From an optimization exercise on the open Yosys and OpenROAD flow, aimed at small area, a short achievable clock period and few clock cycles; shortcuts taken in it are not production practice.
Function was checked by simulation only, so behaviour that the tests miss may differ from the original.
The series may have gaps, and a smaller design here may also do less where the tests do not look.
No activity file was given, so power comes from the tool's default toggle rates.

==> design.v <==
module cache(
    clk,
    proc_reset,
    proc_read,
    proc_write,
    proc_addr,
    proc_rdata,
    proc_wdata,
    proc_stall,
    mem_read,
    mem_write,
    mem_addr,
    mem_rdata,
    mem_wdata,
    mem_ready
);
    input          clk;
    input          proc_reset;
    input          proc_read, proc_write;
    input   [29:0] proc_addr;
    input   [31:0] proc_wdata;
    output         proc_stall;
    output [31:0]  proc_rdata;
    input  [127:0] mem_rdata;
    input          mem_ready;
    output         mem_read, mem_write;
    output [27:0]  mem_addr;
    output [127:0] mem_wdata;
    integer i;
    reg [127:0] data  [0:7];
    reg [24:0]  tag   [0:7];
    reg [7:0]   valid, dirty;
    reg         cap;       
    reg         stall_r;
    reg         whit_r;    
    reg         mrd, mwr;  
    reg         mbusy;     
    reg         rdfl;      
    reg [31:0]  rdata_r;
    reg [127:0] mwdata_r;
    reg [27:0]  maddr_r;
    reg [7:0]   sel_r;     
    reg [3:0]   offd_r;    
    reg         wr_r;
    assign proc_stall = stall_r;
    assign proc_rdata = rdata_r;
    assign mem_read   = mrd;
    assign mem_write  = mwr;
    assign mem_addr   = maddr_r;
    assign mem_wdata  = mwdata_r;
    wire [2:0]  idx = proc_addr[4:2];
    wire [1:0]  off = proc_addr[1:0];
    wire        req = proc_read | proc_write;
    wire [127:0] blk = data[idx];
    reg  [7:0]  match;
    always @(*) for (i = 0; i < 8; i = i + 1) match[i] = valid[i] & (tag[i] == proc_addr[29:5]);
    wire        hit = |(match & (8'd1 << idx));
    reg  [31:0] word_blk, word_mem;
    always @(*) begin
        case (off)
            2'd0: begin word_blk = blk[31:0];   word_mem = mem_rdata[31:0];   end
            2'd1: begin word_blk = blk[63:32];  word_mem = mem_rdata[63:32];  end
            2'd2: begin word_blk = blk[95:64];  word_mem = mem_rdata[95:64];  end
            default: begin word_blk = blk[127:96]; word_mem = mem_rdata[127:96]; end
        endcase
    end
    reg  [24:0] tag_old;
    reg         dirty_old;
    always @(*) begin
        tag_old = 25'd0;
        dirty_old = 1'b0;
        for (i = 0; i < 8; i = i + 1) begin
            tag_old = tag_old | (tag[i] & {25{sel_r[i]}});
            dirty_old = dirty_old | (dirty[i] & sel_r[i]);
        end
    end
    wire taken = !mbusy & !mem_ready & (mrd | mwr);
    wire fill  = rdfl & mem_ready;
    reg [127:0] wbus;
    always @(*) for (i = 0; i < 4; i = i + 1)
        wbus[32*i +: 32] = (rdfl & !(wr_r & offd_r[i])) ? mem_rdata[32*i +: 32] : proc_wdata;
    always @(posedge clk) begin
        rdata_r  <= rdfl ? word_mem : word_blk;
        mwdata_r <= blk;
        maddr_r  <= rdfl ? {tag_old, idx} : proc_addr[29:2];
        sel_r    <= 8'd1 << idx;
        offd_r   <= 4'd1 << off;
        wr_r     <= proc_write;
    end
    always @(posedge clk) begin
        if (proc_reset) begin
            cap     <= 1'b1;
            stall_r <= 1'b1;
            whit_r  <= 1'b0;
            mrd     <= 1'b0;
            mwr     <= 1'b0;
            mbusy   <= 1'b0;
            rdfl    <= 1'b0;
        end else begin
            cap    <= !stall_r;
            whit_r <= cap & proc_write & hit;
            if (cap)
                stall_r <= req & !hit;
            else if (!stall_r)
                stall_r <= 1'b1;
            else if (fill)
                stall_r <= 1'b0;
            mrd <= (cap & req & !hit) | (mrd & !taken);
            mwr <= (fill & dirty_old) | (mwr & !taken);
            if (mem_ready)
                mbusy <= 1'b0;
            else if (taken)
                mbusy <= 1'b1;
            if (mem_ready)
                rdfl <= 1'b0;
            else if (taken & mrd)
                rdfl <= 1'b1;
        end
    end
    always @(posedge clk) begin
        for (i = 0; i < 8; i = i + 1) begin
            if (sel_r[i] & (fill | (whit_r & offd_r[0]))) data[i][31:0]   <= wbus[31:0];
            if (sel_r[i] & (fill | (whit_r & offd_r[1]))) data[i][63:32]  <= wbus[63:32];
            if (sel_r[i] & (fill | (whit_r & offd_r[2]))) data[i][95:64]  <= wbus[95:64];
            if (sel_r[i] & (fill | (whit_r & offd_r[3]))) data[i][127:96] <= wbus[127:96];
            if (sel_r[i] & fill) tag[i] <= proc_addr[29:5];
        end
    end
    always @(posedge clk) begin
        if (proc_reset) begin
            valid <= 8'd0;
            dirty <= 8'd0;
        end else begin
            for (i = 0; i < 8; i = i + 1) begin
                if (sel_r[i] & fill) begin
                    valid[i] <= 1'b1;
                    dirty[i] <= wr_r;
                end else if (sel_r[i] & whit_r)
                    dirty[i] <= 1'b1;
            end
        end
    end
endmodule
==> flow/run.sh <==
#!/bin/bash
# The standard ORFS layout (standard.sh), with timing repair asked to
# leave extra setup slack and the ports buffered with buf_2.
set -euo pipefail
export SETUP_SLACK_MARGIN=6.6
export BUFFER_PORTS_ARGS="-buffer_cell sky130_fd_sc_hd__buf_2"
bash standard.sh > standard.log 2>&1
==> standard.sh <==
#!/bin/bash
# synth_recipe.tcl (not shown) runs the flow's synth.tcl, then flattens the netlist and writes it again
# the make line also repeats each setting of config.mk as NAME=value (left out here)
make -C /OpenROAD-flow-scripts/flow DESIGN_CONFIG=/design/flow/config.mk WORK_HOME=/design/flow/orfs CLKGATE_MAP_FILE= SYNTH_SCRIPT=/design/flow/synth_recipe.tcl "${@:-finish}"
==> config.mk <==
export PLATFORM = sky130hd
export DESIGN_NAME = cache
export DESIGN_NICKNAME = cache
export VERILOG_FILES = /design/flow/design.v
export SDC_FILE = /design/flow/constraint.sdc
export NUM_CORES = 4
export LEC_CHECK = 0
export ABC_AREA = 1
export CAP_MARGIN = 20
export CORE_MARGIN = 2
export CORE_UTILIZATION = 40
export CTS_CLUSTER_DIAMETER = 100
export CTS_CLUSTER_SIZE = 24
export SLEW_MARGIN = 20
==> constraint.sdc <==
create_clock -name core_clock -period 10.0 [get_ports {clk}]
set_input_delay 2.0000 -clock core_clock [delete_from_list [all_inputs] [get_ports {clk}]]
set_output_delay 2.0000 -clock core_clock [all_outputs]
set_load 0.01 [all_outputs]
==> impl_metrics.csv, run 1 <==
group,metric,value,unit
power,ir_drop,132,uV
synth,syn_avg_cell_area,11.7,sq um
sta,slew_headroom,0.204,
placement,post_dp_cell_area,61600,sq um
sta,layout_min_cycle_time,3.52,ns
clock_network,numClockSinks,1448,
clock_network,holdBufCountCts,0,
floorplanning,fp.dieArea,146000,sq um
run,drv_cap,0,
min_path,hold_class,"reg2reg",
sta,tns,0,ns
clock_network,htreeDepth,3,
synth,async_flop_share,0,
clock_network,cts_root_buf,"clkbuf_16",
critical_path,required,10.38,ns
drt,drt-initial-drc-count,6814,
floorplanning,ios,386,
synth,synth_area_leaders,"edfxtp_1 64%, nand2_1 9.1%, dfxtp_1 7.8%",
sta,rsz0062_at_grt,"yes",
global_route,grt_pass1_vias,37900,
drt,wl_per_cell,31.1,um
cells_and_area,drive_above_1_share,0.161,
clock_network,cts.clk_slew.worst_paths,0.10,ns
power,p_leak,24.6,nW
drt,firstDrtPassIters,6,
global_route,grt_max_degree,50,
synth,synth_largest_area_cell,"edfxtp_1",
clock_network,cts_buffer_depth,3,
critical_path,crit_path_max_fanout,46,
critical_path,end_kind,"register",
global_route,grt_overflow,0,
run_status,outcome,"no timing/DRC/antenna violations",
sta,final.period_utilization,0.352,
synth,synth_xor_xnor_area_share,0.0113,
critical_path,crit_type,"reg2reg",
sta,hold_viol,0,
synth,synthAdderAreaFrac,0,
critical_path,cp.arrival,3.89,ns
global_route,antenna_found_initial,32,
synth,synth_top_area_share,0.643,
cells_and_area,syn2layout_area_growth,14.1,%
synth,synthFlopType,"edfxtp_1",
cells_and_area,fill_cells,13000,
synth,yosysWarnings,3,
global_route,grt_first_pass_wirelength,301,mm
synth,synth_top_family_by_area,"simple AND/OR/NAND/NOR gates",
synth,synth_area,57200,sq um
power,p_total,11.2,mW
sta,setup_violations,0,
power,power_density,171,nW/um^2
synth,syn-instance-count,4878,
floorplanning,die_h,382,um
sta,drv_slew,0,
synth,yosys.area_share.simple,0.136,
synth,synthDistinctLibCells,46,
drt,drc,0,
global_route,grt_usage,0.296,
synth,synth-compound-area-share,0.0750,
sta,finClkSkew,0.0283,ns
clock_network,cts_tree,"done",
clock_network,clk_latency,0.72,ns
placement,dp_hpwl,139,mm
sta,worst_slew_pin_slew,1.18,ns
placement,gp_congestion,0.944,
synth,synth_edf_count,1224,
cells_and_area,postLayoutCellArea,65200,sq um
placement,port_buffers,385,
sta,timing.hold.ws,0.424,ns
synth,syn_nets,5073,
synth,muxShareOfSynthArea,0.00709,
synth,ys_ff_latch,1448,
sta,clock.fmax,284,MHz
drt,via_per_inst,5.75,
synth,yosysSeqAreaShare,0.722,
critical_path,crit_path_start_kind,"register",
floorplanning,initial_core_util,0.403,
synth,synth_common_cells,"1388 x nand2_1, 1224 x edfxtp_1, 468 x inv_1",
floorplanning,dieWidth,382,um
cells_and_area,final_nets,5467,
synth,synth_most_common_cell,"nand2_1",
cells_and_area,regArea,41300,sq um
cells_and_area,multi_input_area,13700,sq um
drt,postRouteAntennaNets,0,
Testbench counts for the RTL of run 1, summed over its fixed seeds: cycles 158,178.
run 1: flip-flops by register name (all words and copies together), names as in the netlist, 4 cells and up:
register	flops
data	1024
tag	200
mwdata_r	128
rdata_r	32
maddr_r	28
dirty	8
sel_r	8
valid	8
offd_r	4
run 1: cells in the final DEF, fill, tap and decap left out, types with 45 or more instances in the layout:
master,n
xnor2_1,74
a21oi_1,181
clkbuf_16,79
o21ai_0,159
nand2_1,1378
o21ai_1,59
nor2_1,217
a22oi_1,97
o22ai_1,45
buf_4,117
edfxtp_1,1224
nand4_1,139
dfxtp_1,172
nand3_1,51
inv_1,462
buf_2,381
run 1: metal layers:
metal,GRT usage,vias up,wire [um],share of wire
li1,-,17600,-,-
met1,0.406,20300,83500,0.37
met2,0.441,3126,96700,0.43
met3,0.0750,508,31100,0.14
met4,0.144,28,13200,0.059
met5,0,-,167,0.00074
run 1: stage by stage:
stage          worst slack (ns)  instances
2_1_floorplan              6.28       4878
3_3_place_gp               4.91       7021
3_5_place_dp               4.87       7021
6_report                   6.48       7221
5_1_grt                    6.48       7214
4_1_cts                    6.53       7189
run 1: area by class of cell:
class                           count  area share
Clock buffer                      116      0.0307
Timing Repair Buffer              539      0.0564
Multi-Input combinational cell   2724       0.210
Clock inverter                     10     0.00246
Tap cell                         1890      0.0363
Inverter                          483      0.0296
Timing Repair inverter              4    0.000537
Sequential cell                  1448       0.634
Antenna cell                        7    0.000269
run 1: critical path, stage by stage, from the launching register on:
cell	delay, ns
dfxtp_4	0.34
buf_4	0.65
nand2_2	0.66
buf_4	0.53
o21ai_0	0.87
run 1: final timing paths:
| path | cells past startpoint | startpoint | slack (ns) | to |
|---|---|---|---|---|
| max | 4 | rdfl | 6.48 | data[3][67] |
| min | 1 | stall_r | 0.42 | cap |
| max reg2reg | 4 | rdfl | 6.48 | data[3][67] |
| min reg2reg | 1 | stall_r | 0.42 | cap |
run 1: kinds of logic after synthesis:
kind of cell	Yosys count
simple gates	1917
flops	1448
buf+inv	708
compound gates	695
xor+xnor	74
mux	36
run 1: power breakdown:
group | internal [mW] | leakage, nW | switching [mW]
logic | 0.278 | 10.7 | 0.727
registers | 6.65 | 12.9 | 0.109
clock network | 1.42 | 1.03 | 1.99
total | 8.35 | 24.6 | 2.82
run 1: repair_timing:
item	CTS	global route
gates cloned	15	7
endpoints found under the setup margin	492	284
pin swaps	23	18
resized for setup	165	68
buffers inserted	27	18
==> run_1/final_clocks.png <==
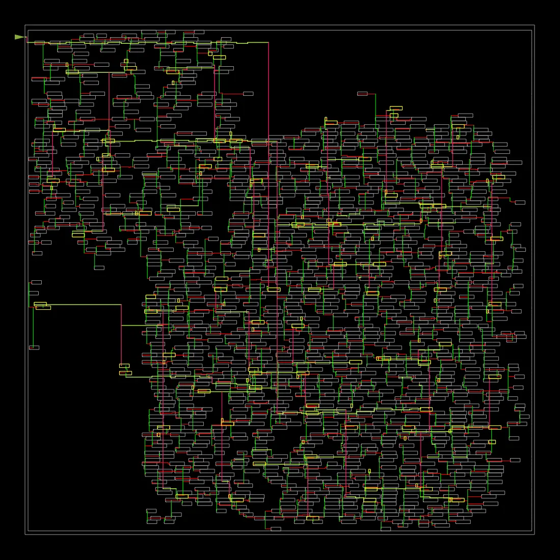
P_clk: 3.41 mW
cts bufs inserted: 72
flip-flop and latch count: 1448

==> run_1/final_placement.png <==
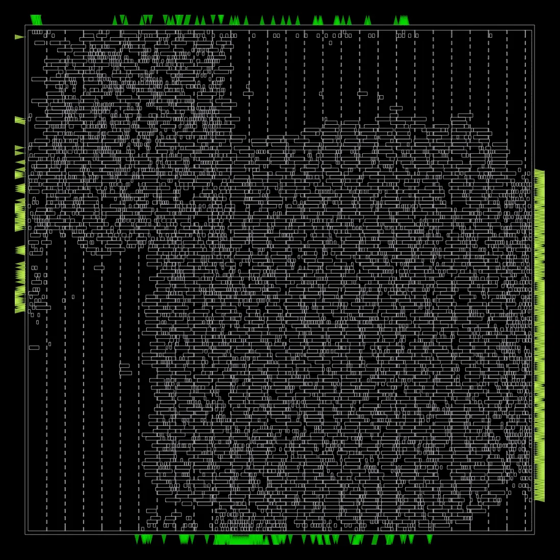
core area: 142000 sq um
Rows: 138
Final Core Density: 0.460

==> run_1/met4.png <==
Supply wires on this layer in gray. Cells faint in the background.
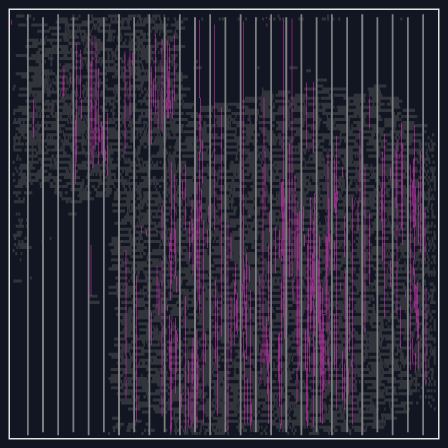
wire length on this layer = 13200 um
nets with wire on the layer = 162
longest straight run = 265 um
main direction = vertical
vias: 41.6k
Post-Route WL: 225 mm

==> run_1/met3.png <==
The bar under the picture is 100 um long. Cells faint in the background.
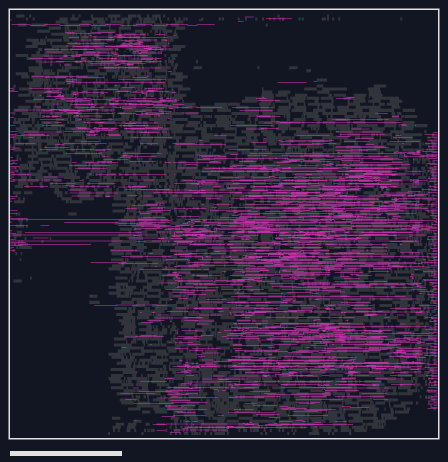

==> run 2, diff against run 1 <==
--- a/config.mk
+++ b/config.mk
@@ -9,6 +9,6 @@
 export CAP_MARGIN = 20
 export CORE_MARGIN = 2
 export CORE_UTILIZATION = 40
-export CTS_CLUSTER_DIAMETER = 100
-export CTS_CLUSTER_SIZE = 24
+export CTS_CLUSTER_DIAMETER = 60
+export CTS_CLUSTER_SIZE = 20
 export SLEW_MARGIN = 20
==> run_2/met3.png <==
The bar under the picture is 100 um long. Cells faint in the background.
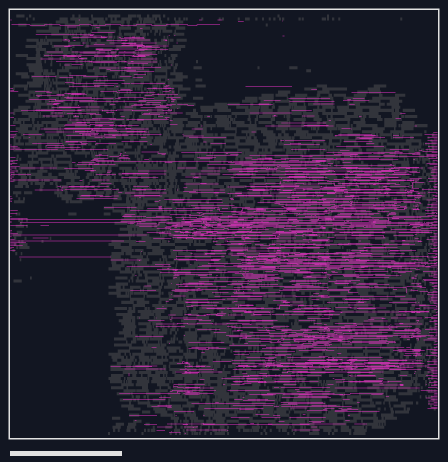
wire length on this layer = 30.4 mm
longest straight run = 208 um
nets with wire on the layer = 864
share of all routed wire = 14%
main direction = horizontal
vias: 41.8k
M3 GR Usage: 0.0727
Post-Route WL: 225 mm

==> run_2/registers.png <==
The bar under the picture is 100 um long. Other sequential cells in the stronger gray, the rest of the logic in the fainter gray.
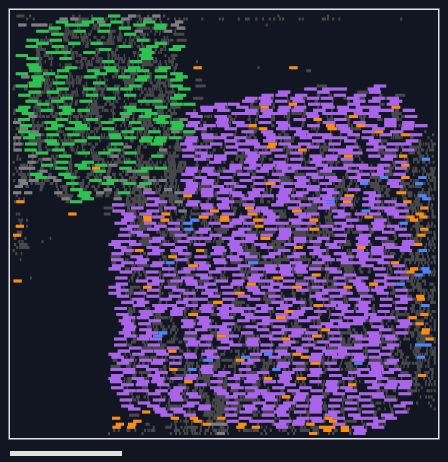
mwdata_r -> orange  # sequential cells 128, where all over the die
data -> purple  # sequential cells 1024
rdata_r -> blue  # sequential cells 32
tag -> green  # sequential cells 200, where top left
fraction of area in registers: 0.619
Final Core Density: 0.472
seq pwr: 6.76 mW

==> run 2 against run 1 <==
Synthesized cell count unchanged; critical path type is now in2reg; non-clock buffer count shrank 8; wire length increased by 0.17%; register-to-register slack is essentially flat; cell count up 0.97%; first-iteration DRC count increased by 1.8%; clock power rose by 41%; sequential share of layout area is 1.5 points lower; die area unchanged; still clean; setup slack got worse by 0.018 ns; combinational power hardly changed; clock skew grew 0.030 ns.
==> impl_metrics.csv, run 2 <==
group,metric,value,unit
synth,yosysSeqAreaShare,0.722,
synth,syn_avg_cell_area,11.7,sq um
critical_path,crit_path_max_fanout,31,
sta,slew_headroom,0.164,
clock_network,cts_root_buf,"clkbuf_16",
synth,async_flop_share,0,
sta,setup_violations,0,
drt,drc,0,
clock_network,numClockSinks,1448,
synth,synthFlopType,"edfxtp_1",
synth,synth_top_area_share,0.643,
power,power_density,188,nW/um^2
drt,wl_per_cell,30.9,um
cells_and_area,layout_common_cells,"1378 x nand2_1, 1224 x edfxtp_1, 462 x inv_1",
sta,final.period_utilization,0.353,
synth,synth_area_leaders,"edfxtp_1 64%, nand2_1 9.1%, dfxtp_1 7.8%",
min_path,min_from,"stall_r",
sta,finClkSkew,0.0579,ns
floorplanning,ios,386,
sta,hold_viol,0,
clock_network,cts_tree,"done",
clock_network,htreeDepth,3,
critical_path,end_kind,"register",
drt,via_per_inst,5.73,
cells_and_area,regMostFlops,"data",
synth,ys_ff_latch,1448,
critical_path,r2r-end,"data[4][51]",
drt,firstDrtPassIters,6,
sta,drv_slew,0,
global_route,grt_max_degree,51,
floorplanning,rows,138,
placement,dp_hpwl,139,mm
synth,synth_most_common_cell,"nand2_1",
synth,synth_largest_area_cell,"edfxtp_1",
floorplanning,die_h,382,um
critical_path,cp.arrival,4.24,ns
cells_and_area,largestRegisters,"data: 1024 flops, tag: 200 flops, mwdata_r: 128 flops",
min_path,hold_class,"reg2reg",
power,clkPwrFrac,0.383,
global_route,grt_overflow,0,
critical_path,timing.rr.start,"rdfl",
clock_network,cts_buffer_depth,3,
cells_and_area,drive_above_1_share,0.178,
drt,postRouteAntennaNets,0,
run_status,outcome,"no timing/DRC/antenna violations",
synth,syn-instance-count,4878,
power,pwr-share-seq,0.538,
placement,port_buffers,385,
sta,clock.fmax,283,MHz
sta,tns,0,ns
critical_path,r2r_setup_slack,6.49,ns
floorplanning,initial_core_util,0.403,
min_path,holdPathStages,1,
critical_path,crit_path_start_kind,"input port",
sta,timing.hold.ws,0.417,ns
power,p_total,12.6,mW
power,ir_drop,132,uV
global_route,antenna_found_initial,28,
floorplanning,coreArea,142000,sq um
power,switchingPower,3.23,mW
synth,synthDistinctLibCells,46,
cells_and_area,largest_reg_flops,1024,
global_route,grt_first_pass_wirelength,302,mm
floorplanning,fp.dieArea,146000,sq um
global_route,grt_usage,0.297,
floorplanning,dieWidth,382,um
drt,drt-initial-drc-count,6939,
power,p_int,9.34,mW
clock_network,clk_latency,0.78,ns
critical_path,required,10.71,ns
power,power_leader,"registers",
cells_and_area,syn2layout_area_growth,17.0,%
power,pg_clk,4.81,mW
sta,layout_min_cycle_time,3.53,ns
clock_network,holdBufCountCts,0,
critical_path,ff2ff_path_depth,4,
power,p_sw_frac,0.257,
critical_path,crit_type,"in2reg",
synth,synth_common_cells,"1388 x nand2_1, 1224 x edfxtp_1, 468 x inv_1",
cells_and_area,stdcell_count,7291,
synth,syn_nets,5073,
clock_network,cts.clk_slew.worst_paths,0.08,ns
cells_and_area,final_nets,5494,
placement,dp_cells,7021,
clock_network,numCtsBuffers,109,
cells_and_area,layout.cells.most_common,"nand2_1",
power,p_leak,25.4,nW
synth,yosysWarnings,3,
sta,rsz0062_at_grt,"yes",
synth,synth_edf_count,1224,
power,p_comb,0.999,mW
power,comb_power_share,0.080,
global_route,grt_pass1_vias,38200,
min_path,min_to,"cap",
sta,worst_slew_pin_slew,1.24,ns
[run 2: cell counts after synthesis]
Identical to the previous run, type by type.
[run 2: layout make-up]
| class | count | area (sq um) | area share |
|---|---|---|---|
| clock buffer | 131 | 2940 | 0.0439 |
| antenna | 6 | 15.0 | 0.000225 |
| timing repair buffer | 531 | 3610 | 0.0540 |
| inverter | 483 | 1920 | 0.0287 |
| multi-input combinational | 2724 | 13600 | 0.204 |
| sequential | 1448 | 41400 | 0.619 |
| timing repair inverter | 2 | 17.5 | 0.000262 |
| clock inverter | 76 | 965 | 0.0144 |
| tap | 1890 | 2360 | 0.0354 |
[run 2: critical path, stage by stage]
cell	delay, ns
buf_2	0.09
buf_4	0.24
nand2_8	0.29
buf_8	0.32
buf_4	0.50
nor2_1	0.15
nor2_1	0.33
o21ai_2	0.17
nand2_1	0.08
[run 2: what timing repair did]
action | CTS | global route
pin swaps | 18 | 16
gates resized for setup | 192 | 55
cloned | 12 | 8
buffers inserted | 24 | 13
setup endpoints to repair | 505 | 232
[run 2: metal layers]
layer  part of all wire  track usage  wire length, um
met1               0.38        0.409            85100
met4              0.055        0.133            12300
met3               0.14       0.0727            30400
met2               0.43        0.445            97100
met5            0.00056            0              126
[run 2: cell families after synthesis]
family          share of synthesized area
compound gates                     0.0750
flops                               0.722
xor+xnor                           0.0113
mux                               0.00709
simple gates                        0.136
buf+inv                            0.0493
[run 2: metrics by stage]
| step | area (sq um) | util | worst slack [ns] |
|---|---|---|---|
| after CTS | 66500 | 0.469 | 6.60 |
| after global routing | 66800 | 0.472 | 6.53 |
| final | 66900 | 0.472 | 6.47 |
| after floorplan | 57400 | - | 6.28 |
| after detailed placement | 61600 | 0.434 | 4.87 |
| after global placement | 61600 | 0.434 | 4.91 |
[run 2: worst max path at each step]
stage / start / endpoint / cells after the start
5_1_grt: proc_addr[0] / rdata_r[25] / 9
2_1_floorplan: mem_ready / dirty[1] / 5
3_3_place_gp: proc_addr[3] / rdata_r[24] / 11
4_1_cts: mwdata_r[10] / mem_wdata[10] / 1
6_report: proc_addr[0] / rdata_r[25] / 9
3_5_place_dp: proc_addr[3] / rdata_r[3] / 11
==> run_2/final_placement.png <==
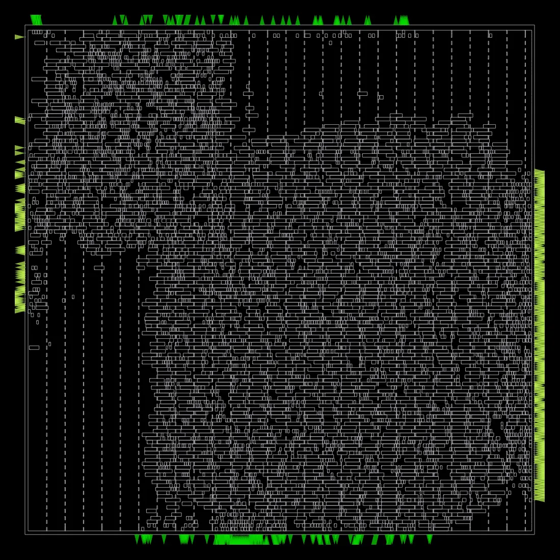

==> run 3, diff against run 2 <==
--- a/design.v
+++ b/design.v
@@ -76,9 +76,7 @@
     end
     wire taken = !mbusy & !mem_ready & (mrd | mwr);
     wire fill  = rdfl & mem_ready;
-    reg [127:0] wbus;
-    always @(*) for (i = 0; i < 4; i = i + 1)
-        wbus[32*i +: 32] = (rdfl & !(wr_r & offd_r[i])) ? mem_rdata[32*i +: 32] : proc_wdata;
+    wire [127:0] wbus = rdfl ? mem_rdata : {4{proc_wdata}};
     always @(posedge clk) begin
         rdata_r  <= rdfl ? word_mem : word_blk;
         mwdata_r <= blk;
@@ -98,7 +96,7 @@
             rdfl    <= 1'b0;
         end else begin
             cap    <= !stall_r;
-            whit_r <= cap & proc_write & hit;
+            whit_r <= (cap & proc_write & hit) | (fill & wr_r);
             if (cap)
                 stall_r <= req & !hit;
             else if (!stall_r)
@@ -134,7 +132,7 @@
             for (i = 0; i < 8; i = i + 1) begin
                 if (sel_r[i] & fill) begin
                     valid[i] <= 1'b1;
-                    dirty[i] <= wr_r;
+                    dirty[i] <= 1'b0;
                 end else if (sel_r[i] & whit_r)
                     dirty[i] <= 1'b1;
             end
--- a/config.mk
+++ b/config.mk
@@ -9,6 +9,6 @@
 export CAP_MARGIN = 20
 export CORE_MARGIN = 2
 export CORE_UTILIZATION = 40
-export CTS_CLUSTER_DIAMETER = 60
-export CTS_CLUSTER_SIZE = 20
+export CTS_CLUSTER_DIAMETER = 100
+export CTS_CLUSTER_SIZE = 24
 export SLEW_MARGIN = 20
==> run_3/final_placement.png <==
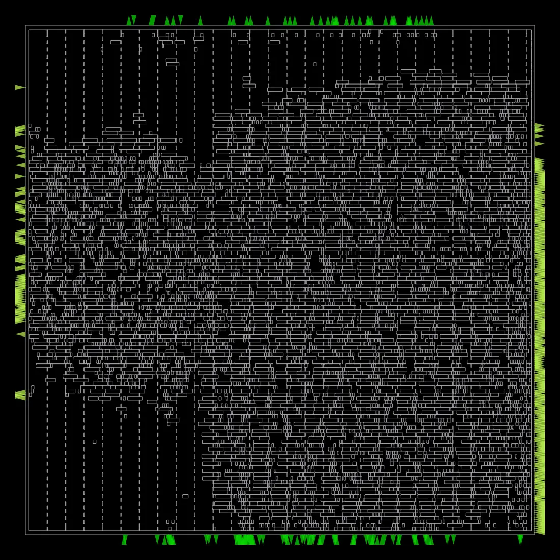
Non-Filler Instances: 7263
fraction of area in registers: 0.635
Fillers: 12.9k
core area: 141000 sq um
Final Core Density: 0.460

==> run_3/cell_classes.png <==
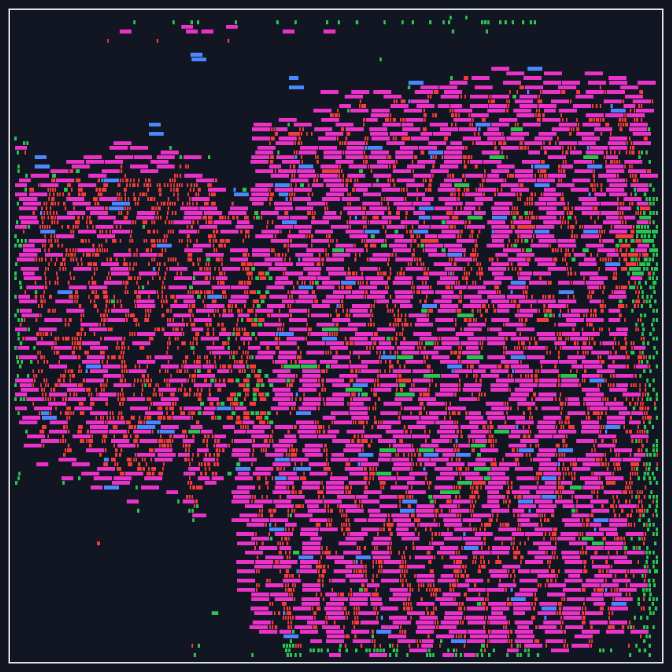
clock drivers and dummy loads -> blue  # cells 134
other buffers and delay cells -> green  # cells 517
flip-flops -> magenta  # cells 1448
all other logic -> red  # cells 3268
post-route cell area: 65000 sq um

==> run 3 against run 2 <==
Die area down 0.46%; via count up 0.46%; cell count down 0.38%; flip-flop and latch count unchanged; first-iteration DRC count up 0.20%; highest routed layer unchanged.
==> impl_metrics.csv, run 3 <==
group,metric,value,unit
critical_path,cp.arrival,4.16,ns
floorplanning,die_h,381,um
critical_path,worstSetupPathDepth,6,
cells_and_area,largestRegisters,"data: 1024 flops, tag: 200 flops, mwdata_r: 128 flops",
drt,route.vias.total,42000,
cells_and_area,syn2layout_area_growth,14.3,%
critical_path,critPathMostFrequentCell,"nand2_1",
sta,rsz0062_at_grt,"yes",
clock_network,cts_tree,"done",
sta,hold_viol,0,
synth,synth_area_leaders,"edfxtp_1 65%, nand2_1 11%, dfxtp_1 7.9%",
power,power_density,174,nW/um^2
sta,layout_min_cycle_time,3.49,ns
synth,syn_avg_cell_area,11.5,sq um
global_route,grt_overflow,0,
clock_network,cts_buffer_depth,3,
sta,drv_slew,0,
clock_network,cts_root_buf,"clkbuf_16",
global_route,busiest_layer,"met2",
drt,drt-initial-drc-count,6953,
floorplanning,ios,386,
synth,synthFlopType,"edfxtp_1",
cells_and_area,drive_above_1_share,0.147,
global_route,use_met2,0.484,
clock_network,clk_latency,0.75,ns
power,clkPwrFrac,0.310,
sta,slew_headroom,0.210,
synth,synth_top_area_share,0.646,
power,p_sw_frac,0.257,
synth,yosysSeqAreaShare,0.725,
critical_path,crit_path_max_incr_delay,0.43,ns
synth,yosysWarnings,3,
synth,synth_edf_count,1224,
power,comb_power_share,0.091,
run_status,outcome,"no timing/DRC/antenna violations",
global_route,met1_usage,0.392,
sta,clock.fmax,286,MHz
critical_path,cp_top_family,"buffers and inverters",
critical_path,ff2ff_path_depth,5,
critical_path,crit_path_max_fanout,54,
drt,postRouteAntennaNets,0,
floorplanning,rows,138,
power,p_int,8.39,mW
drt,drc,0,
cells_and_area,layout_common_cells,"1664 x nand2_1, 1224 x edfxtp_1, 399 x inv_1",
power,ir_drop,120,uV
floorplanning,initial_core_util,0.402,
sta,setup_violations,0,
critical_path,critPathBufInv,2,
synth,syn_nets,5122,
placement,gp_congestion,0.958,
global_route,met3_usage,0.0642,
power,p_leak,24.5,nW
global_route,grt_first_pass_wirelength,306,mm
synth,synthDistinctLibCells,39,
cells_and_area,layout.cells.most_common,"nand2_1",
global_route,grt_max_degree,109,
placement,dp_hpwl,144,mm
critical_path,end_kind,"register",
clock_network,cts.clk_slew.worst_paths,0.10,ns
sta,finClkSkew,0.0647,ns
synth,synth_largest_area_cell,"edfxtp_1",
floorplanning,dieWidth,381,um
critical_path,crit_chain,"buf_4 > nand2_8 > buf_6 > o2111ai_2 > nand2_1 > nand2_1",
cells_and_area,final_nets,5503,
synth,synth_area,56900,sq um
floorplanning,fp.dieArea,145000,sq um
clock_network,holdBufCountCts,0,
clock_network,numClockSinks,1448,
critical_path,required,10.67,ns
drt,totalWireLength,235,mm
cells_and_area,regMostFlops,"data",
drt,firstDrtPassIters,6,
sta,tns,0,ns
min_path,hold_class,"reg2reg",
run,drv_cap,0,
placement,port_buffers,385,
critical_path,worst_path_max_delay_cell,"o2111ai_2",
critical_path,crit_type,"in2reg",
drt,wl_per_cell,32.4,um
power,pwr-share-seq,0.599,
sta,worst_slew_pin_slew,1.17,ns
global_route,antenna_found_initial,26,
power,switchingPower,2.91,mW
global_route,grt_pass1_vias,37800,
synth,async_flop_share,0,
synth,ys_ff_latch,1448,
min_path,holdPathStages,2,
global_route,grt_usage,0.304,
cells_and_area,largest_reg_flops,1024,
critical_path,crit_path_start_kind,"input port",
synth,synth_common_cells,"1678 x nand2_1, 1224 x edfxtp_1, 404 x inv_1",
drt,via_per_inst,5.78,
synth,synth_most_common_cell,"nand2_1",
synth,syn-instance-count,4927,
sta,timing.hold.ws,0.463,ns
clock_network,numCtsBuffers,73,
clock_network,htreeDepth,3,
sta,final.period_utilization,0.349,
Testbench counts for the RTL of run 3, summed over its fixed seeds: cycles 158,178.
## run 3: cell count changes after synthesis, sizes merged, moves of 27 or more
cell and change:
a21oi -37, mux2 -36, o21ai -119, nor2 +27, nand2 +289, inv -66
o2111ai +33
## run 3: worst paths after layout
| path | from | endpoint | slack [ns] |
|---|---|---|---|
| setup / recovery | proc_addr[0] | rdata_r[16] | 6.51 |
| hold / removal | wr_r | whit_r | 0.46 |
| setup reg to reg | rdfl | data[5][126] | 6.67 |
| hold reg to reg | wr_r | whit_r | 0.46 |
## run 3: layout make-up
class | instances | area, sq um
Clock buffer | 123 | 2070
Tap cell | 1890 | 2360
Antenna cell | 6 | 15.0
Timing Repair Buffer | 517 | 3570
Inverter | 419 | 1740
Clock inverter | 11 | 206
Multi-Input combinational cell | 2842 | 13700
Sequential cell | 1448 | 41300
Timing Repair inverter | 7 | 76.3
Fill cell | 12900 | 76400
## run 3: power by group through the flow
stage,Sequential (mW),Clock [mW],Combinational (mW)
detailed placement,6.90,0,0.910
finish,6.77,3.51,1.02
global route,6.77,3.70,1.05
CTS,6.76,3.52,0.953
global placement,6.90,0,0.900
floorplan,6.86,0,0.380
## run 3: per-layer routing
layer / share of wire / vias to the layer above
met5: 0.00068 / -
met4: 0.064 / 26
met3: 0.12 / 521
met2: 0.46 / 3169
met1: 0.36 / 20700
li1: - / 17600
## run 3: worst min-delay path, stage by stage, from the launching register on
cell and delay [ns]:
dfxtp_1 0.31, nand2_1 0.06, a21oi_1 0.06
## run 3: kinds of logic (layout without fill, tap and decap cells)
logic type / Yosys count / count (layout) / synth area share
buf+inv: 639 / 1077 / 0.0451
flops: 1448 / 1448 / 0.725
other cells: 0 / 6 / 0
compound gates: 550 / 550 / 0.0638
xor+xnor: 69 / 69 / 0.0106
simple gates: 2221 / 2223 / 0.156
## run 3: metrics by stage
stage	setup slack [ns]	power, mW	area (sq um)	instances	utilization
4_1_cts	6.46	11.2	64200	7206	0.454
3_3_place_gp	4.29	7.80	61100	7054	0.432
6_report	6.51	11.3	65000	7263	0.460
5_1_grt	6.57	11.5	65000	7257	0.460
2_1_floorplan	6.39	7.24	57200	4927	-
3_5_place_dp	4.25	7.81	61100	7055	0.432
## run 3: what timing repair did
action,in CTS,in global routing
cloned,10,18
setup buffers,7,33
pin swaps,6,17
resized for setup,146,70
setup endpoints to repair,236,161
==> run_3/registers.png <==
The bar under the picture is 100 um long. Other sequential cells in the stronger gray, the rest of the logic in the fainter gray.
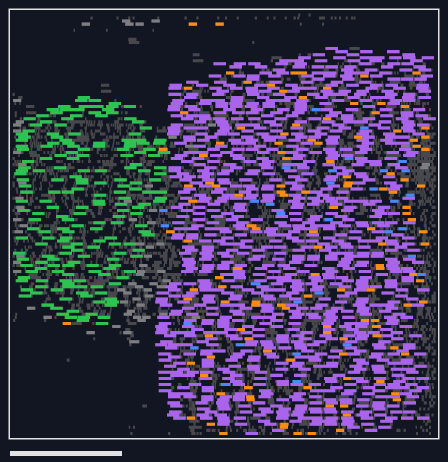

==> run 4, diff against run 3 <==
==> flow/run.sh (replaced) <==
#!/bin/bash
# The standard ORFS layout (standard.sh), with timing repair asked to
# leave extra setup slack and the ports buffered with buf_2.
set -euo pipefail
export SETUP_SLACK_MARGIN=6.75
export BUFFER_PORTS_ARGS="-buffer_cell sky130_fd_sc_hd__buf_2"
bash standard.sh > standard.log 2>&1
==> run_4/registers.png <==
The bar under the picture is 100 um long. Other sequential cells in the stronger gray, the rest of the logic in the fainter gray.
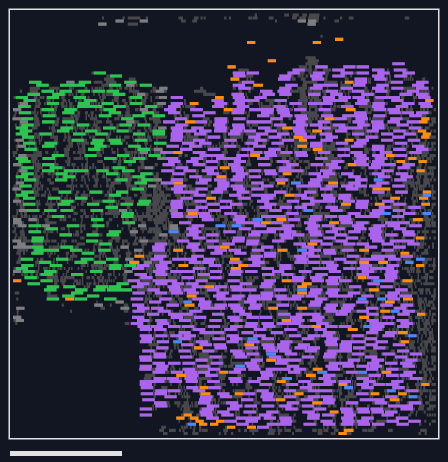
data -> purple  # sequential cells 1024
mwdata_r -> orange  # sequential cells 128
rdata_r -> blue  # sequential cells 32
tag -> green  # sequential cells 200
not colored = 64
sequential cell area: 41600 sq um
Final Core Density: 0.473
seq pwr: 6.79 mW
fraction of area in registers: 0.622

==> run 4 against run 3 <==
Still clean; clock-buffer cell count down 4; area after synthesis unchanged; critical path depth up 5; sequential power about the same; core utilization up 1.3 points; register-to-register slack better by 0.03 ns; highest routed layer unchanged.
==> impl_metrics.csv, run 4 <==
group,metric,value,unit
clock_network,numCtsBuffers,74,
synth,syn-instance-count,4927,
synth,synthFlopType,"edfxtp_1",
floorplanning,dieWidth,381,um
sta,layout_min_cycle_time,3.35,ns
critical_path,end_kind,"register",
drt,firstDrtPassIters,6,
synth,synthDistinctLibCells,39,
synth,yosysWarnings,3,
sta,finClkSkew,0.0600,ns
clock_network,numClockSinks,1448,
sta,tns,0,ns
clock_network,cts.clk_slew.worst_paths,0.11,ns
sta,worst_slew_pin_slew,1.16,ns
sta,timing.hold.ws,0.437,ns
critical_path,r2r-end,"data[0][122]",
floorplanning,ios,386,
placement,dp_hpwl,145,mm
critical_path,timing.rr.start,"rdfl",
synth,synth_top_area_share,0.646,
placement,dp_cells,7061,
sta,drv_slew,0,
critical_path,crit_path_max_fanout,38,
clock_network,cts_tree,"done",
critical_path,crit_end,"rdata_r[12]",
floorplanning,coreArea,141000,sq um
sta,slew_headroom,0.219,
drt,route.vias.total,42200,
placement,port_buffers,385,
critical_path,crit_chain,"buf_8 > nand2_2 > nor2_4 > buf_4 > buf_12 > a22oi_2 > nand4_1 > nand2_1 > nand4_1 > nand2_2 > nand2_1",
power,power_density,170,nW/um^2
synth,syn_nets,5122,
global_route,grt_pass1_vias,37900,
clock_network,cts_root_buf,"clkbuf_16",
critical_path,cp.arrival,3.99,ns
min_path,hold_class,"reg2reg",
synth,async_flop_share,0,
cells_and_area,final_nets,5549,
cells_and_area,regMostFlops,"data",
global_route,antenna_found_initial,20,
synth,synth_most_common_cell,"nand2_1",
sta,setup_violations,0,
synth,yosysSeqAreaShare,0.725,
cells_and_area,layout.cells.most_common,"nand2_1",
critical_path,ff2ff_path_depth,5,
sta,clock.fmax,299,MHz
synth,synth_edf_count,1224,
synth,synth_area_leaders,"edfxtp_1 65%, nand2_1 11%, dfxtp_1 7.9%",
clock_network,holdBufCountCts,0,
critical_path,startpoint,"proc_addr[2]",
synth,syn_avg_cell_area,11.5,sq um
global_route,grt_usage,0.316,
cells_and_area,largestRegisters,"data: 1024 flops, tag: 200 flops, mwdata_r: 128 flops",
critical_path,required,10.64,ns
synth,ys_ff_latch,1448,
critical_path,crit_path_start_kind,"input port",
placement,gp_congestion,0.984,
drt,drc,0,
global_route,grt_max_degree,62,
sta,hold_viol,0,
drt,via_per_inst,5.77,
clock_network,htreeDepth,3,
drt,postRouteAntennaNets,0,
cells_and_area,layout_common_cells,"1660 x nand2_1, 1224 x edfxtp_1, 399 x inv_1",
power,p_leak,25.2,nW
clock_network,cts_buffer_depth,3,
critical_path,crit_path_max_incr_delay,0.28,ns
critical_path,worst_path_max_delay_cell,"nand4_1",
run_status,outcome,"no timing/DRC/antenna violations",
critical_path,r2r_setup_slack,6.70,ns
clock_network,clk_latency,0.73,ns
global_route,grt_overflow,0,
critical_path,crit_type,"in2reg",
floorplanning,rows,138,
synth,synth_area,56900,sq um
run,drv_cap,0,
cells_and_area,drive_above_1_share,0.173,
floorplanning,fp.dieArea,145000,sq um
floorplanning,die_h,381,um
synth,synth_common_cells,"1678 x nand2_1, 1224 x edfxtp_1, 404 x inv_1",
floorplanning,initial_core_util,0.402,
global_route,grt_first_pass_wirelength,315,mm
drt,totalWireLength,239,mm
drt,drt-initial-drc-count,6618,
power,ir_drop,142,uV
drt,wl_per_cell,32.7,um
sta,rsz0062_at_grt,"yes",
cells_and_area,syn2layout_area_growth,17.5,%
synth,synth_largest_area_cell,"edfxtp_1",
power,p_total,11.4,mW
sta,final.period_utilization,0.335,
cells_and_area,largest_reg_flops,1024,
==> run_4/final_placement.png <==
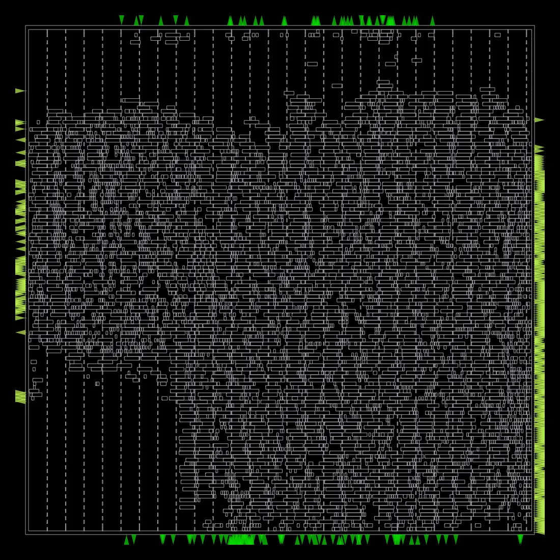
Non-Filler Instances: 7306
n_taps: 1890

[run 4: through the flow]
step           setup slack (ns)  instance area (sq um)   util
6_report                   6.65                  66800  0.473
5_1_grt                    6.66                  66800  0.473
4_1_cts                    6.65                  66000  0.467
3_5_place_dp               4.35                  61400  0.434
3_3_place_gp               4.43                  61400  0.434
2_1_floorplan              6.39                  57500      -
[run 4: critical path: cells and delay by family]
family / cells / cell delay, ns
AOI/OAI and AO/OA: 1 / 0.27
and+or+nand+nor: 7 / 1.17
buffers and inverters: 3 / 0.46
[run 4: cell type report]
class                      count  area, sq um
fill                       12700        74600
sequential                  1448        41600
multi-input combinational   2843        13800
timing repair buffer         557         4910
tap                         1890         2360
clock buffer                 119         2040
inverter                     419         1720
clock inverter                16          229
timing repair inverter        11          109
antenna                        3         7.51
[run 4: kinds of logic after synthesis]
group,Yosys count,synth area share
compound gates,550,0.0638
flops,1448,0.725
xor+xnor,69,0.0106
simple gates,2221,0.156
buf+inv,639,0.0451
[run 4: per-layer routing]
| layer | vias up | global-route usage | part of all wire |
|---|---|---|---|
| li1 | 17700 | - | - |
| met5 | - | 0 | 0.00065 |
| met4 | 26 | 0.175 | 0.069 |
| met1 | 20700 | 0.409 | 0.36 |
| met3 | 576 | 0.0863 | 0.13 |
| met2 | 3179 | 0.480 | 0.44 |
[run 4: what timing repair did]
action	in CTS	in global routing
pin swaps	25	17
resized for setup	462	67
endpoints found under the hold margin	0	0
endpoints found under the setup margin	605	480
setup buffers	39	33
cloned	23	9
[run 4: how the worst min path moves through the flow]
stage / startpoint / end / slack [ns] / cells after the start
floorplan: wr_r / whit_r / 0.43 / 2
global placement: stall_r / cap / 0.40 / 1
detailed placement: stall_r / cap / 0.40 / 1
CTS: stall_r / cap / 0.43 / 1
global route: stall_r / cap / 0.44 / 1
finish: stall_r / cap / 0.44 / 1
[run 4: power breakdown]
part | total, mW | leakage, nW | switching, mW | internal (mW)
Sequential | 6.79 | 12.9 | 0.130 | 6.66
Clock | 3.52 | 1.08 | 2.03 | 1.48
Combinational | 1.08 | 11.2 | 0.749 | 0.333
Total | 11.4 | 25.2 | 2.91 | 8.48
==> run_4/cell_classes.png <==
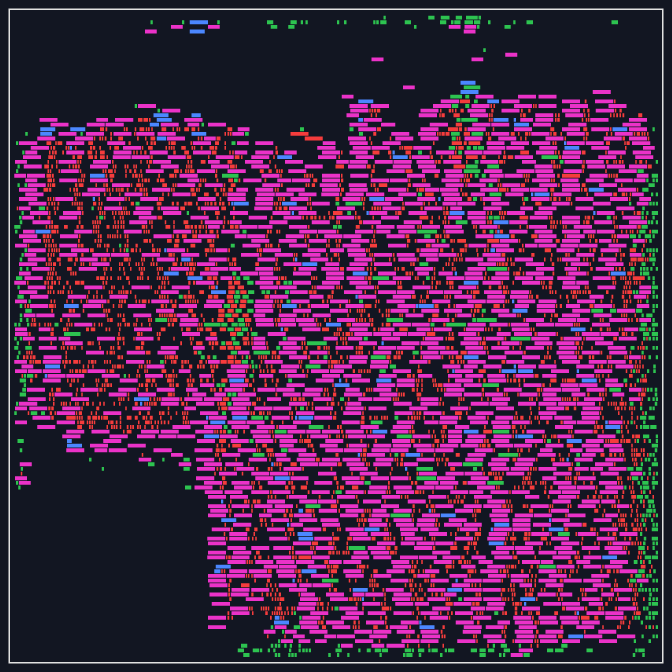

==> run 5, diff against run 4 <==
==> flow/run.sh (replaced) <==
#!/bin/bash
# The standard ORFS layout (standard.sh), with timing repair asked to
# leave extra setup slack and the ports buffered with buf_2.
set -euo pipefail
export SETUP_SLACK_MARGIN=6.85
export BUFFER_PORTS_ARGS="-buffer_cell sky130_fd_sc_hd__buf_2"
bash standard.sh > standard.log 2>&1
--- a/config.mk
+++ b/config.mk
@@ -9,6 +9,6 @@
 export CAP_MARGIN = 20
 export CORE_MARGIN = 2
 export CORE_UTILIZATION = 40
-export CTS_CLUSTER_DIAMETER = 100
-export CTS_CLUSTER_SIZE = 24
+export CTS_CLUSTER_DIAMETER = 90
+export CTS_CLUSTER_SIZE = 22
 export SLEW_MARGIN = 20
==> run_5/cell_classes.png <==
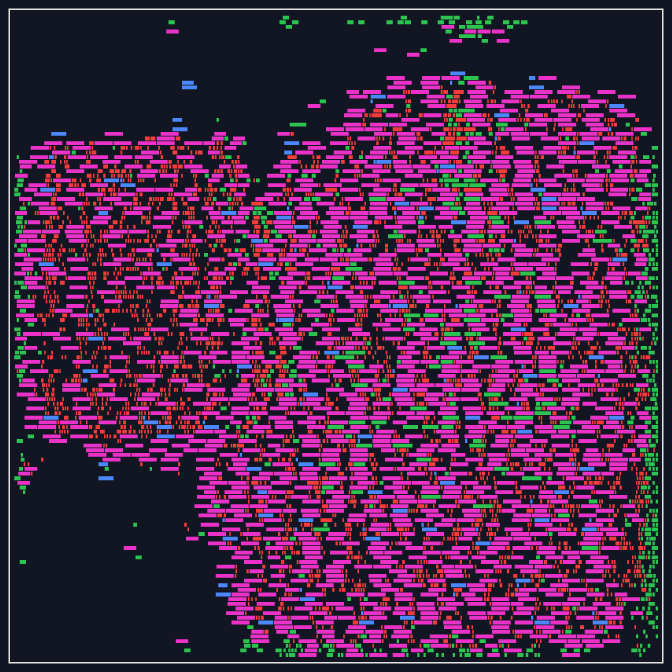
all other logic -> red  # cells 3267
other buffers and delay cells -> green  # cells 656
clock drivers and dummy loads -> blue  # cells 145
flip-flops -> magenta  # cells 1448
post-route cell area: 69200 sq um
Final Core Density: 0.489
fraction of area in registers: 0.602

==> run 5 against run 4 <==
Still clean on timing, DRC and antenna; fmax is essentially flat; area after synthesis is the same; die area unchanged; global-route usage increased by 1.1 points; largest cell class unchanged.
==> impl_metrics.csv, run 5 <==
group,metric,value,unit
placement,port_buffers,385,
synth,yosysSeqAreaShare,0.725,
drt,wl_per_cell,33.4,um
cells_and_area,final_nets,5647,
floorplanning,die_h,381,um
global_route,grt_max_degree,66,
sta,hold_viol,0,
global_route,antenna_found_initial,24,
drt,via_per_inst,5.84,
cells_and_area,regMostFlops,"data",
critical_path,crit_path_max_fanout,10,
cells_and_area,layout_common_cells,"1631 x nand2_1, 1224 x edfxtp_1, 395 x inv_1",
clock_network,cts_buffer_depth,3,
cells_and_area,largest_reg_flops,1024,
floorplanning,rows,138,
floorplanning,fp.dieArea,145000,sq um
global_route,grt_overflow,0,
synth,synth_area,56900,sq um
synth,synth_largest_area_cell,"edfxtp_1",
sta,slew_headroom,0.183,
sta,worst_slew_pin_slew,1.22,ns
cells_and_area,stdcell_count,7413,
critical_path,crit_path_max_incr_delay,0.26,ns
critical_path,required,10.64,ns
critical_path,crit_chain,"buf_16 > inv_4 > nand3_4 > inv_16 > buf_16 > buf_12 > clkbuf_16 > a21oi_2 > inv_1 > nor2_1 > nand4_1 > nand2_2 > nand2_1 > nor2_2 > o21ai_1",
clock_network,cts_tree,"done",
synth,synth_top_area_share,0.646,
cells_and_area,layout.cells.most_common,"nand2_1",
clock_network,clk_latency,0.75,ns
drt,drt-initial-drc-count,7820,
clock_network,cts_root_buf,"clkbuf_16",
cells_and_area,drive_above_1_share,0.215,
power,power_density,169,nW/um^2
clock_network,numCtsBuffers,79,
clock_network,holdBufCountCts,0,
clock_network,numClockSinks,1448,
power,ir_drop,135,uV
synth,ys_ff_latch,1448,
floorplanning,ios,386,
drt,drc,0,
cells_and_area,largestRegisters,"data: 1024 flops, tag: 200 flops, mwdata_r: 128 flops",
synth,syn_nets,5122,
critical_path,worst_path_max_delay_cell,"nand4_1",
synth,async_flop_share,0,
sta,tns,0,ns
critical_path,crit_type,"in2reg",
drt,firstDrtPassIters,8,
global_route,grt_first_pass_wirelength,325,mm
sta,final.period_utilization,0.335,
synth,syn-instance-count,4927,
sta,layout_min_cycle_time,3.35,ns
run_status,outcome,"no timing/DRC/antenna violations",
critical_path,end_kind,"register",
critical_path,cp.arrival,3.99,ns
sta,finClkSkew,0.0426,ns
placement,post_dp_cell_area,61600,sq um
critical_path,cp_top_family,"simple AND/OR/NAND/NOR gates",
sta,rsz0062_at_grt,"yes",
synth,synth_area_leaders,"edfxtp_1 65%, nand2_1 11%, dfxtp_1 7.9%",
global_route,grt_usage,0.326,
drt,postRouteAntennaNets,0,
critical_path,crit_path_start_kind,"input port",
global_route,grt_pass1_vias,38900,
min_path,hold_class,"reg2reg",
critical_path,critPathMostFrequentCell,"buf_16",
synth,synthFlopType,"edfxtp_1",
placement,dp_cells,7071,
synth,synth_most_common_cell,"nand2_1",
synth,synth_common_cells,"1678 x nand2_1, 1224 x edfxtp_1, 404 x inv_1",
synth,synth_edf_count,1224,
sta,drv_slew,0,
run,drv_cap,0,
floorplanning,initial_core_util,0.402,
cells_and_area,syn2layout_area_growth,21.6,%
sta,clock.fmax,299,MHz
clock_network,cts.clk_slew.worst_paths,0.09,ns
floorplanning,coreArea,141000,sq um
sta,setup_violations,0,
synth,syn_avg_cell_area,11.5,sq um
power,p_leak,26.2,nW
synth,synthDistinctLibCells,39,
critical_path,critPathBufInv,7,
synth,yosysWarnings,3,
clock_network,htreeDepth,3,
placement,gp_congestion,0.976,
placement,dp_hpwl,148,mm
floorplanning,dieWidth,381,um
==> run_5/met4.png <==
Supply wires on this layer in gray. Cells faint in the background.
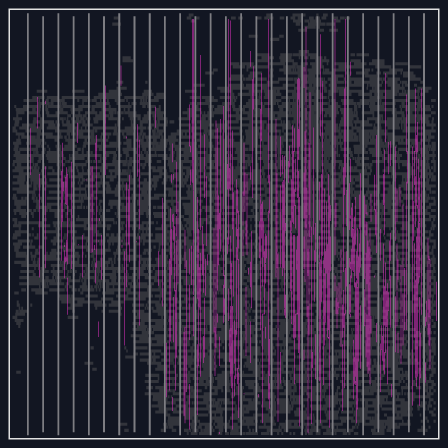
nets with wire on the layer = 258
share of all routed wire = 8.1%
wire length on this layer = 20.1 mm
longest straight run = 231 um
main direction = vertical
vias: 43.3k
Post-Route WL: 248 mm

run 5: cell counts after synthesis:
No cell type changed its count.
run 5: cell type report:
cell class	instances	area (sq um)
repair buffers	656	6680
fillers	12500	72200
multi-input cells	2842	14300
clock buffers	132	2210
repair inverters	6	55.1
flip-flops and latches	1448	41600
well taps	1890	2360
clock inverters	13	196
inverters	419	1700
diodes	7	17.5
run 5: what timing repair did:
item | in CTS | in global routing
resized for setup | 571 | 199
setup buffers | 67 | 73
cloned | 39 | 11
endpoints found under the setup margin | 879 | 450
pin swaps | 52 | 96
run 5: worst min-delay path, delay by kind of cell, from the launching register on:
family	cells	cell delay (ns)
AOI/OAI and AO/OA	1	0.06
DFF	1	0.31
and+or+nand+nor	1	0.06
run 5: per-stage QoR:
| step | util | total power, mW | hold WS (ns) | worst slack [ns] |
|---|---|---|---|---|
| after floorplan | - | 7.26 | 0.429 | 6.42 |
| after global placement | 0.435 | 7.81 | 0.438 | 4.68 |
| after detailed placement | 0.435 | 7.81 | 0.452 | 4.68 |
| after CTS | 0.478 | 11.5 | 0.462 | 6.67 |
| after global routing | 0.489 | 11.9 | 0.491 | 6.66 |
| final | 0.489 | 11.7 | 0.465 | 6.65 |
run 5: where the power goes:
group          switching [mW]  internal, mW  leakage, nW
Combinational           0.824         0.421         12.1
Clock                    2.07          1.56         1.14
Sequential              0.119          6.67         12.9
run 5: logic make-up after synthesis:
logic type      Yosys count  share of synthesized area
simple gates           2221                      0.156
flops                  1448                      0.725
compound gates          550                     0.0638
buf+inv                 639                     0.0451
xor+xnor                 69                     0.0106
run 5: worst paths after layout:
| path | startpoint | endpoint | slack (ns) | cells after the start |
|---|---|---|---|---|
| worst min-delay path | wr_r | whit_r | 0.46 | 2 |
| worst max register to register | rdfl | data[6][120] | 6.82 | 4 |
| worst min register to register | wr_r | whit_r | 0.46 | 2 |
| worst max-delay path | proc_addr[2] | rdata_r[20] | 6.65 | 15 |
run 5: per-layer routing:
metal,up-vias,global-route usage,routed length [um]
met5,-,0,134
met1,21100,0.417,85900
met4,22,0.201,20100
met3,757,0.0782,32600
met2,3561,0.503,109000
li1,17900,-,-
==> run_5/final_placement.png <==
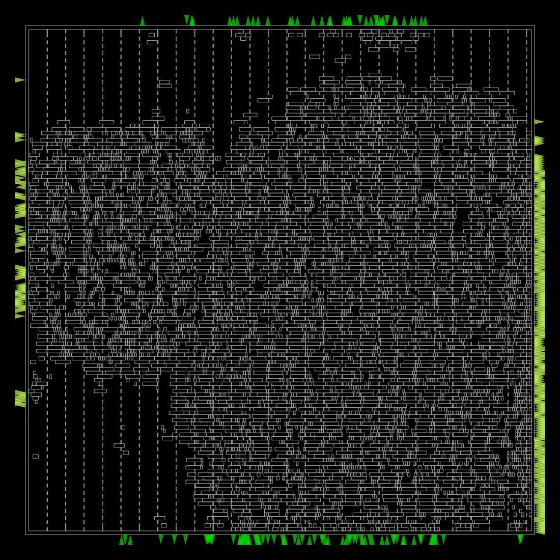

==> run 6, diff against run 5 <==
--- a/design.v
+++ b/design.v
@@ -42,6 +42,9 @@
     reg [7:0]   sel_r;     
     reg [3:0]   offd_r;    
     reg         wr_r;
+    reg         pend;      
+    reg [7:0]   selw;      
+    reg [3:0]   offdw;     
     assign proc_stall = stall_r;
     assign proc_rdata = rdata_r;
     assign mem_read   = mrd;
@@ -75,13 +78,21 @@
         end
     end
     wire taken = !mbusy & !mem_ready & (mrd | mwr);
-    wire fill  = rdfl & mem_ready;
+    wire fill  = rdfl & mem_ready & !pend;    
+    wire fillw = rdfl & mem_ready & pend;     
+    wire [7:0] sel = 8'd1 << idx;
+    wire hold  = pend & (proc_write | (|(sel & selw)));
+    wire early = proc_write & !(|(dirty & sel)) & !mbusy;
     wire [127:0] wbus = rdfl ? mem_rdata : {4{proc_wdata}};
     always @(posedge clk) begin
-        rdata_r  <= rdfl ? word_mem : word_blk;
+        rdata_r  <= (rdfl & !pend) ? word_mem : word_blk;
         mwdata_r <= blk;
-        maddr_r  <= rdfl ? {tag_old, idx} : proc_addr[29:2];
-        sel_r    <= 8'd1 << idx;
+        maddr_r  <= (rdfl & !pend & !mrd) ? {tag_old, idx} : proc_addr[29:2];
+        sel_r    <= sel;
+        if (cap & req & !hit & !pend & early) begin
+            selw  <= sel;
+            offdw <= 4'd1 << off;
+        end
         offd_r   <= 4'd1 << off;
         wr_r     <= proc_write;
     end
@@ -94,16 +105,21 @@
             mwr     <= 1'b0;
             mbusy   <= 1'b0;
             rdfl    <= 1'b0;
+            pend    <= 1'b0;
         end else begin
-            cap    <= !stall_r;
-            whit_r <= (cap & proc_write & hit) | (fill & wr_r);
+            cap    <= !stall_r | (cap & req & hold);
+            whit_r <= (cap & proc_write & !hold & (hit | early)) | (fill & wr_r);
             if (cap)
-                stall_r <= req & !hit;
+                stall_r <= req & (hold | (!hit & !early));
             else if (!stall_r)
                 stall_r <= 1'b1;
             else if (fill)
                 stall_r <= 1'b0;
-            mrd <= (cap & req & !hit) | (mrd & !taken);
+            mrd <= (cap & req & !hit & !hold) | (mrd & !taken);
+            if (fillw)
+                pend <= 1'b0;
+            else if (cap & req & !hit & !pend & early)
+                pend <= 1'b1;
             mwr <= (fill & dirty_old) | (mwr & !taken);
             if (mem_ready)
                 mbusy <= 1'b0;
@@ -117,11 +133,11 @@
     end
     always @(posedge clk) begin
         for (i = 0; i < 8; i = i + 1) begin
-            if (sel_r[i] & (fill | (whit_r & offd_r[0]))) data[i][31:0]   <= wbus[31:0];
-            if (sel_r[i] & (fill | (whit_r & offd_r[1]))) data[i][63:32]  <= wbus[63:32];
-            if (sel_r[i] & (fill | (whit_r & offd_r[2]))) data[i][95:64]  <= wbus[95:64];
-            if (sel_r[i] & (fill | (whit_r & offd_r[3]))) data[i][127:96] <= wbus[127:96];
-            if (sel_r[i] & fill) tag[i] <= proc_addr[29:5];
+            if ((sel_r[i] & (fill | (whit_r & offd_r[0]))) | (selw[i] & fillw & !offdw[0])) data[i][31:0]   <= wbus[31:0];
+            if ((sel_r[i] & (fill | (whit_r & offd_r[1]))) | (selw[i] & fillw & !offdw[1])) data[i][63:32]  <= wbus[63:32];
+            if ((sel_r[i] & (fill | (whit_r & offd_r[2]))) | (selw[i] & fillw & !offdw[2])) data[i][95:64]  <= wbus[95:64];
+            if ((sel_r[i] & (fill | (whit_r & offd_r[3]))) | (selw[i] & fillw & !offdw[3])) data[i][127:96] <= wbus[127:96];
+            if (sel_r[i] & (fill | whit_r)) tag[i] <= proc_addr[29:5];
         end
     end
     always @(posedge clk) begin
@@ -133,8 +149,10 @@
                 if (sel_r[i] & fill) begin
                     valid[i] <= 1'b1;
                     dirty[i] <= 1'b0;
-                end else if (sel_r[i] & whit_r)
+                end else if (sel_r[i] & whit_r) begin
+                    valid[i] <= 1'b1;
                     dirty[i] <= 1'b1;
+                end
             end
         end
     end
==> flow/run.sh (replaced) <==
#!/bin/bash
# The standard ORFS layout (standard.sh), with timing repair asked to
# leave extra setup slack and the ports buffered with buf_2.
set -euo pipefail
export SETUP_SLACK_MARGIN=6.75
export BUFFER_PORTS_ARGS="-buffer_cell sky130_fd_sc_hd__buf_2"
bash standard.sh > standard.log 2>&1
--- a/config.mk
+++ b/config.mk
@@ -9,6 +9,6 @@
 export CAP_MARGIN = 20
 export CORE_MARGIN = 2
 export CORE_UTILIZATION = 40
-export CTS_CLUSTER_DIAMETER = 90
-export CTS_CLUSTER_SIZE = 22
+export CTS_CLUSTER_DIAMETER = 100
+export CTS_CLUSTER_SIZE = 24
 export SLEW_MARGIN = 20
==> run_6/final_placement.png <==
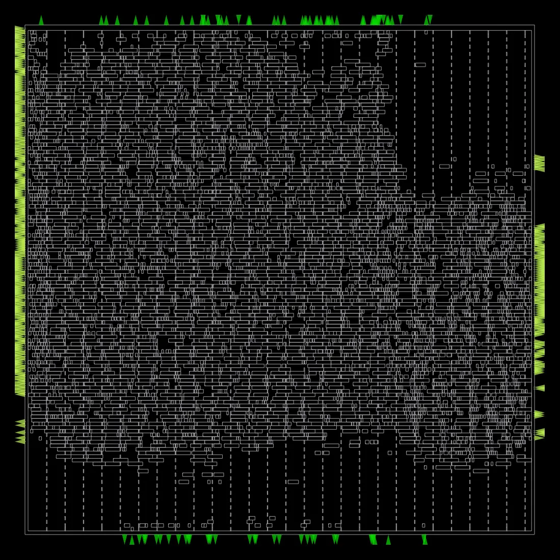
flip-flop and latch count: 1461
Final Core Density: 0.479

==> run_6/registers.png <==
The bar under the picture is 100 um long. Other sequential cells in the stronger gray, the rest of the logic in the fainter gray.
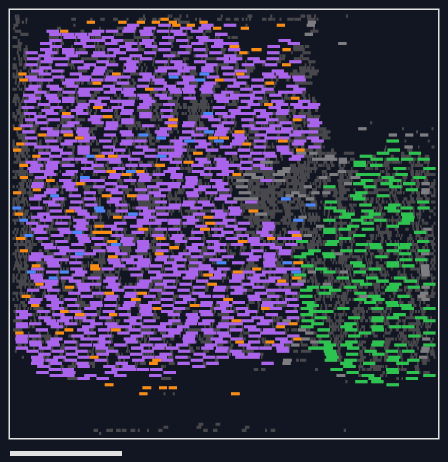
data -> purple  # sequential cells 1024
rdata_r -> blue  # sequential cells 32
mwdata_r -> orange  # sequential cells 128
tag -> green  # sequential cells 200
not colored = 77
fraction of area in registers: 0.617
sequential cell area: 42000 sq um
seq pwr: 6.88 mW

==> run 6 against run 5 <==
Still clean on timing, DRC and antenna; flip-flop and latch count grew 13; area after synthesis grew 0.55%; cell count shrank 4.7%; synthesized cell count shrank 5.3%; register-to-register slack lost 0.13 ns; die area grew 0.54%; critical path depth is the same; worst hold slack lost 0.014 ns; first-iteration DRC count shrank 17%; critical endpoint is now offdw[2].
==> impl_metrics.csv, run 6 <==
group,metric,value,unit
run_status,outcome,"no timing/DRC/antenna violations",
sta,worst_slack,6.50,ns
floorplanning,dieWidth,382,um
drt,postRouteAntennaNets,0,
floorplanning,die_h,382,um
critical_path,crit_path_max_incr_delay,0.32,ns
clock_network,cts_buffer_depth,3,
clock_network,numClockSinks,1461,
drt,route.vias.total,41400,
clock_network,clk_latency,0.72,ns
placement,port_buffers,385,
power,ir_drop,146,uV
power,p_leak,24.5,nW
cells_and_area,largest_reg_flops,1024,
synth,yosysWarnings,3,
global_route,grt_max_degree,59,
placement,dp_hpwl,138,mm
synth,synth_area,57200,sq um
synth,async_flop_share,0,
drt,drt-initial-drc-count,6522,
drt,via_per_inst,5.86,
critical_path,required,10.43,ns
synth,synth_area_leaders,"edfxtp_1 65%, nand2_1 9.3%, dfxtp_1 7.9%",
synth,syn_avg_cell_area,12.3,sq um
sta,tns,0,ns
sta,slew_headroom,0.119,
synth,synthDistinctLibCells,47,
critical_path,ff2ff_path_depth,8,
critical_path,worst_path_max_delay_cell,"o211ai_1",
clock_network,cts.clk_slew.worst_paths,0.10,ns
sta,setup_violations,0,
floorplanning,fp.dieArea,146000,sq um
drt,firstDrtPassIters,8,
critical_path,end_kind,"register",
drt,wl_per_cell,32.1,um
floorplanning,coreArea,142000,sq um
global_route,grt_pass1_vias,38000,
cells_and_area,layout.cells.most_common,"nand2_1",
synth,synth_largest_area_cell,"edfxtp_1",
critical_path,crit_path_start_kind,"input port",
floorplanning,rows,138,
clock_network,cts_root_buf,"clkbuf_16",
critical_path,crit_chain,"buf_12 > clkinvlp_4 > o211ai_1 > nor2_1 > nand2_1 > nor2_1 > nand2_1 > nand2_2 > nor2_4 > nand2_2 > nor2_4 > nand2_2 > nor2_4 > buf_6 > buf_12",
synth,ys_ff_latch,1461,
synth,synth_most_common_cell,"nand2_1",
sta,clock.fmax,286,MHz
cells_and_area,layout_common_cells,"1374 x nand2_1, 1236 x edfxtp_1, 327 x inv_1",
cells_and_area,largestRegisters,"data: 1024 flops, tag: 200 flops, mwdata_r: 128 flops",
clock_network,holdBufCountCts,0,
clock_network,htreeDepth,3,
sta,rsz0062_at_grt,"yes",
global_route,grt_overflow,0,
min_path,hold_class,"reg2reg",
sta,drv_slew,0,
critical_path,cp.arrival,3.93,ns
drt,drc,0,
critical_path,crit_type,"in2reg",
placement,gp_congestion,0.984,
floorplanning,ios,386,
synth,syn-instance-count,4665,
floorplanning,initial_core_util,0.404,
synth,yosysSeqAreaShare,0.728,
cells_and_area,syn2layout_area_growth,18.8,%
critical_path,crit_path_max_fanout,8,
synth,synth_top_area_share,0.649,
synth,syn_nets,4860,
Testbench counts for the RTL of run 6, summed over its fixed seeds: cycles 155,519.
[run 6: logic make-up after synthesis]
kind of cell / share of synthesized area
simple gates: 0.139
flops: 0.728
compound gates: 0.0768
buf+inv: 0.0452
xor+xnor: 0.0119
[run 6: power breakdown]
part           total [mW]  switching, mW  internal (mW)
Sequential           6.88          0.135           6.75
Clock                3.41           1.99           1.41
Combinational        1.16          0.786          0.376
Total                11.5           2.91           8.54
[run 6: per-stage QoR]
step | std cells | hold WS (ns) | instance area, sq um | util | power, mW
floorplan | 4665 | 0.430 | 58300 | - | 7.39
global placement | 6808 | 0.435 | 61900 | 0.436 | 7.93
detailed placement | 6808 | 0.438 | 61900 | 0.436 | 7.93
CTS | 7022 | 0.445 | 67100 | 0.473 | 11.4
global route | 7059 | 0.487 | 68000 | 0.479 | 11.7
finish | 7066 | 0.450 | 68000 | 0.479 | 11.5
[run 6: area by class of cell]
class | instances | area, sq um
flip-flops and latches | 1461 | 42000
clock buffers | 119 | 2000
repair buffers | 579 | 5350
clock inverters | 11 | 146
repair inverters | 10 | 92.6
well taps | 1890 | 2360
inverters | 359 | 1520
diodes | 8 | 20.0
fillers | 12500 | 73800
multi-input cells | 2629 | 14500
[run 6: what timing repair did]
item	CTS	global route
setup buffers	55	24
cloned	29	9
endpoints found under the setup margin	1575	885
gates resized for setup	548	117
pin swaps	34	50
[run 6: critical path, delay by kind of cell]
family                 cells  cell delay [ns]
buffers and inverters      4             0.47
and+or+nand+nor           10             1.11
AOI/OAI and AO/OA          1             0.32
[run 6: final timing paths]
check             slack, ns           to         start
setup / recovery       6.50     offdw[2]  proc_addr[6]
hold reg to reg        0.45       whit_r          wr_r
hold / removal         0.45       whit_r          wr_r
setup reg to reg       6.69  maddr_r[27]          rdfl
[run 6: per-layer routing]
layer  global-route usage  share of wire  up-vias  routed length [um]
met5                    0        0.00082        -                 186
met4                0.135          0.055       10               12600
met3               0.0668           0.12      463               27400
met2                0.471           0.45     2979              103000
met1                0.397           0.37    20600               83900
li1                     -              -    17300                   -
==> run_6/cell_classes.png <==
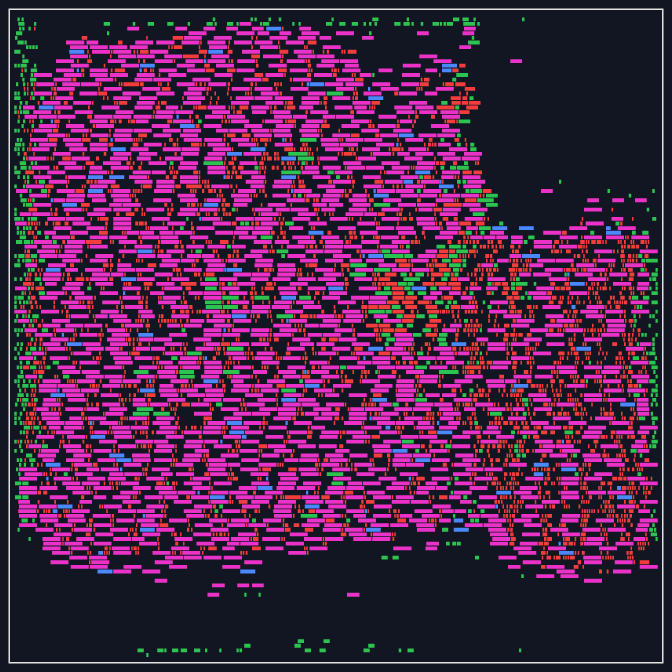

==> run 7, diff against run 6 <==
==> flow/run.sh (replaced) <==
#!/bin/bash
# The standard ORFS layout (standard.sh), with timing repair asked to
# leave extra setup slack and the ports buffered with buf_2.
set -euo pipefail
export SETUP_SLACK_MARGIN=6.85
export BUFFER_PORTS_ARGS="-buffer_cell sky130_fd_sc_hd__buf_2"
bash standard.sh > standard.log 2>&1
--- a/config.mk
+++ b/config.mk
@@ -9,6 +9,6 @@
 export CAP_MARGIN = 20
 export CORE_MARGIN = 2
 export CORE_UTILIZATION = 40
-export CTS_CLUSTER_DIAMETER = 100
-export CTS_CLUSTER_SIZE = 24
+export CTS_CLUSTER_DIAMETER = 90
+export CTS_CLUSTER_SIZE = 22
 export SLEW_MARGIN = 20
==> run_7/cell_classes.png <==
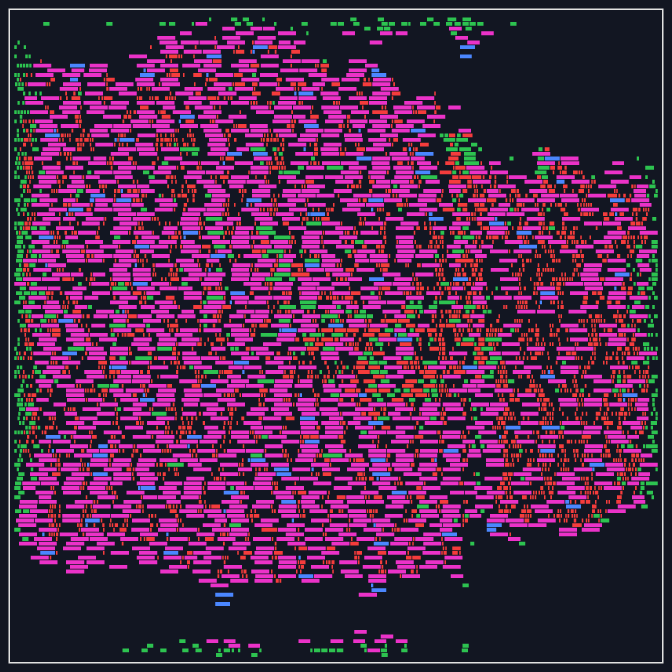
clock drivers and dummy loads -> blue  # cells 146
all other logic -> red  # cells 3003
flip-flops -> magenta  # cells 1461
other buffers and delay cells -> green  # cells 600
fraction of area in registers: 0.609
Final Core Density: 0.487
post-route cell area: 69000 sq um

==> run_7/final_clocks.png <==
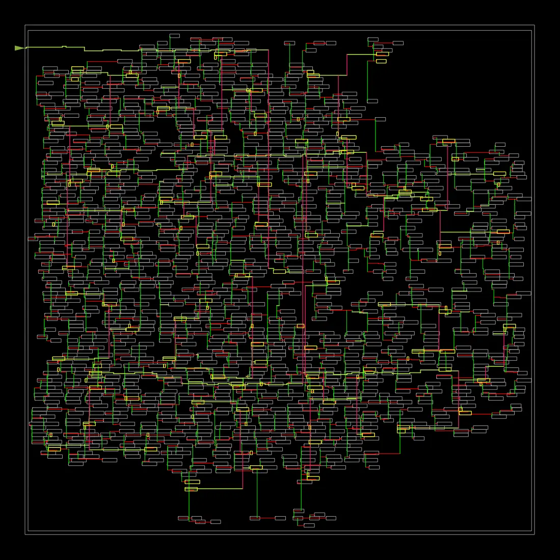
P_clk: 3.64 mW
cts bufs inserted: 78
clk_skew: 0.0454 ns

==> run 7 against run 6 <==
Cell area increased by 1.6%; worst hold slack gained 0.0041 ns; setup slack improved by 0.15 ns; register-to-register slack better by 0.24 ns; wire length increased by 0.79%; core utilization is 0.75 points higher; critical path depth is 14 lower.
==> impl_metrics.csv, run 7 <==
group,metric,value,unit
clock_network,cts.clk_slew.worst_paths,0.10,ns
run_status,outcome,"no timing/DRC/antenna violations",
floorplanning,die_h,382,um
drt,via_per_inst,5.82,
global_route,grt_first_pass_wirelength,304,mm
placement,port_buffers,385,
power,p_leak,24.9,nW
critical_path,cp.arrival,1.35,ns
cells_and_area,fill_cells,12400,
power,pwr-share-seq,0.588,
placement,dp_hpwl,135,mm
synth,ys_ff_latch,1461,
placement,gp_congestion,0.960,
synth,synth_top_area_share,0.649,
critical_path,r2r-end,"tag[4][24]",
cells_and_area,final_nets,5339,
synth,synth_area,57200,sq um
cells_and_area,stdcell_count,7112,
floorplanning,dieWidth,382,um
cells_and_area,largestRegisters,"data: 1024 flops, tag: 200 flops, mwdata_r: 128 flops",
global_route,grt_usage,0.300,
critical_path,crit_chain,"buf_6",
critical_path,crit_end,"mem_wdata[7]",
synth,synthDistinctLibCells,47,
sta,layout_min_cycle_time,3.35,ns
power,p_sw_frac,0.254,
min_path,min_from,"wr_r",
sta,clock.fmax,298,MHz
synth,yosysSeqAreaShare,0.728,
clock_network,cts_tree,"done",
drt,route.vias.total,41400,
sta,setup_violations,0,
critical_path,crit_path_max_incr_delay,0.46,ns
power,power_density,170,nW/um^2
drt,wl_per_cell,32.2,um
global_route,grt_pass1_vias,38200,
synth,syn-instance-count,4665,
critical_path,end_kind,"output pin",
critical_path,startpoint,"mwdata_r[7]",
power,p_int,8.74,mW
synth,syn_avg_cell_area,12.3,sq um
critical_path,crit_type,"reg2out",
critical_path,ff2ff_path_depth,3,
critical_path,worst_path_max_delay_cell,"dfxtp_4",
synth,synth_edf_count,1236,
critical_path,r2r_setup_slack,6.93,ns
cells_and_area,layout_common_cells,"1390 x nand2_1, 1236 x edfxtp_1, 326 x inv_1",
critical_path,timing.rr.start,"sel_r[4]",
sta,drv_slew,0,
sta,slew_headroom,0.161,
power,clkPwrFrac,0.311,
floorplanning,initial_core_util,0.404,
synth,synth_largest_area_cell,"edfxtp_1",
synth,async_flop_share,0,
synth,synth_most_common_cell,"nand2_1",
drt,drc,0,
placement,dp_cells,6805,
floorplanning,ios,386,
min_path,min_to,"whit_r",
clock_network,htreeDepth,3,
critical_path,critPathBufInv,1,
synth,synthFlopType,"edfxtp_1",
clock_network,cts_buffer_depth,3,
critical_path,crit_path_start_kind,"register",
min_path,hold_class,"reg2reg",
cells_and_area,layout.cells.most_common,"nand2_1",
run,drv_cap,0,
floorplanning,coreArea,142000,sq um
cells_and_area,syn2layout_area_growth,20.7,%
sta,worst_slew_pin_slew,1.25,ns
critical_path,required,8.00,ns
floorplanning,fp.dieArea,146000,sq um
drt,firstDrtPassIters,6,
power,comb_power_share,0.101,
sta,rsz0062_at_grt,"yes",
sta,hold_viol,0,
clock_network,numClockSinks,1461,
sta,final.period_utilization,0.335,
global_route,grt_max_degree,65,
drt,postRouteAntennaNets,0,
cells_and_area,drive_above_1_share,0.223,
floorplanning,rows,138,
global_route,grt_overflow,0,
synth,yosysWarnings,3,
clock_network,cts_root_buf,"clkbuf_16",
synth,synth_common_cells,"1420 x nand2_1, 1236 x edfxtp_1, 340 x inv_1",
critical_path,cp_top_family,"flip-flops",
synth,syn_nets,4860,
critical_path,worstSetupPathDepth,1,
cells_and_area,largest_reg_flops,1024,
power,ir_drop,134,uV
critical_path,crit_path_max_fanout,1,
synth,synth_area_leaders,"edfxtp_1 65%, nand2_1 9.3%, dfxtp_1 7.9%",
cells_and_area,regMostFlops,"data",
min_path,holdPathStages,2,
drt,totalWireLength,229,mm
global_route,antenna_found_initial,20,
drt,drt-initial-drc-count,6000,
sta,tns,0,ns
clock_network,clk_latency,0.76,ns
power,switchingPower,2.97,mW
placement,post_dp_cell_area,61900,sq um
==> run 7: cell families (layout without fill, tap and decap cells) <==
group | after synthesis | in the layout | share of synthesized area
XOR/XNOR | 78 | 78 | 0.0119
AND/OR/NAND/NOR | 1932 | 1939 | 0.139
other | 0 | 12 | 0
buffers and inverters | 581 | 1119 | 0.0452
AO/OA/AOI/OAI | 613 | 613 | 0.0768
flip-flops | 1461 | 1461 | 0.728
==> run 7: per-stage QoR <==
step / total power [mW] / worst slack [ns] / hold slack [ns]
2_1_floorplan: 7.39 / 6.31 / 0.430
3_3_place_gp: 7.92 / 4.87 / 0.438
3_5_place_dp: 7.92 / 4.75 / 0.441
4_1_cts: 11.6 / 6.62 / 0.453
5_1_grt: 12.0 / 6.61 / 0.485
6_report: 11.7 / 6.65 / 0.455
==> run 7: layout make-up <==
cell class	count	area (sq um)	share of cell area
clock buffers	133	2220	0.0322
well taps	1890	2360	0.0343
repair buffers	600	6000	0.0869
clock inverters	13	235	0.00341
diodes	12	30.0	0.000435
repair inverters	14	143	0.00207
flip-flops and latches	1461	42000	0.609
multi-input cells	2630	14500	0.210
inverters	359	1550	0.0224
==> run 7: power by group through the flow <==
stage / Clock, mW / Sequential, mW / Combinational, mW
6_report: 3.64 / 6.89 / 1.19
5_1_grt: 3.85 / 6.89 / 1.23
4_1_cts: 3.66 / 6.88 / 1.10
3_5_place_dp: 0 / 6.99 / 0.931
3_3_place_gp: 0 / 6.99 / 0.924
2_1_floorplan: 0 / 6.95 / 0.443
==> run 7: layer usage <==
layer  GRT usage  wire [um]  up-vias
met1       0.392      82700    20400
li1            -          -    17400
met3      0.0838      30100      542
met4       0.144      14000       26
met2       0.463     102000     3041
met5           0        164        -
==> run 7: what timing repair did <==
| action | in CTS | in global routing |
|---|---|---|
| endpoints found under the hold margin | 0 | 0 |
| endpoints found under the setup margin | 1678 | 1249 |
| gates resized for setup | 621 | 199 |
| buffers inserted | 74 | 27 |
| pin swaps | 35 | 35 |
| hold buffers | 0 | 0 |
| cloned | 34 | 12 |
==> run_7/met3.png <==
The bar under the picture is 100 um long. Cells faint in the background.
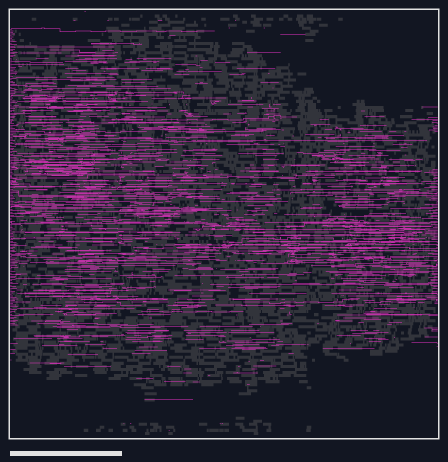

==> run 8, diff against run 7 <==
--- a/config.mk
+++ b/config.mk
@@ -12,3 +12,4 @@
 export CTS_CLUSTER_DIAMETER = 90
 export CTS_CLUSTER_SIZE = 22
 export SLEW_MARGIN = 20
+export TNS_END_PERCENT = 30
==> run_8/met3.png <==
The bar under the picture is 100 um long. Cells faint in the background.
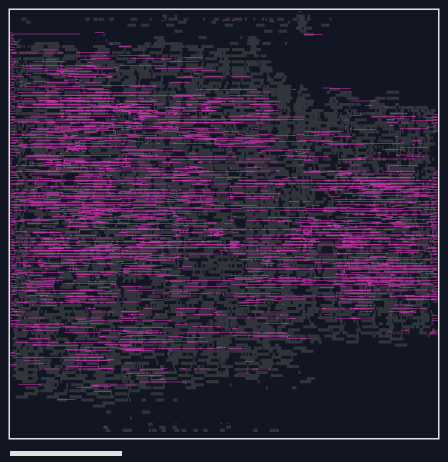
main direction = horizontal
wire length on this layer = 29.5 mm
M3 GR Usage: 0.0833
Post-Route WL: 231 mm
vias: 41.3k

==> run 8 against run 7 <==
Non-clock buffer count up 19; register-to-register slack better by 0.02 ns; sequential share of layout area up 0.39 points; area after synthesis unchanged; clock skew up 0.021 ns; first-iteration DRC count up 8.6%; combinational power about the same; global-route usage up 0.48 points; clock-buffer cell count up 2; clock power down 1%; setup slack worse by 0.055 ns; fmax down 1.6%.
==> impl_metrics.csv, run 8 <==
group,metric,value,unit
synth,synth_area_leaders,"edfxtp_1 65%, nand2_1 9.3%, dfxtp_1 7.9%",
synth,syn-instance-count,4665,
cells_and_area,drive_above_1_share,0.216,
sta,setup_violations,0,
sta,hold_viol,0,
critical_path,crit_type,"in2reg",
synth,synth_edf_count,1236,
floorplanning,rows,138,
critical_path,crit_path_start_kind,"input port",
global_route,grt_pass1_vias,38400,
clock_network,cts_root_buf,"clkbuf_16",
clock_network,cts_buffer_depth,3,
floorplanning,dieWidth,382,um
drt,drc,0,
global_route,grt_max_degree,44,
sta,drv_slew,0,
synth,synth_top_area_share,0.649,
sta,slew_headroom,0.182,
sta,layout_min_cycle_time,3.41,ns
drt,drt-initial-drc-count,6519,
cells_and_area,regMostFlops,"data",
run_status,outcome,"no timing/DRC/antenna violations",
run,drv_cap,0,
power,ir_drop,132,uV
drt,postRouteAntennaNets,0,
clock_network,holdBufCountCts,0,
clock_network,cts.clk_slew.worst_paths,0.10,ns
synth,synth_largest_area_cell,"edfxtp_1",
synth,synth_area,57200,sq um
synth,ys_ff_latch,1461,
drt,firstDrtPassIters,8,
placement,gp_congestion,0.992,
synth,synthFlopType,"edfxtp_1",
critical_path,cp.arrival,3.84,ns
floorplanning,fp.dieArea,146000,sq um
cells_and_area,largest_reg_flops,1024,
power,p_leak,24.9,nW
synth,async_flop_share,0,
power,p_sw_frac,0.255,
power,p_int,8.69,mW
global_route,grt_overflow,0,
synth,synthDistinctLibCells,47,
sta,final.period_utilization,0.341,
clock_network,cts_tree,"done",
drt,wl_per_cell,32.4,um
cells_and_area,syn2layout_area_growth,19.7,%
synth,synth_common_cells,"1420 x nand2_1, 1236 x edfxtp_1, 340 x inv_1",
critical_path,crit_path_max_fanout,7,
critical_path,required,10.43,ns
clock_network,cts_resized,302,
clock_network,clk_latency,0.75,ns
min_path,hold_class,"reg2reg",
floorplanning,ios,386,
cells_and_area,final_nets,5354,
power,switchingPower,2.98,mW
power,comb_power_share,0.102,
sta,clock.fmax,294,MHz
synth,syn_nets,4860,
clock_network,numCtsBuffers,78,
cells_and_area,largestRegisters,"data: 1024 flops, tag: 200 flops, mwdata_r: 128 flops",
synth,syn_avg_cell_area,12.3,sq um
synth,yosysSeqAreaShare,0.728,
global_route,grt_usage,0.305,
synth,synth_most_common_cell,"nand2_1",
global_route,antenna_found_initial,15,
placement,dp_hpwl,139,mm
cells_and_area,layout_common_cells,"1376 x nand2_1, 1236 x edfxtp_1, 331 x inv_1",
power,pwr-share-seq,0.589,
sta,finClkSkew,0.0664,ns
sta,tns,0,ns
global_route,grt_first_pass_wirelength,308,mm
sta,worst_slew_pin_slew,1.21,ns
drt,via_per_inst,5.80,
clock_network,htreeDepth,3,
clock_network,numClockSinks,1461,
placement,port_buffers,385,
power,power_density,170,nW/um^2
placement,post_dp_cell_area,61600,sq um
synth,yosysWarnings,3,
floorplanning,die_h,382,um
critical_path,r2r_setup_slack,6.95,ns
power,clkPwrFrac,0.309,
cells_and_area,layout.cells.most_common,"nand2_1",
cells_and_area,stdcell_count,7121,
sta,rsz0062_at_grt,"yes",
critical_path,end_kind,"register",
clock_network,cts_setup_buffers,105,
floorplanning,initial_core_util,0.404,
placement,dp_cells,6809,
==> run_8/cell_classes.png <==
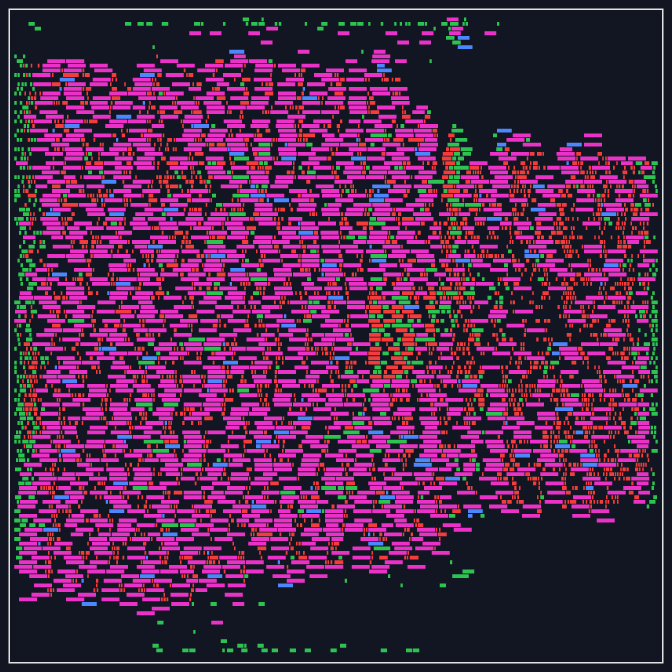
clock drivers and dummy loads -> blue  # cells 146
other buffers and delay cells -> green  # cells 619
all other logic -> red  # cells 2999
flip-flops -> magenta  # cells 1461
fraction of area in registers: 0.613
Final Core Density: 0.483
post-route cell area: 68500 sq um
core area: 142000 sq um

[run 8: layout make-up]
type / instances / area (sq um)
Timing Repair Buffer: 619 / 5790
Inverter: 359 / 1510
Tap cell: 1890 / 2360
Timing Repair inverter: 10 / 111
Multi-Input combinational cell: 2630 / 14300
Sequential cell: 1461 / 41900
Fill cell: 12600 / 73300
Clock buffer: 135 / 2210
Antenna cell: 6 / 15.0
Clock inverter: 11 / 190
[run 8: power groups by stage]
stage / sequential, mW / clock [mW] / combinational [mW]
2_1_floorplan: 6.95 / 0 / 0.425
5_1_grt: 6.88 / 3.80 / 1.23
4_1_cts: 6.85 / 3.61 / 1.07
3_5_place_dp: 6.98 / 0 / 0.945
6_report: 6.88 / 3.60 / 1.19
3_3_place_gp: 6.99 / 0 / 0.935
[run 8: path summary, 6_finish.rpt]
path	start	endpoint	depth (start not counted)
worst min register to register	wr_r	whit_r	2
worst min-delay path	wr_r	whit_r	2
worst max-delay path	proc_addr[6]	selw[7]	16
worst max register to register	sel_r[7]	tag[7][24]	3
[run 8: routing by layer]
layer  track usage  routed length [um]  vias up
li1              -                   -    17400
met1         0.386               81200    20500
met2         0.474              105000     2971
met3        0.0833               29500      465
met4         0.173               15100       16
met5             0                  94        -
[run 8: metrics by stage]
step	hold slack (ns)	total power, mW	setup slack [ns]
after global placement	0.438	7.92	4.76
after detailed placement	0.449	7.93	4.71
after CTS	0.461	11.5	6.50
after global routing	0.478	11.9	6.54
final	0.470	11.7	6.59
after floorplan	0.430	7.37	6.31
[run 8: cells by family (layout without fill, tap and decap cells)]
group | after synthesis | after routing | share of synthesized area
other | 0 | 6 | 0
AOI/OAI and AO/OA | 613 | 613 | 0.0768
buffers and inverters | 581 | 1134 | 0.0452
xor gates and xnor gates | 78 | 78 | 0.0119
DFF | 1461 | 1461 | 0.728
and+or+nand+nor | 1932 | 1939 | 0.139
[run 8: critical path, cell delays in order]
cell and delay [ns]:
buf_12 0.08, clkinvlp_4 0.16, buf_6 0.16, o211ai_1 0.25, nor2_1 0.09, nand2_1 0.14, nor2_1 0.06, nand2_1 0.07
nand2_2 0.06, nor2_4 0.12, nand2_2 0.07, nor2_4 0.09, nand2_2 0.08, nor2_4 0.16, buf_6 0.12, buf_12 0.11
==> run_8/met4.png <==
Supply wires on this layer in gray. Cells faint in the background.
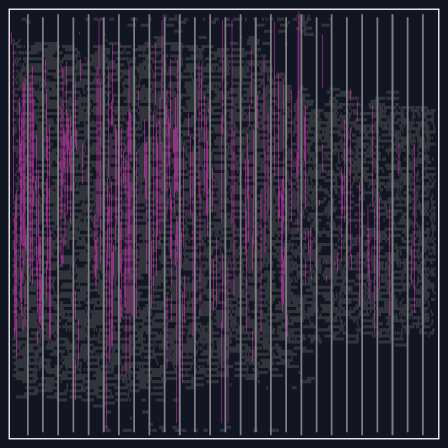

==> run 9, diff against run 8 <==
--- a/config.mk
+++ b/config.mk
@@ -8,8 +8,7 @@
 export ABC_AREA = 1
 export CAP_MARGIN = 20
 export CORE_MARGIN = 2
-export CORE_UTILIZATION = 40
+export CORE_UTILIZATION = 60
 export CTS_CLUSTER_DIAMETER = 90
 export CTS_CLUSTER_SIZE = 22
 export SLEW_MARGIN = 20
-export TNS_END_PERCENT = 30
==> run_9/met4.png <==
Supply wires on this layer in gray. Cells faint in the background.
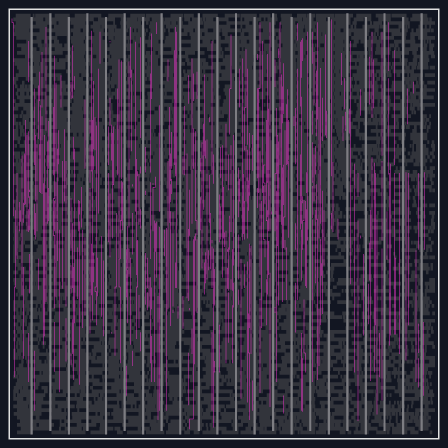
wire length on this layer = 20.2 mm
main direction = vertical
vias: 42.6k
Post-Route WL: 227 mm

==> run 9 against run 8 <==
Still clean; setup slack worse by 0.013 ns; combinational power is 7% higher; first-iteration DRC count is 12% higher; largest cell class unchanged.
==> impl_metrics.csv, run 9 <==
group,metric,value,unit
run_status,outcome,"no timing/DRC/antenna violations",
cells_and_area,multi_input_area,15100,sq um
floorplanning,rows,113,
critical_path,r2r_setup_slack,6.82,ns
drt,wl_per_cell,34.6,um
cells_and_area,final_core_util,0.740,
floorplanning,dieWidth,313,um
global_route,grt_first_pass_wirelength,294,mm
cells_and_area,layout.cells.most_common,"nand2_1",
power,p_leak,25.8,nW
power,p_total,11.6,mW
sta,setup_violations,0,
cells_and_area,layout_common_cells,"1322 x nand2_1, 1236 x edfxtp_1, 323 x inv_1",
cells_and_area,regArea,42000,sq um
floorplanning,initial_core_util,0.604,
synth,yosysSeqAreaShare,0.728,
sta,finClkSkew,0.0261,ns
run,drv_cap,0,
critical_path,r2r-end,"data[1][42]",
sta,hold_viol,0,
clock_network,cts.clk_slew.worst_paths,0.09,ns
drt,drc,0,
synth,synth_top_area_share,0.649,
sta,slew_headroom,0.205,
synth,synthFlopType,"edfxtp_1",
critical_path,worst_path_max_delay_cell,"clkinvlp_4",
cells_and_area,fill_cells,6206,
sta,clock.fmax,293,MHz
synth,ys_ff_latch,1461,
synth,synth_area_leaders,"edfxtp_1 65%, nand2_1 9.3%, dfxtp_1 7.9%",
sta,worst_slack,6.58,ns
critical_path,crit_path_max_incr_delay,0.22,ns
placement,gp_congestion,1.01,
cells_and_area,regMostFlops,"data",
synth,syn-instance-count,4665,
cells_and_area,stdcell_count,6556,
min_path,holdPathStages,2,
min_path,hold_class,"reg2reg",
synth,synth_common_cells,"1420 x nand2_1, 1236 x edfxtp_1, 340 x inv_1",
clock_network,cts_tree,"done",
power,power_density,166,nW/um^2
drt,drt-initial-drc-count,7325,
cells_and_area,postLayoutCellArea,70100,sq um
global_route,grt_usage,0.435,
sta,rsz0062_at_grt,"yes",
synth,yosysWarnings,3,
critical_path,required,10.40,ns
clock_network,clk_latency,0.70,ns
cells_and_area,largestRegisters,"data: 1024 flops, tag: 200 flops, mwdata_r: 128 flops",
critical_path,ff2ff_path_depth,6,
critical_path,critPathMostFrequentCell,"nor2_4",
critical_path,timing.rr.start,"rdfl",
placement,port_buffers,385,
drt,wl_met2,100,mm
clock_network,htreeDepth,3,
sta,tns,0,ns
placement,dp_cells,6187,
critical_path,crit_chain,"buf_8 > clkinvlp_4 > nor2_2 > nor3_1 > nand3_1 > nor2_1 > nand2_1 > nand2_1 > nor2_4 > nand2_2 > nor2_4 > nand2_2 > nor2_4 > buf_6 > buf_12",
critical_path,cp_top_family,"simple AND/OR/NAND/NOR gates",
placement,dp_hpwl,127,mm
clock_network,cts_buffer_depth,3,
global_route,grt_max_degree,65,
cells_and_area,final_nets,5416,
floorplanning,coreArea,94700,sq um
critical_path,crit_path_max_fanout,14,
sta,layout_min_cycle_time,3.42,ns
critical_path,crit_type,"in2reg",
global_route,grt_pass1_vias,38600,
drt,via_per_inst,6.50,
synth,synth_edf_count,1236,
min_path,min_to,"whit_r",
floorplanning,fp.dieArea,97800,sq um
cells_and_area,syn2layout_area_growth,22.5,%
global_route,grt_overflow,0,
sta,drv_slew,0,
critical_path,cp.arrival,3.82,ns
critical_path,crit_path_start_kind,"input port",
floorplanning,ios,386,
critical_path,end_kind,"register",
cells_and_area,drive_above_1_share,0.255,
drt,dr_wl_met3,32.0,mm
synth,synth_most_common_cell,"nand2_1",
drt,firstDrtPassIters,6,
sta,worst_slew_pin_slew,1.18,ns
synth,synthDistinctLibCells,47,
min_path,min_from,"wr_r",
placement,dpl_worst_slack,4.98,ns
sta,timing.hold.ws,0.467,ns
synth,synth_area,57200,sq um
==> run_9/met3.png <==
The bar under the picture is 100 um long. Cells faint in the background.
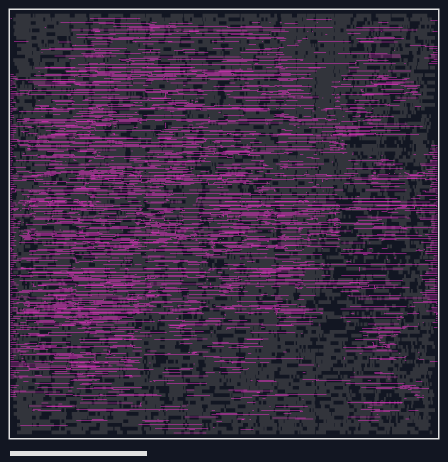
nets with wire on the layer = 1058
share of all routed wire = 14%
longest straight run = 156 um
main direction = horizontal
M3 GR Usage: 0.0963

-- run 9: logic make-up after synthesis --
group / synth area share
xor gates and xnor gates: 0.0119
AOI/OAI and AO/OA: 0.0768
and+or+nand+nor: 0.139
buffers and inverters: 0.0452
DFF: 0.728
-- run 9: power by group --
| group | switching (mW) | internal, mW | leakage, nW | total (mW) |
|---|---|---|---|---|
| clock network | 1.94 | 1.53 | 1.07 | 3.47 |
| logic | 0.814 | 0.455 | 11.7 | 1.27 |
| registers | 0.125 | 6.75 | 13.0 | 6.87 |
-- run 9: metal layers --
| metal | up-vias | GRT usage |
|---|---|---|
| met4 | 12 | 0.283 |
| met3 | 824 | 0.0963 |
| met1 | 20500 | 0.569 |
| li1 | 17500 | - |
| met2 | 3797 | 0.664 |
| met5 | - | 0 |
-- run 9: area by class of cell --
| class | instances | share of cell area |
|---|---|---|
| diodes | 11 | 0.000393 |
| clock buffers | 132 | 0.0311 |
| clock inverters | 6 | 0.00113 |
| inverters | 359 | 0.0222 |
| multi-input cells | 2627 | 0.216 |
| flip-flops and latches | 1461 | 0.599 |
| well taps | 1265 | 0.0226 |
| repair buffers | 677 | 0.104 |
| repair inverters | 18 | 0.00323 |
-- run 9: how the worst max path moves through the flow --
stage | depth (start not counted) | end | from | slack [ns]
finish | 15 | selw[2] | proc_addr[28] | 6.58
global route | 18 | selw[2] | proc_addr[6] | 6.52
CTS | 20 | selw[2] | proc_addr[6] | 6.63
detailed placement | 12 | rdata_r[21] | proc_addr[3] | 4.98
global placement | 11 | rdata_r[19] | proc_addr[3] | 5.00
floorplan | 4 | data[4][0] | mem_ready | 6.31
-- run 9: what timing repair did --
item / 4_1_cts / 5_1_grt
endpoints found under the setup margin: 1720 / 1155
cloned: 34 / 31
pin swaps: 41 / 156
buffers inserted: 63 / 90
gates resized for setup: 642 / 383
hold buffers: 0 / 0
-- run 9: tightest hold or removal path: stages, from the launching register on --
cell	delay, ns
dfxtp_1	0.31
nand2_1	0.06
a21oi_1	0.06
==> run_9/cell_classes.png <==
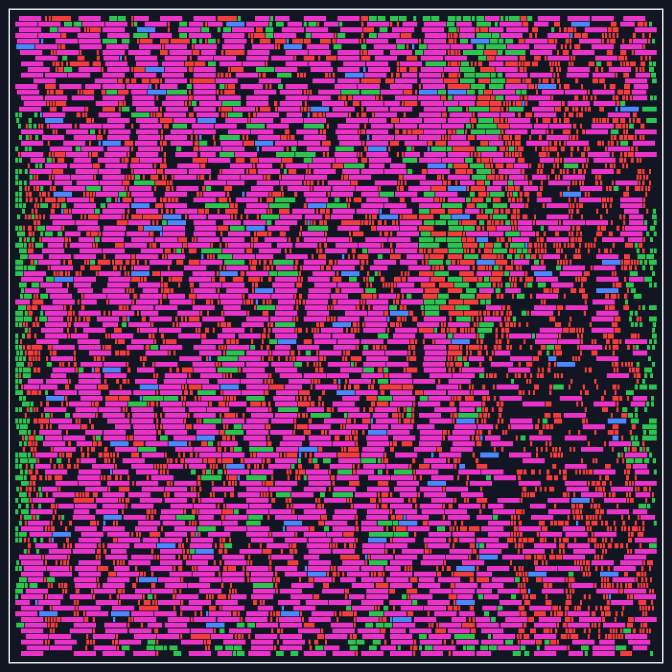

==> run 10, diff against run 9 <==
--- a/config.mk
+++ b/config.mk
@@ -8,7 +8,8 @@
 export ABC_AREA = 1
 export CAP_MARGIN = 20
 export CORE_MARGIN = 2
-export CORE_UTILIZATION = 60
+export CORE_UTILIZATION = 40
 export CTS_CLUSTER_DIAMETER = 90
 export CTS_CLUSTER_SIZE = 22
+export PLACE_DENSITY = 0.5
 export SLEW_MARGIN = 20
==> run_10/cell_classes.png <==
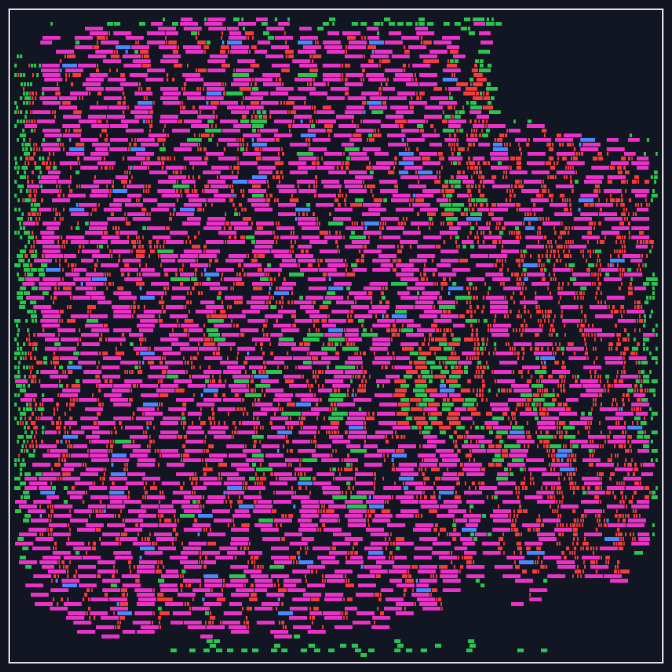
other buffers and delay cells -> green  # cells 654
clock drivers and dummy loads -> blue  # cells 141
all other logic -> red  # cells 2996
flip-flops -> magenta  # cells 1461
post-route cell area: 70000 sq um
fraction of area in registers: 0.600

==> run_10/met3.png <==
The bar under the picture is 100 um long. Cells faint in the background.
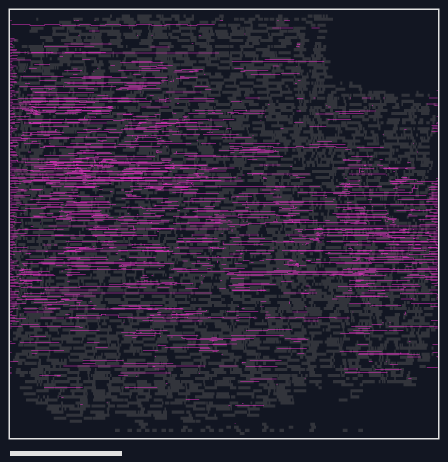
main direction = horizontal
longest straight run = 201 um
share of all routed wire = 9.1%
M3 GR Usage: 0.0621
vias: 40.9k
Post-Route WL: 242 mm

==> run 10 against run 9 <==
Critical endpoint is now selw[7]; clock skew is 0.021 ns higher; via count is 4.0% lower; wire length is 6.8% higher; clock power is 3% higher; largest power group unchanged; area after synthesis stayed put.
==> impl_metrics.csv, run 10 <==
group,metric,value,unit
run_status,outcome,"no timing/DRC/antenna violations",
sta,setup_violations,0,
synth,synthFlopType,"edfxtp_1",
critical_path,worst_path_max_delay_cell,"o211ai_1",
sta,clock.fmax,291,MHz
synth,syn-instance-count,4665,
cells_and_area,final_nets,5385,
critical_path,r2r_setup_slack,6.91,ns
synth,yosysSeqAreaShare,0.728,
sta,final.period_utilization,0.344,
sta,rsz0062_at_grt,"yes",
clock_network,cts_tree,"done",
synth,ys_ff_latch,1461,
synth,synth_most_common_cell,"nand2_1",
placement,dp_hpwl,143,mm
sta,timing.hold.ws,0.470,ns
synth,synth_largest_area_cell,"edfxtp_1",
min_path,hold_class,"reg2reg",
cells_and_area,regMostFlops,"data",
critical_path,timing.rr.start,"sel_r[7]",
critical_path,r2r-end,"data[7][110]",
floorplanning,rows,138,
global_route,grt_first_pass_wirelength,321,mm
sta,drv_slew,0,
critical_path,crit_chain,"buf_12 > clkinvlp_4 > o211ai_1 > nor2_1 > nand2_2 > nor2_1 > nand2_1 > nand2_2 > nor2_4 > nand2_2 > nor2_4 > nand2_2 > nor2_4 > buf_6 > buf_12",
cells_and_area,syn2layout_area_growth,22.4,%
cells_and_area,layout.cells.most_common,"nand2_1",
clock_network,numClockSinks,1461,
global_route,grt_overflow,0,
critical_path,crit_path_max_incr_delay,0.34,ns
global_route,grt_pass1_vias,38200,
power,switchingPower,3.00,mW
synth,yosysWarnings,3,
floorplanning,ios,386,
critical_path,startpoint,"proc_addr[6]",
drt,drt-initial-drc-count,5378,
floorplanning,initial_core_util,0.404,
placement,port_buffers,385,
critical_path,worstSetupPathDepth,15,
critical_path,cp_top_family,"simple AND/OR/NAND/NOR gates",
sta,finClkSkew,0.0475,ns
global_route,grt_max_degree,64,
clock_network,cts_root_buf,"clkbuf_16",
critical_path,end_kind,"register",
drt,drc,0,
critical_path,critPathMostFrequentCell,"nand2_2",
clock_network,htreeDepth,3,
synth,synth_area,57200,sq um
critical_path,crit_path_max_fanout,7,
synth,syn_avg_cell_area,12.3,sq um
power,pwr-share-seq,0.589,
synth,synthDistinctLibCells,47,
critical_path,crit_path_start_kind,"input port",
floorplanning,fp.dieArea,146000,sq um
sta,hold_viol,0,
synth,synth_common_cells,"1420 x nand2_1, 1236 x edfxtp_1, 340 x inv_1",
critical_path,cp.arrival,3.87,ns
global_route,antenna_found_initial,18,
critical_path,ff2ff_path_depth,3,
floorplanning,dieWidth,382,um
clock_network,numCtsBuffers,77,
critical_path,crit_type,"in2reg",
power,comb_power_share,0.106,
global_route,grt_usage,0.320,
sta,layout_min_cycle_time,3.44,ns
drt,postRouteAntennaNets,0,
synth,synth_area_leaders,"edfxtp_1 65%, nand2_1 9.3%, dfxtp_1 7.9%",
cells_and_area,drive_above_1_share,0.245,
clock_network,cts.clk_slew.worst_paths,0.09,ns
drt,via_per_inst,5.73,
cells_and_area,layout_common_cells,"1325 x nand2_1, 1236 x edfxtp_1, 326 x inv_1",
clock_network,cts_buffer_depth,3,
synth,synth_edf_count,1236,
cells_and_area,largest_reg_flops,1024,
floorplanning,coreArea,142000,sq um
power,clkPwrFrac,0.305,
critical_path,required,10.43,ns
power,p_int,8.70,mW
cells_and_area,fill_cells,12600,
placement,gp_congestion,0.926,
drt,wl_per_cell,33.9,um
synth,syn_nets,4860,
drt,firstDrtPassIters,6,
cells_and_area,largestRegisters,"data: 1024 flops, tag: 200 flops, mwdata_r: 128 flops",
sta,tns,0,ns
critical_path,crit_end,"selw[7]",
synth,async_flop_share,0,
floorplanning,die_h,382,um
sta,slew_headroom,0.190,
clock_network,clk_latency,0.74,ns
clock_network,holdBufCountCts,0,
synth,synth_top_area_share,0.649,
run,drv_cap,0,
power,p_leak,25.5,nW
power,power_density,167,nW/um^2
power,ir_drop,126,uV
power,p_sw_frac,0.256,
sta,worst_slew_pin_slew,1.20,ns
critical_path,critPathBufInv,4,
## run 10: cell counts after synthesis
Identical to the previous run, type by type.
## run 10: cell type report
class,count,area (sq um),area share
inverter,359,1510,0.0216
antenna,9,22.5,0.000322
tap,1890,2360,0.0338
timing repair buffer,654,6940,0.0991
multi-input combinational,2628,14800,0.211
timing repair inverter,9,96.3,0.00138
clock inverter,9,131,0.00188
clock buffer,132,2130,0.0305
sequential,1461,42000,0.600
## run 10: logic make-up after synthesis
logic type,synth area share
AO/OA/AOI/OAI,0.0768
XOR/XNOR,0.0119
buffers and inverters,0.0452
flip-flops,0.728
AND/OR/NAND/NOR,0.139
## run 10: power by group through the flow
stage | combinational, mW | clock [mW] | sequential (mW)
after floorplan | 0.443 | 0 | 6.95
after detailed placement | 0.954 | 0 | 6.99
final | 1.24 | 3.56 | 6.89
after global placement | 0.949 | 0 | 7.00
after CTS | 1.15 | 3.59 | 6.89
after global routing | 1.29 | 3.78 | 6.90
## run 10: through the flow
stage | utilization | instance area [sq um] | setup slack [ns] | cells | power (mW)
floorplan | - | 58300 | 6.31 | 4665 | 7.39
global placement | 0.436 | 61900 | 4.81 | 6810 | 7.95
detailed placement | 0.437 | 61900 | 4.93 | 6813 | 7.95
CTS | 0.481 | 68200 | 6.57 | 7066 | 11.6
global route | 0.494 | 70000 | 6.52 | 7142 | 12.0
finish | 0.494 | 70000 | 6.56 | 7151 | 11.7
## run 10: how the worst min path moves through the flow
stage | cells past startpoint | endpoint | start | slack [ns]
3_5_place_dp | 1 | cap | stall_r | 0.43
2_1_floorplan | 2 | whit_r | wr_r | 0.43
6_report | 1 | mwdata_r[66] | data[0][66] | 0.47
5_1_grt | 1 | mwdata_r[66] | data[0][66] | 0.50
3_3_place_gp | 1 | cap | stall_r | 0.42
4_1_cts | 2 | mwdata_r[43] | data[0][43] | 0.47
## run 10: what timing repair did
item	4_1_cts	5_1_grt
pin swaps	53	108
resized for setup	688	221
gates cloned	36	15
buffers inserted	76	60
setup endpoints to repair	1936	1296
## run 10: layer usage
metal	track usage	part of all wire	up-vias
met5	0	0.00023	-
met4	0.145	0.053	8
met3	0.0621	0.091	408
met2	0.514	0.47	2374
met1	0.422	0.39	20700
li1	-	-	17500
==> run_10/met4.png <==
Supply wires on this layer in gray. Cells faint in the background.
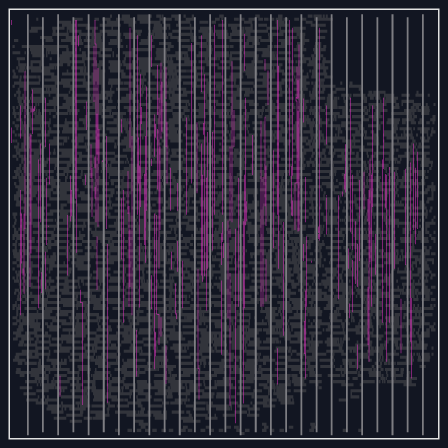

==> run 11, diff against run 10 <==
--- a/config.mk
+++ b/config.mk
@@ -6,10 +6,9 @@
 export NUM_CORES = 4
 export LEC_CHECK = 0
 export ABC_AREA = 1
-export CAP_MARGIN = 20
+export CAP_MARGIN = 10
 export CORE_MARGIN = 2
 export CORE_UTILIZATION = 40
 export CTS_CLUSTER_DIAMETER = 90
 export CTS_CLUSTER_SIZE = 22
-export PLACE_DENSITY = 0.5
-export SLEW_MARGIN = 20
+export SLEW_MARGIN = 10
==> run_11/met4.png <==
Supply wires on this layer in gray. Cells faint in the background.
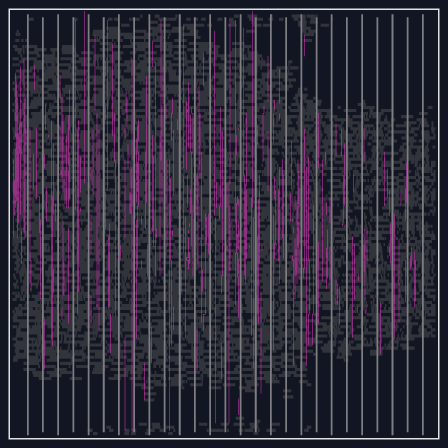
nets with wire on the layer = 189
share of all routed wire = 6.3%
vias: 42.1k
Post-Route WL: 232 mm

==> run_11/final_clocks.png <==
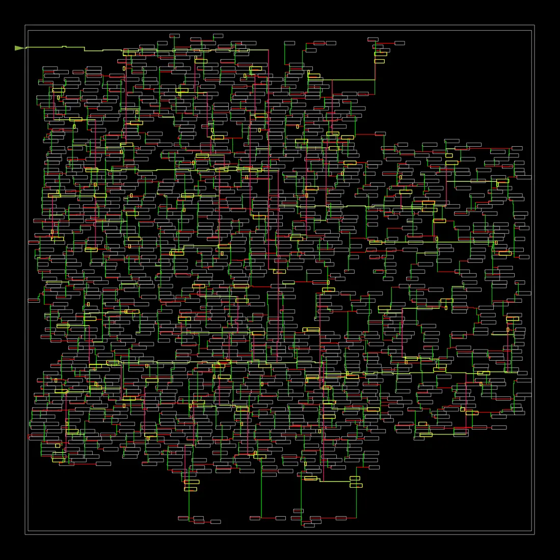
cts bufs inserted: 79
clk_skew: 0.0452 ns
Clock Latency Late Sink: 0.74 ns
# clock sinks: 1461

==> run 11 against run 10 <==
Non-clock buffer count increased by 11; critical path type is now reg2out; highest routed layer unchanged; register-to-register slack worse by 0.08 ns; setup slack better by 0.099 ns; core utilization is 0.31 points higher; cell count rose by 0.41%; fmax is 3.0% higher.
==> impl_metrics.csv, run 11 <==
group,metric,value,unit
run_status,outcome,"no timing/DRC/antenna violations",
sta,rsz0062_at_grt,"yes",
sta,tns,0,ns
critical_path,cp.arrival,1.34,ns
clock_network,cts_root_buf,"clkbuf_16",
sta,hold_viol,0,
clock_network,cts.clk_slew.worst_paths,0.10,ns
synth,synth_most_common_cell,"nand2_1",
clock_network,cts_tree,"done",
global_route,grt_pass1_vias,38600,
synth,synth_top_family_by_area,"simple AND/OR/NAND/NOR gates",
synth,synthDistinctLibCells,47,
sta,worst_slew_pin_slew,1.31,ns
synth,muxShareOfSynthArea,0,
synth,syn-instance-count,4665,
critical_path,required,8.00,ns
synth,synth_area,57200,sq um
synth,syn_avg_cell_area,12.3,sq um
drt,wl_per_cell,32.3,um
synth,yosysWarnings,3,
synth,synth_top_area_share,0.649,
cells_and_area,largestRegisters,"data: 1024 flops, tag: 200 flops, mwdata_r: 128 flops",
sta,final.period_utilization,0.334,
cells_and_area,largest_reg_flops,1024,
global_route,grt_first_pass_wirelength,307,mm
floorplanning,dieWidth,382,um
critical_path,crit_chain,"buf_6",
synth,async_flop_share,0,
critical_path,crit_path_max_fanout,1,
drt,postRouteAntennaNets,0,
sta,drv_slew,0,
power,p_leak,25.6,nW
drt,drt-initial-drc-count,6232,
sta,slew_headroom,0.118,
global_route,grt_overflow,0,
sta,clock.fmax,300,MHz
synth,synth_largest_area_cell,"edfxtp_1",
synth,synth_edf_count,1236,
critical_path,crit_path_max_incr_delay,0.45,ns
critical_path,critPathBufInv,1,
cells_and_area,postLayoutCellArea,70400,sq um
power,power_density,168,nW/um^2
global_route,antenna_found_initial,23,
floorplanning,coreArea,142000,sq um
placement,post_dp_cell_area,61800,sq um
run,drv_cap,0,
clock_network,cts_buffer_depth,3,
power,ir_drop,139,uV
sta,layout_min_cycle_time,3.34,ns
cells_and_area,regMostFlops,"data",
synth,synth_common_cells,"1420 x nand2_1, 1236 x edfxtp_1, 340 x inv_1",
placement,dp_hpwl,136,mm
min_path,hold_class,"reg2reg",
synth,ys_ff_latch,1461,
synth,synth_area_leaders,"edfxtp_1 65%, nand2_1 9.3%, dfxtp_1 7.9%",
drt,firstDrtPassIters,6,
critical_path,worst_path_max_delay_cell,"dfxtp_4",
cells_and_area,syn2layout_area_growth,23.1,%
floorplanning,ios,386,
synth,synthAdderAreaFrac,0,
floorplanning,fp.dieArea,146000,sq um
synth,synthFlopType,"edfxtp_1",
critical_path,crit_type,"reg2out",
cells_and_area,drive_above_1_share,0.249,
synth,synth-compound-area-share,0.0768,
floorplanning,initial_core_util,0.404,
drt,drc,0,
global_route,grt_max_degree,65,
cells_and_area,layout.cells.most_common,"nand2_1",
clock_network,holdBufCountCts,0,
placement,gp_congestion,0.960,
clock_network,htreeDepth,3,
critical_path,end_kind,"output pin",
cells_and_area,final_core_util,0.497,
cells_and_area,final_nets,5407,
synth,synth_xor_xnor_area_share,0.0119,
placement,port_buffers,385,
sta,setup_violations,0,
global_route,grt_usage,0.304,
critical_path,cp_top_family,"flip-flops",
floorplanning,rows,138,
critical_path,crit_path_start_kind,"register",
synth,yosys.area_share.simple,0.139,
cells_and_area,layout_common_cells,"1348 x nand2_1, 1236 x edfxtp_1, 325 x inv_1",
synth,yosysSeqAreaShare,0.728,
cells_and_area,fill_cells,12300,
floorplanning,die_h,382,um
drt,via_per_inst,5.86,
synth,syn_nets,4860,
-- run 11: logic make-up (layout without fill, tap and decap cells) --
logic type,after synthesis,in the layout
AOI/OAI and AO/OA,613,613
xor gates and xnor gates,78,78
buffers and inverters,581,1183
DFF,1461,1461
other,0,15
and+or+nand+nor,1932,1940
-- run 11: metal layers --
metal  track usage  wire, um  up-vias
met3        0.0730     30100      543
met2         0.469    104000     3256
met1         0.400     83700    20700
met4         0.152     14600       12
li1              -         -    17500
met5             0        71        -
-- run 11: worst paths after layout --
check / to / startpoint / slack [ns] / cells past startpoint
worst min-delay path: whit_r / wr_r / 0.45 / 2
worst min register to register: whit_r / wr_r / 0.45 / 2
worst max-delay path: mem_wdata[7] / mwdata_r[7] / 6.66 / 1
worst max register to register: maddr_r[17] / rdfl / 6.83 / 9
-- run 11: area by class of cell --
type	count	area [sq um]	share of cell area
inverter	359	1530	0.0217
multi-input combinational	2631	14800	0.210
sequential	1461	42000	0.597
antenna	15	37.5	0.000533
timing repair inverter	15	144	0.00204
timing repair buffer	665	7060	0.100
clock buffer	132	2230	0.0316
clock inverter	12	229	0.00325
tap	1890	2360	0.0336
-- run 11: repair_timing --
action | CTS | global route
buffers inserted | 96 | 64
gates cloned | 37 | 21
pin swaps | 54 | 109
gates resized for setup | 694 | 262
setup endpoints to repair | 1676 | 1007
-- run 11: stage by stage --
| stage | hold WS (ns) | setup WS, ns | power (mW) | cells |
|---|---|---|---|---|
| 2_1_floorplan | 0.430 | 6.31 | 7.39 | 4665 |
| 3_3_place_gp | 0.438 | 4.87 | 7.92 | 6802 |
| 3_5_place_dp | 0.441 | 4.74 | 7.92 | 6803 |
| 4_1_cts | 0.453 | 6.64 | 11.7 | 7080 |
| 5_1_grt | 0.484 | 6.61 | 12.1 | 7166 |
| 6_report | 0.454 | 6.66 | 11.8 | 7180 |
-- run 11: power breakdown --
part           internal [mW]  switching [mW]  total [mW]
logic                  0.441           0.801        1.24
registers               6.75           0.140        6.89
clock network           1.62            2.07        3.69
total                   8.81            3.01        11.8
==> run_11/final_placement.png <==
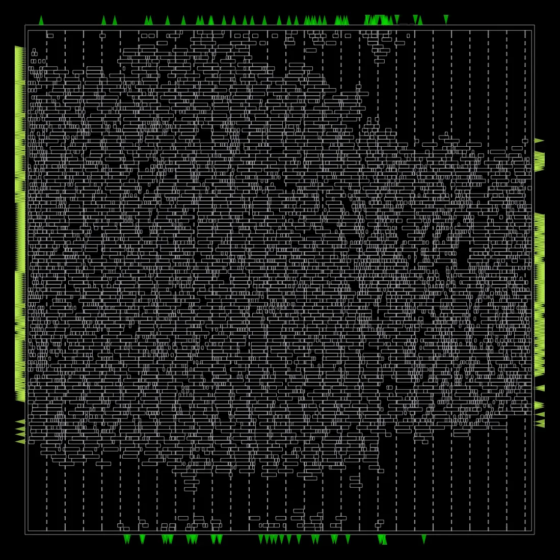

==> run 12, diff against run 11 <==
==> flow/run.sh (replaced) <==
#!/bin/bash
# The standard ORFS layout (standard.sh), with timing repair asked to
# leave extra setup slack and the ports buffered with buf_4.
set -euo pipefail
export SETUP_SLACK_MARGIN=6.85
export BUFFER_PORTS_ARGS="-buffer_cell sky130_fd_sc_hd__buf_4"
bash standard.sh > standard.log 2>&1
--- a/config.mk
+++ b/config.mk
@@ -6,9 +6,9 @@
 export NUM_CORES = 4
 export LEC_CHECK = 0
 export ABC_AREA = 1
-export CAP_MARGIN = 10
+export CAP_MARGIN = 20
 export CORE_MARGIN = 2
 export CORE_UTILIZATION = 40
 export CTS_CLUSTER_DIAMETER = 90
 export CTS_CLUSTER_SIZE = 22
-export SLEW_MARGIN = 10
+export SLEW_MARGIN = 20
==> run_12/final_placement.png <==
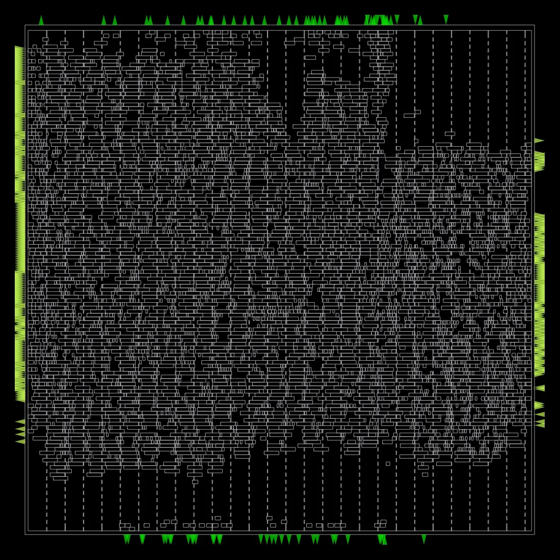
Final Core Density: 0.500
Non-Filler Instances: 7161
fraction of area in registers: 0.594

==> run 12 against run 11 <==
Still clean on timing, DRC and antenna; sequential power about the same; global-route usage up 0.18 points; sequential share of layout area down 0.29 points; critical path depth up 15; wire length up 0.38%; synthesized cell count unchanged; non-clock buffer count down 6; register-to-register slack better by 0.15 ns; highest routed layer unchanged.
==> impl_metrics.csv, run 12 <==
group,metric,value,unit
synth,syn_avg_cell_area,12.3,sq um
sta,hold_viol,0,
synth,synth_most_common_cell,"nand2_1",
critical_path,r2r_setup_slack,6.98,ns
sta,rsz0062_at_grt,"yes",
global_route,grt_first_pass_wirelength,309,mm
drt,via_per_inst,5.83,
drt,wl_per_cell,32.5,um
floorplanning,dieWidth,382,um
cells_and_area,fill_cells,12300,
clock_network,cts_buffer_depth,3,
synth,synth_top_area_share,0.649,
clock_network,cts_resized,693,
cells_and_area,syn2layout_area_growth,23.9,%
global_route,grt_overflow,0,
drt,drt-initial-drc-count,5998,
sta,worst_slew_pin_slew,1.21,ns
run_status,outcome,"no timing/DRC/antenna violations",
synth,syn_nets,4860,
sta,drv_slew,0,
drt,firstDrtPassIters,8,
power,comb_power_share,0.109,
run,drv_cap,0,
synth,synthFlopType,"edfxtp_1",
synth,async_flop_share,0,
placement,dp_hpwl,136,mm
synth,syn-instance-count,4665,
critical_path,required,10.45,ns
sta,slew_headroom,0.191,
clock_network,clk_latency,0.74,ns
min_path,hold_class,"reg2reg",
power,ir_drop,151,uV
clock_network,numCtsBuffers,78,
sta,final.period_utilization,0.342,
floorplanning,initial_core_util,0.404,
global_route,grt_pass1_vias,38500,
critical_path,crit_path_start_kind,"input port",
clock_network,numClockSinks,1461,
sta,tns,0,ns
synth,synth_common_cells,"1420 x nand2_1, 1236 x edfxtp_1, 340 x inv_1",
clock_network,htreeDepth,3,
placement,gp_congestion,0.943,
placement,port_buffers,385,
power,p_sw_frac,0.253,
cells_and_area,largest_reg_flops,1024,
synth,synth_edf_count,1236,
critical_path,end_kind,"register",
synth,synth_area,57200,sq um
floorplanning,ios,386,
power,power_density,166,nW/um^2
synth,synthDistinctLibCells,47,
floorplanning,fp.dieArea,146000,sq um
sta,setup_violations,0,
sta,layout_min_cycle_time,3.42,ns
clock_network,holdBufCountCts,0,
power,clkPwrFrac,0.306,
cells_and_area,layout_common_cells,"1343 x nand2_1, 1236 x edfxtp_1, 325 x inv_1",
power,p_total,11.8,mW
cells_and_area,layout.cells.most_common,"nand2_1",
critical_path,cp.arrival,3.87,ns
clock_network,cts_tree,"done",
synth,synth_largest_area_cell,"edfxtp_1",
critical_path,crit_type,"in2reg",
sta,clock.fmax,292,MHz
floorplanning,coreArea,142000,sq um
drt,postRouteAntennaNets,0,
power,switchingPower,2.98,mW
floorplanning,die_h,382,um
sta,finClkSkew,0.0572,ns
clock_network,cts.clk_slew.worst_paths,0.10,ns
synth,yosysWarnings,3,
power,p_int,8.80,mW
critical_path,crit_path_max_fanout,6,
global_route,antenna_found_initial,15,
synth,ys_ff_latch,1461,
clock_network,cts_root_buf,"clkbuf_16",
cells_and_area,drive_above_1_share,0.251,
drt,drc,0,
global_route,grt_max_degree,71,
clock_network,cts_setup_buffers,95,
power,p_leak,25.7,nW
cells_and_area,final_nets,5399,
synth,yosysSeqAreaShare,0.728,
power,pwr-share-seq,0.585,
synth,synth_area_leaders,"edfxtp_1 65%, nand2_1 9.3%, dfxtp_1 7.9%",
cells_and_area,regMostFlops,"data",
cells_and_area,largestRegisters,"data: 1024 flops, tag: 200 flops, mwdata_r: 128 flops",
global_route,grt_usage,0.305,
floorplanning,rows,138,
==> run_12/met4.png <==
Supply wires on this layer in gray. Cells faint in the background.
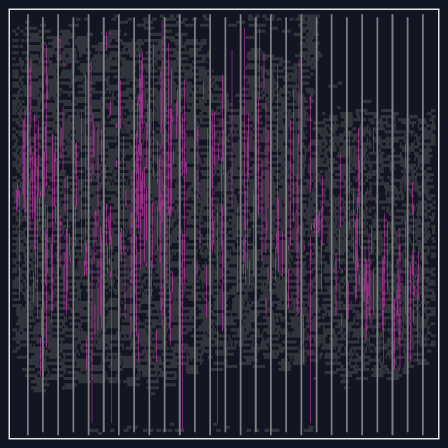
wire length on this layer = 13700 um
share of all routed wire = 5.9%
longest straight run = 194 um
Post-Route WL: 233 mm
vias: 41.8k

-- run 12: cell types whose count changed in the layout (fill, tap and decap cells not counted), moves of 13 or more --
| cell | delta |
|---|---|
| dfxtp_2 | +18 |
| buf_2 | -193 |
| diode_2 | -13 |
| dfxtp_1 | -23 |
| buf_4 | +171 |
| buf_6 | +30 |
-- run 12: kinds of logic after synthesis --
family | count (synthesis) | synth area share
buf+inv | 581 | 0.0452
simple gates | 1932 | 0.139
compound gates | 613 | 0.0768
flops | 1461 | 0.728
xor+xnor | 78 | 0.0119
-- run 12: worst max-delay path, stage by stage --
cell and delay (ns):
buf_12 0.08, clkinvlp_4 0.14, buf_4 0.18, o211ai_1 0.21, nor2_1 0.08, nand2_2 0.10, nor2_2 0.06, nand2_1 0.06
nand2_1 0.05, nor2_2 0.12, nand2_1 0.09, nor2_2 0.17, nand2_2 0.10, nor2_4 0.16, buf_6 0.12, buf_12 0.11
-- run 12: power groups by stage --
stage	clock [mW]	sequential, mW	combinational [mW]
5_1_grt	3.82	6.89	1.32
3_3_place_gp	0	6.99	1.00
2_1_floorplan	0	6.95	0.443
4_1_cts	3.62	6.88	1.18
6_report	3.61	6.89	1.28
3_5_place_dp	0	6.99	1.01
-- run 12: final timing paths --
| kind | start | endpoint | cells past startpoint |
|---|---|---|---|
| setup / recovery | proc_addr[6] | offdw[3] | 16 |
| hold reg to reg | wr_r | whit_r | 2 |
| hold / removal | wr_r | whit_r | 2 |
| setup reg to reg | rdfl | data[5][78] | 5 |
-- run 12: layout make-up --
type                    count  area (sq um)  share of cell area
flip-flops and latches   1461         42100               0.594
clock inverters            10           144             0.00203
multi-input cells        2632         14900               0.210
diodes                      2          5.00           0.0000706
clock buffers             135          2250              0.0318
inverters                 359          1540              0.0218
well taps                1890          2360              0.0334
repair inverters           13           143             0.00201
repair buffers            659          7430               0.105
-- run 12: metal layers --
metal	vias to the layer above	track usage	share of wire
li1	17500	-	-
met2	2927	0.477	0.46
met3	533	0.0854	0.12
met4	20	0.158	0.059
met1	20800	0.388	0.36
met5	-	0	0.00055
-- run 12: metrics by stage --
step	area, sq um	hold WS (ns)	setup WS [ns]	std cells
after detailed placement	62900	0.444	4.65	6809
final	70900	0.459	6.58	7161
after CTS	69100	0.458	6.70	7087
after global placement	62800	0.439	4.71	6808
after global routing	70900	0.491	6.53	7159
after floorplan	58300	0.430	6.31	4665

==> notes/layouts.md <==
Pictures saved along the way, in no particular order.

Register map, names as in the netlist.
The bar under the picture is 100 um long. Other sequential cells in the stronger gray, the rest of the logic in the fainter gray.
image #1
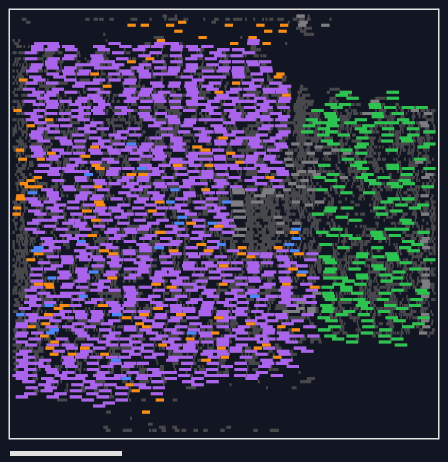
image #2
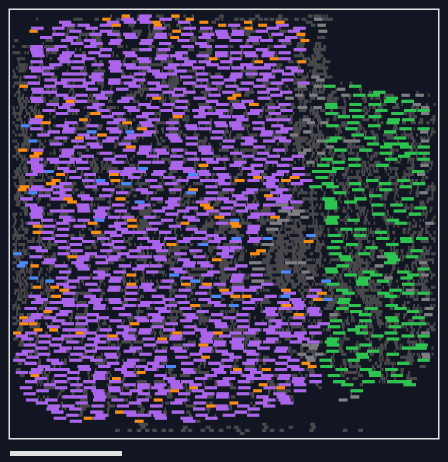
image #3
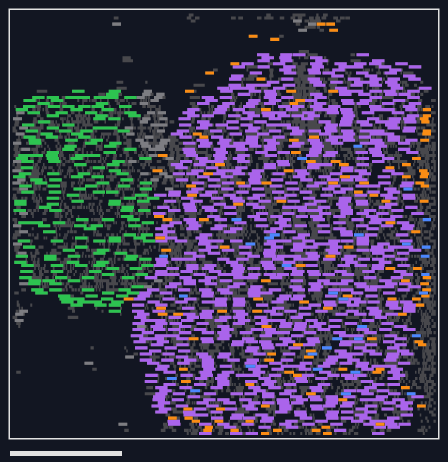
image #4
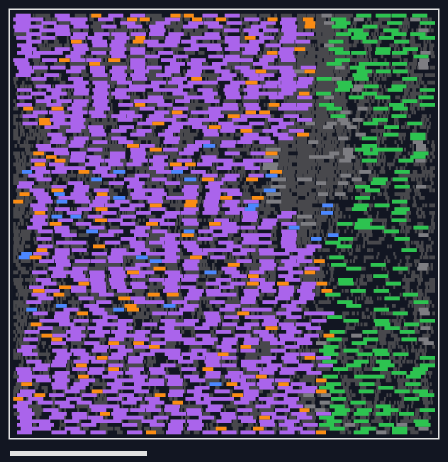
Image #3 comes from run 5.
Image #2 comes from run 10.
Image #4 comes from run 9.
Image #1 comes from run 8.

Key to image #1:
data -> purple  # sequential cells 1024
mwdata_r -> orange  # sequential cells 128
rdata_r -> blue  # sequential cells 32
tag -> green  # sequential cells 200

-- static timing again, ports no longer ideal --
The flow's constraints put no driver on any port. The routed layouts listed below were extracted and timed again, unchanged, in two steps. Step 1 assumes that a clkbuf_16 drives the clock port and a buf_2 every other input. Step 2 also shifts input and output timing later by t, the mid clock arrival at the registers, as if the neighbouring blocks saw the same clock. Three values: ideal, step 1, step 2; two values: the first two.
run | shift t [ns] | slack for setup (ns) | worst setup path after step 2 | worst slew at a driven data input, ns | pins driven straight from the clock port
run 1 | 0.791 | 6.485 / 6.485 / 5.791 | input to register | 0.22 | 1
run 2 | 0.835 | 6.467 / 6.493 / 5.688 | input to register | 0.22 | 1
run 3 | 0.791 | 6.509 / 6.519 / 5.746 | input to register | 0.26 | 1
run 4 | 0.779 | 6.654 / 6.600 / 5.906 | input to register | 0.18 | 1
run 5 | 0.799 | 6.653 / 6.600 / 5.843 | input to register | 0.18 | 1
run 6 | 0.783 | 6.502 / 6.513 / 5.730 | input to register | 0.17 | 1
run 7 | 0.818 | 6.649 / 6.568 / 5.953 | input to register | 0.23 | 1
run 8 | 0.802 | 6.594 / 6.576 / 5.811 | input to register | 0.22 | 1
run 9 | 0.763 | 6.581 / 6.602 / 5.839 | input to register | 0.19 | 1
run 10 | 0.808 | 6.563 / 6.585 / 5.777 | input to register | 0.22 | 1
run 11 | 0.798 | 6.662 / 6.580 / 5.847 | input to register | 0.25 | 1
run 12 | 0.793 | 6.579 / 6.595 / 5.802 | input to register | 0.24 | 1
After both steps setup and hold are still met in every run listed. The setup slack of run 11, which loses most, moves by -0.082 ns with the drivers and by -0.815 ns with both steps.
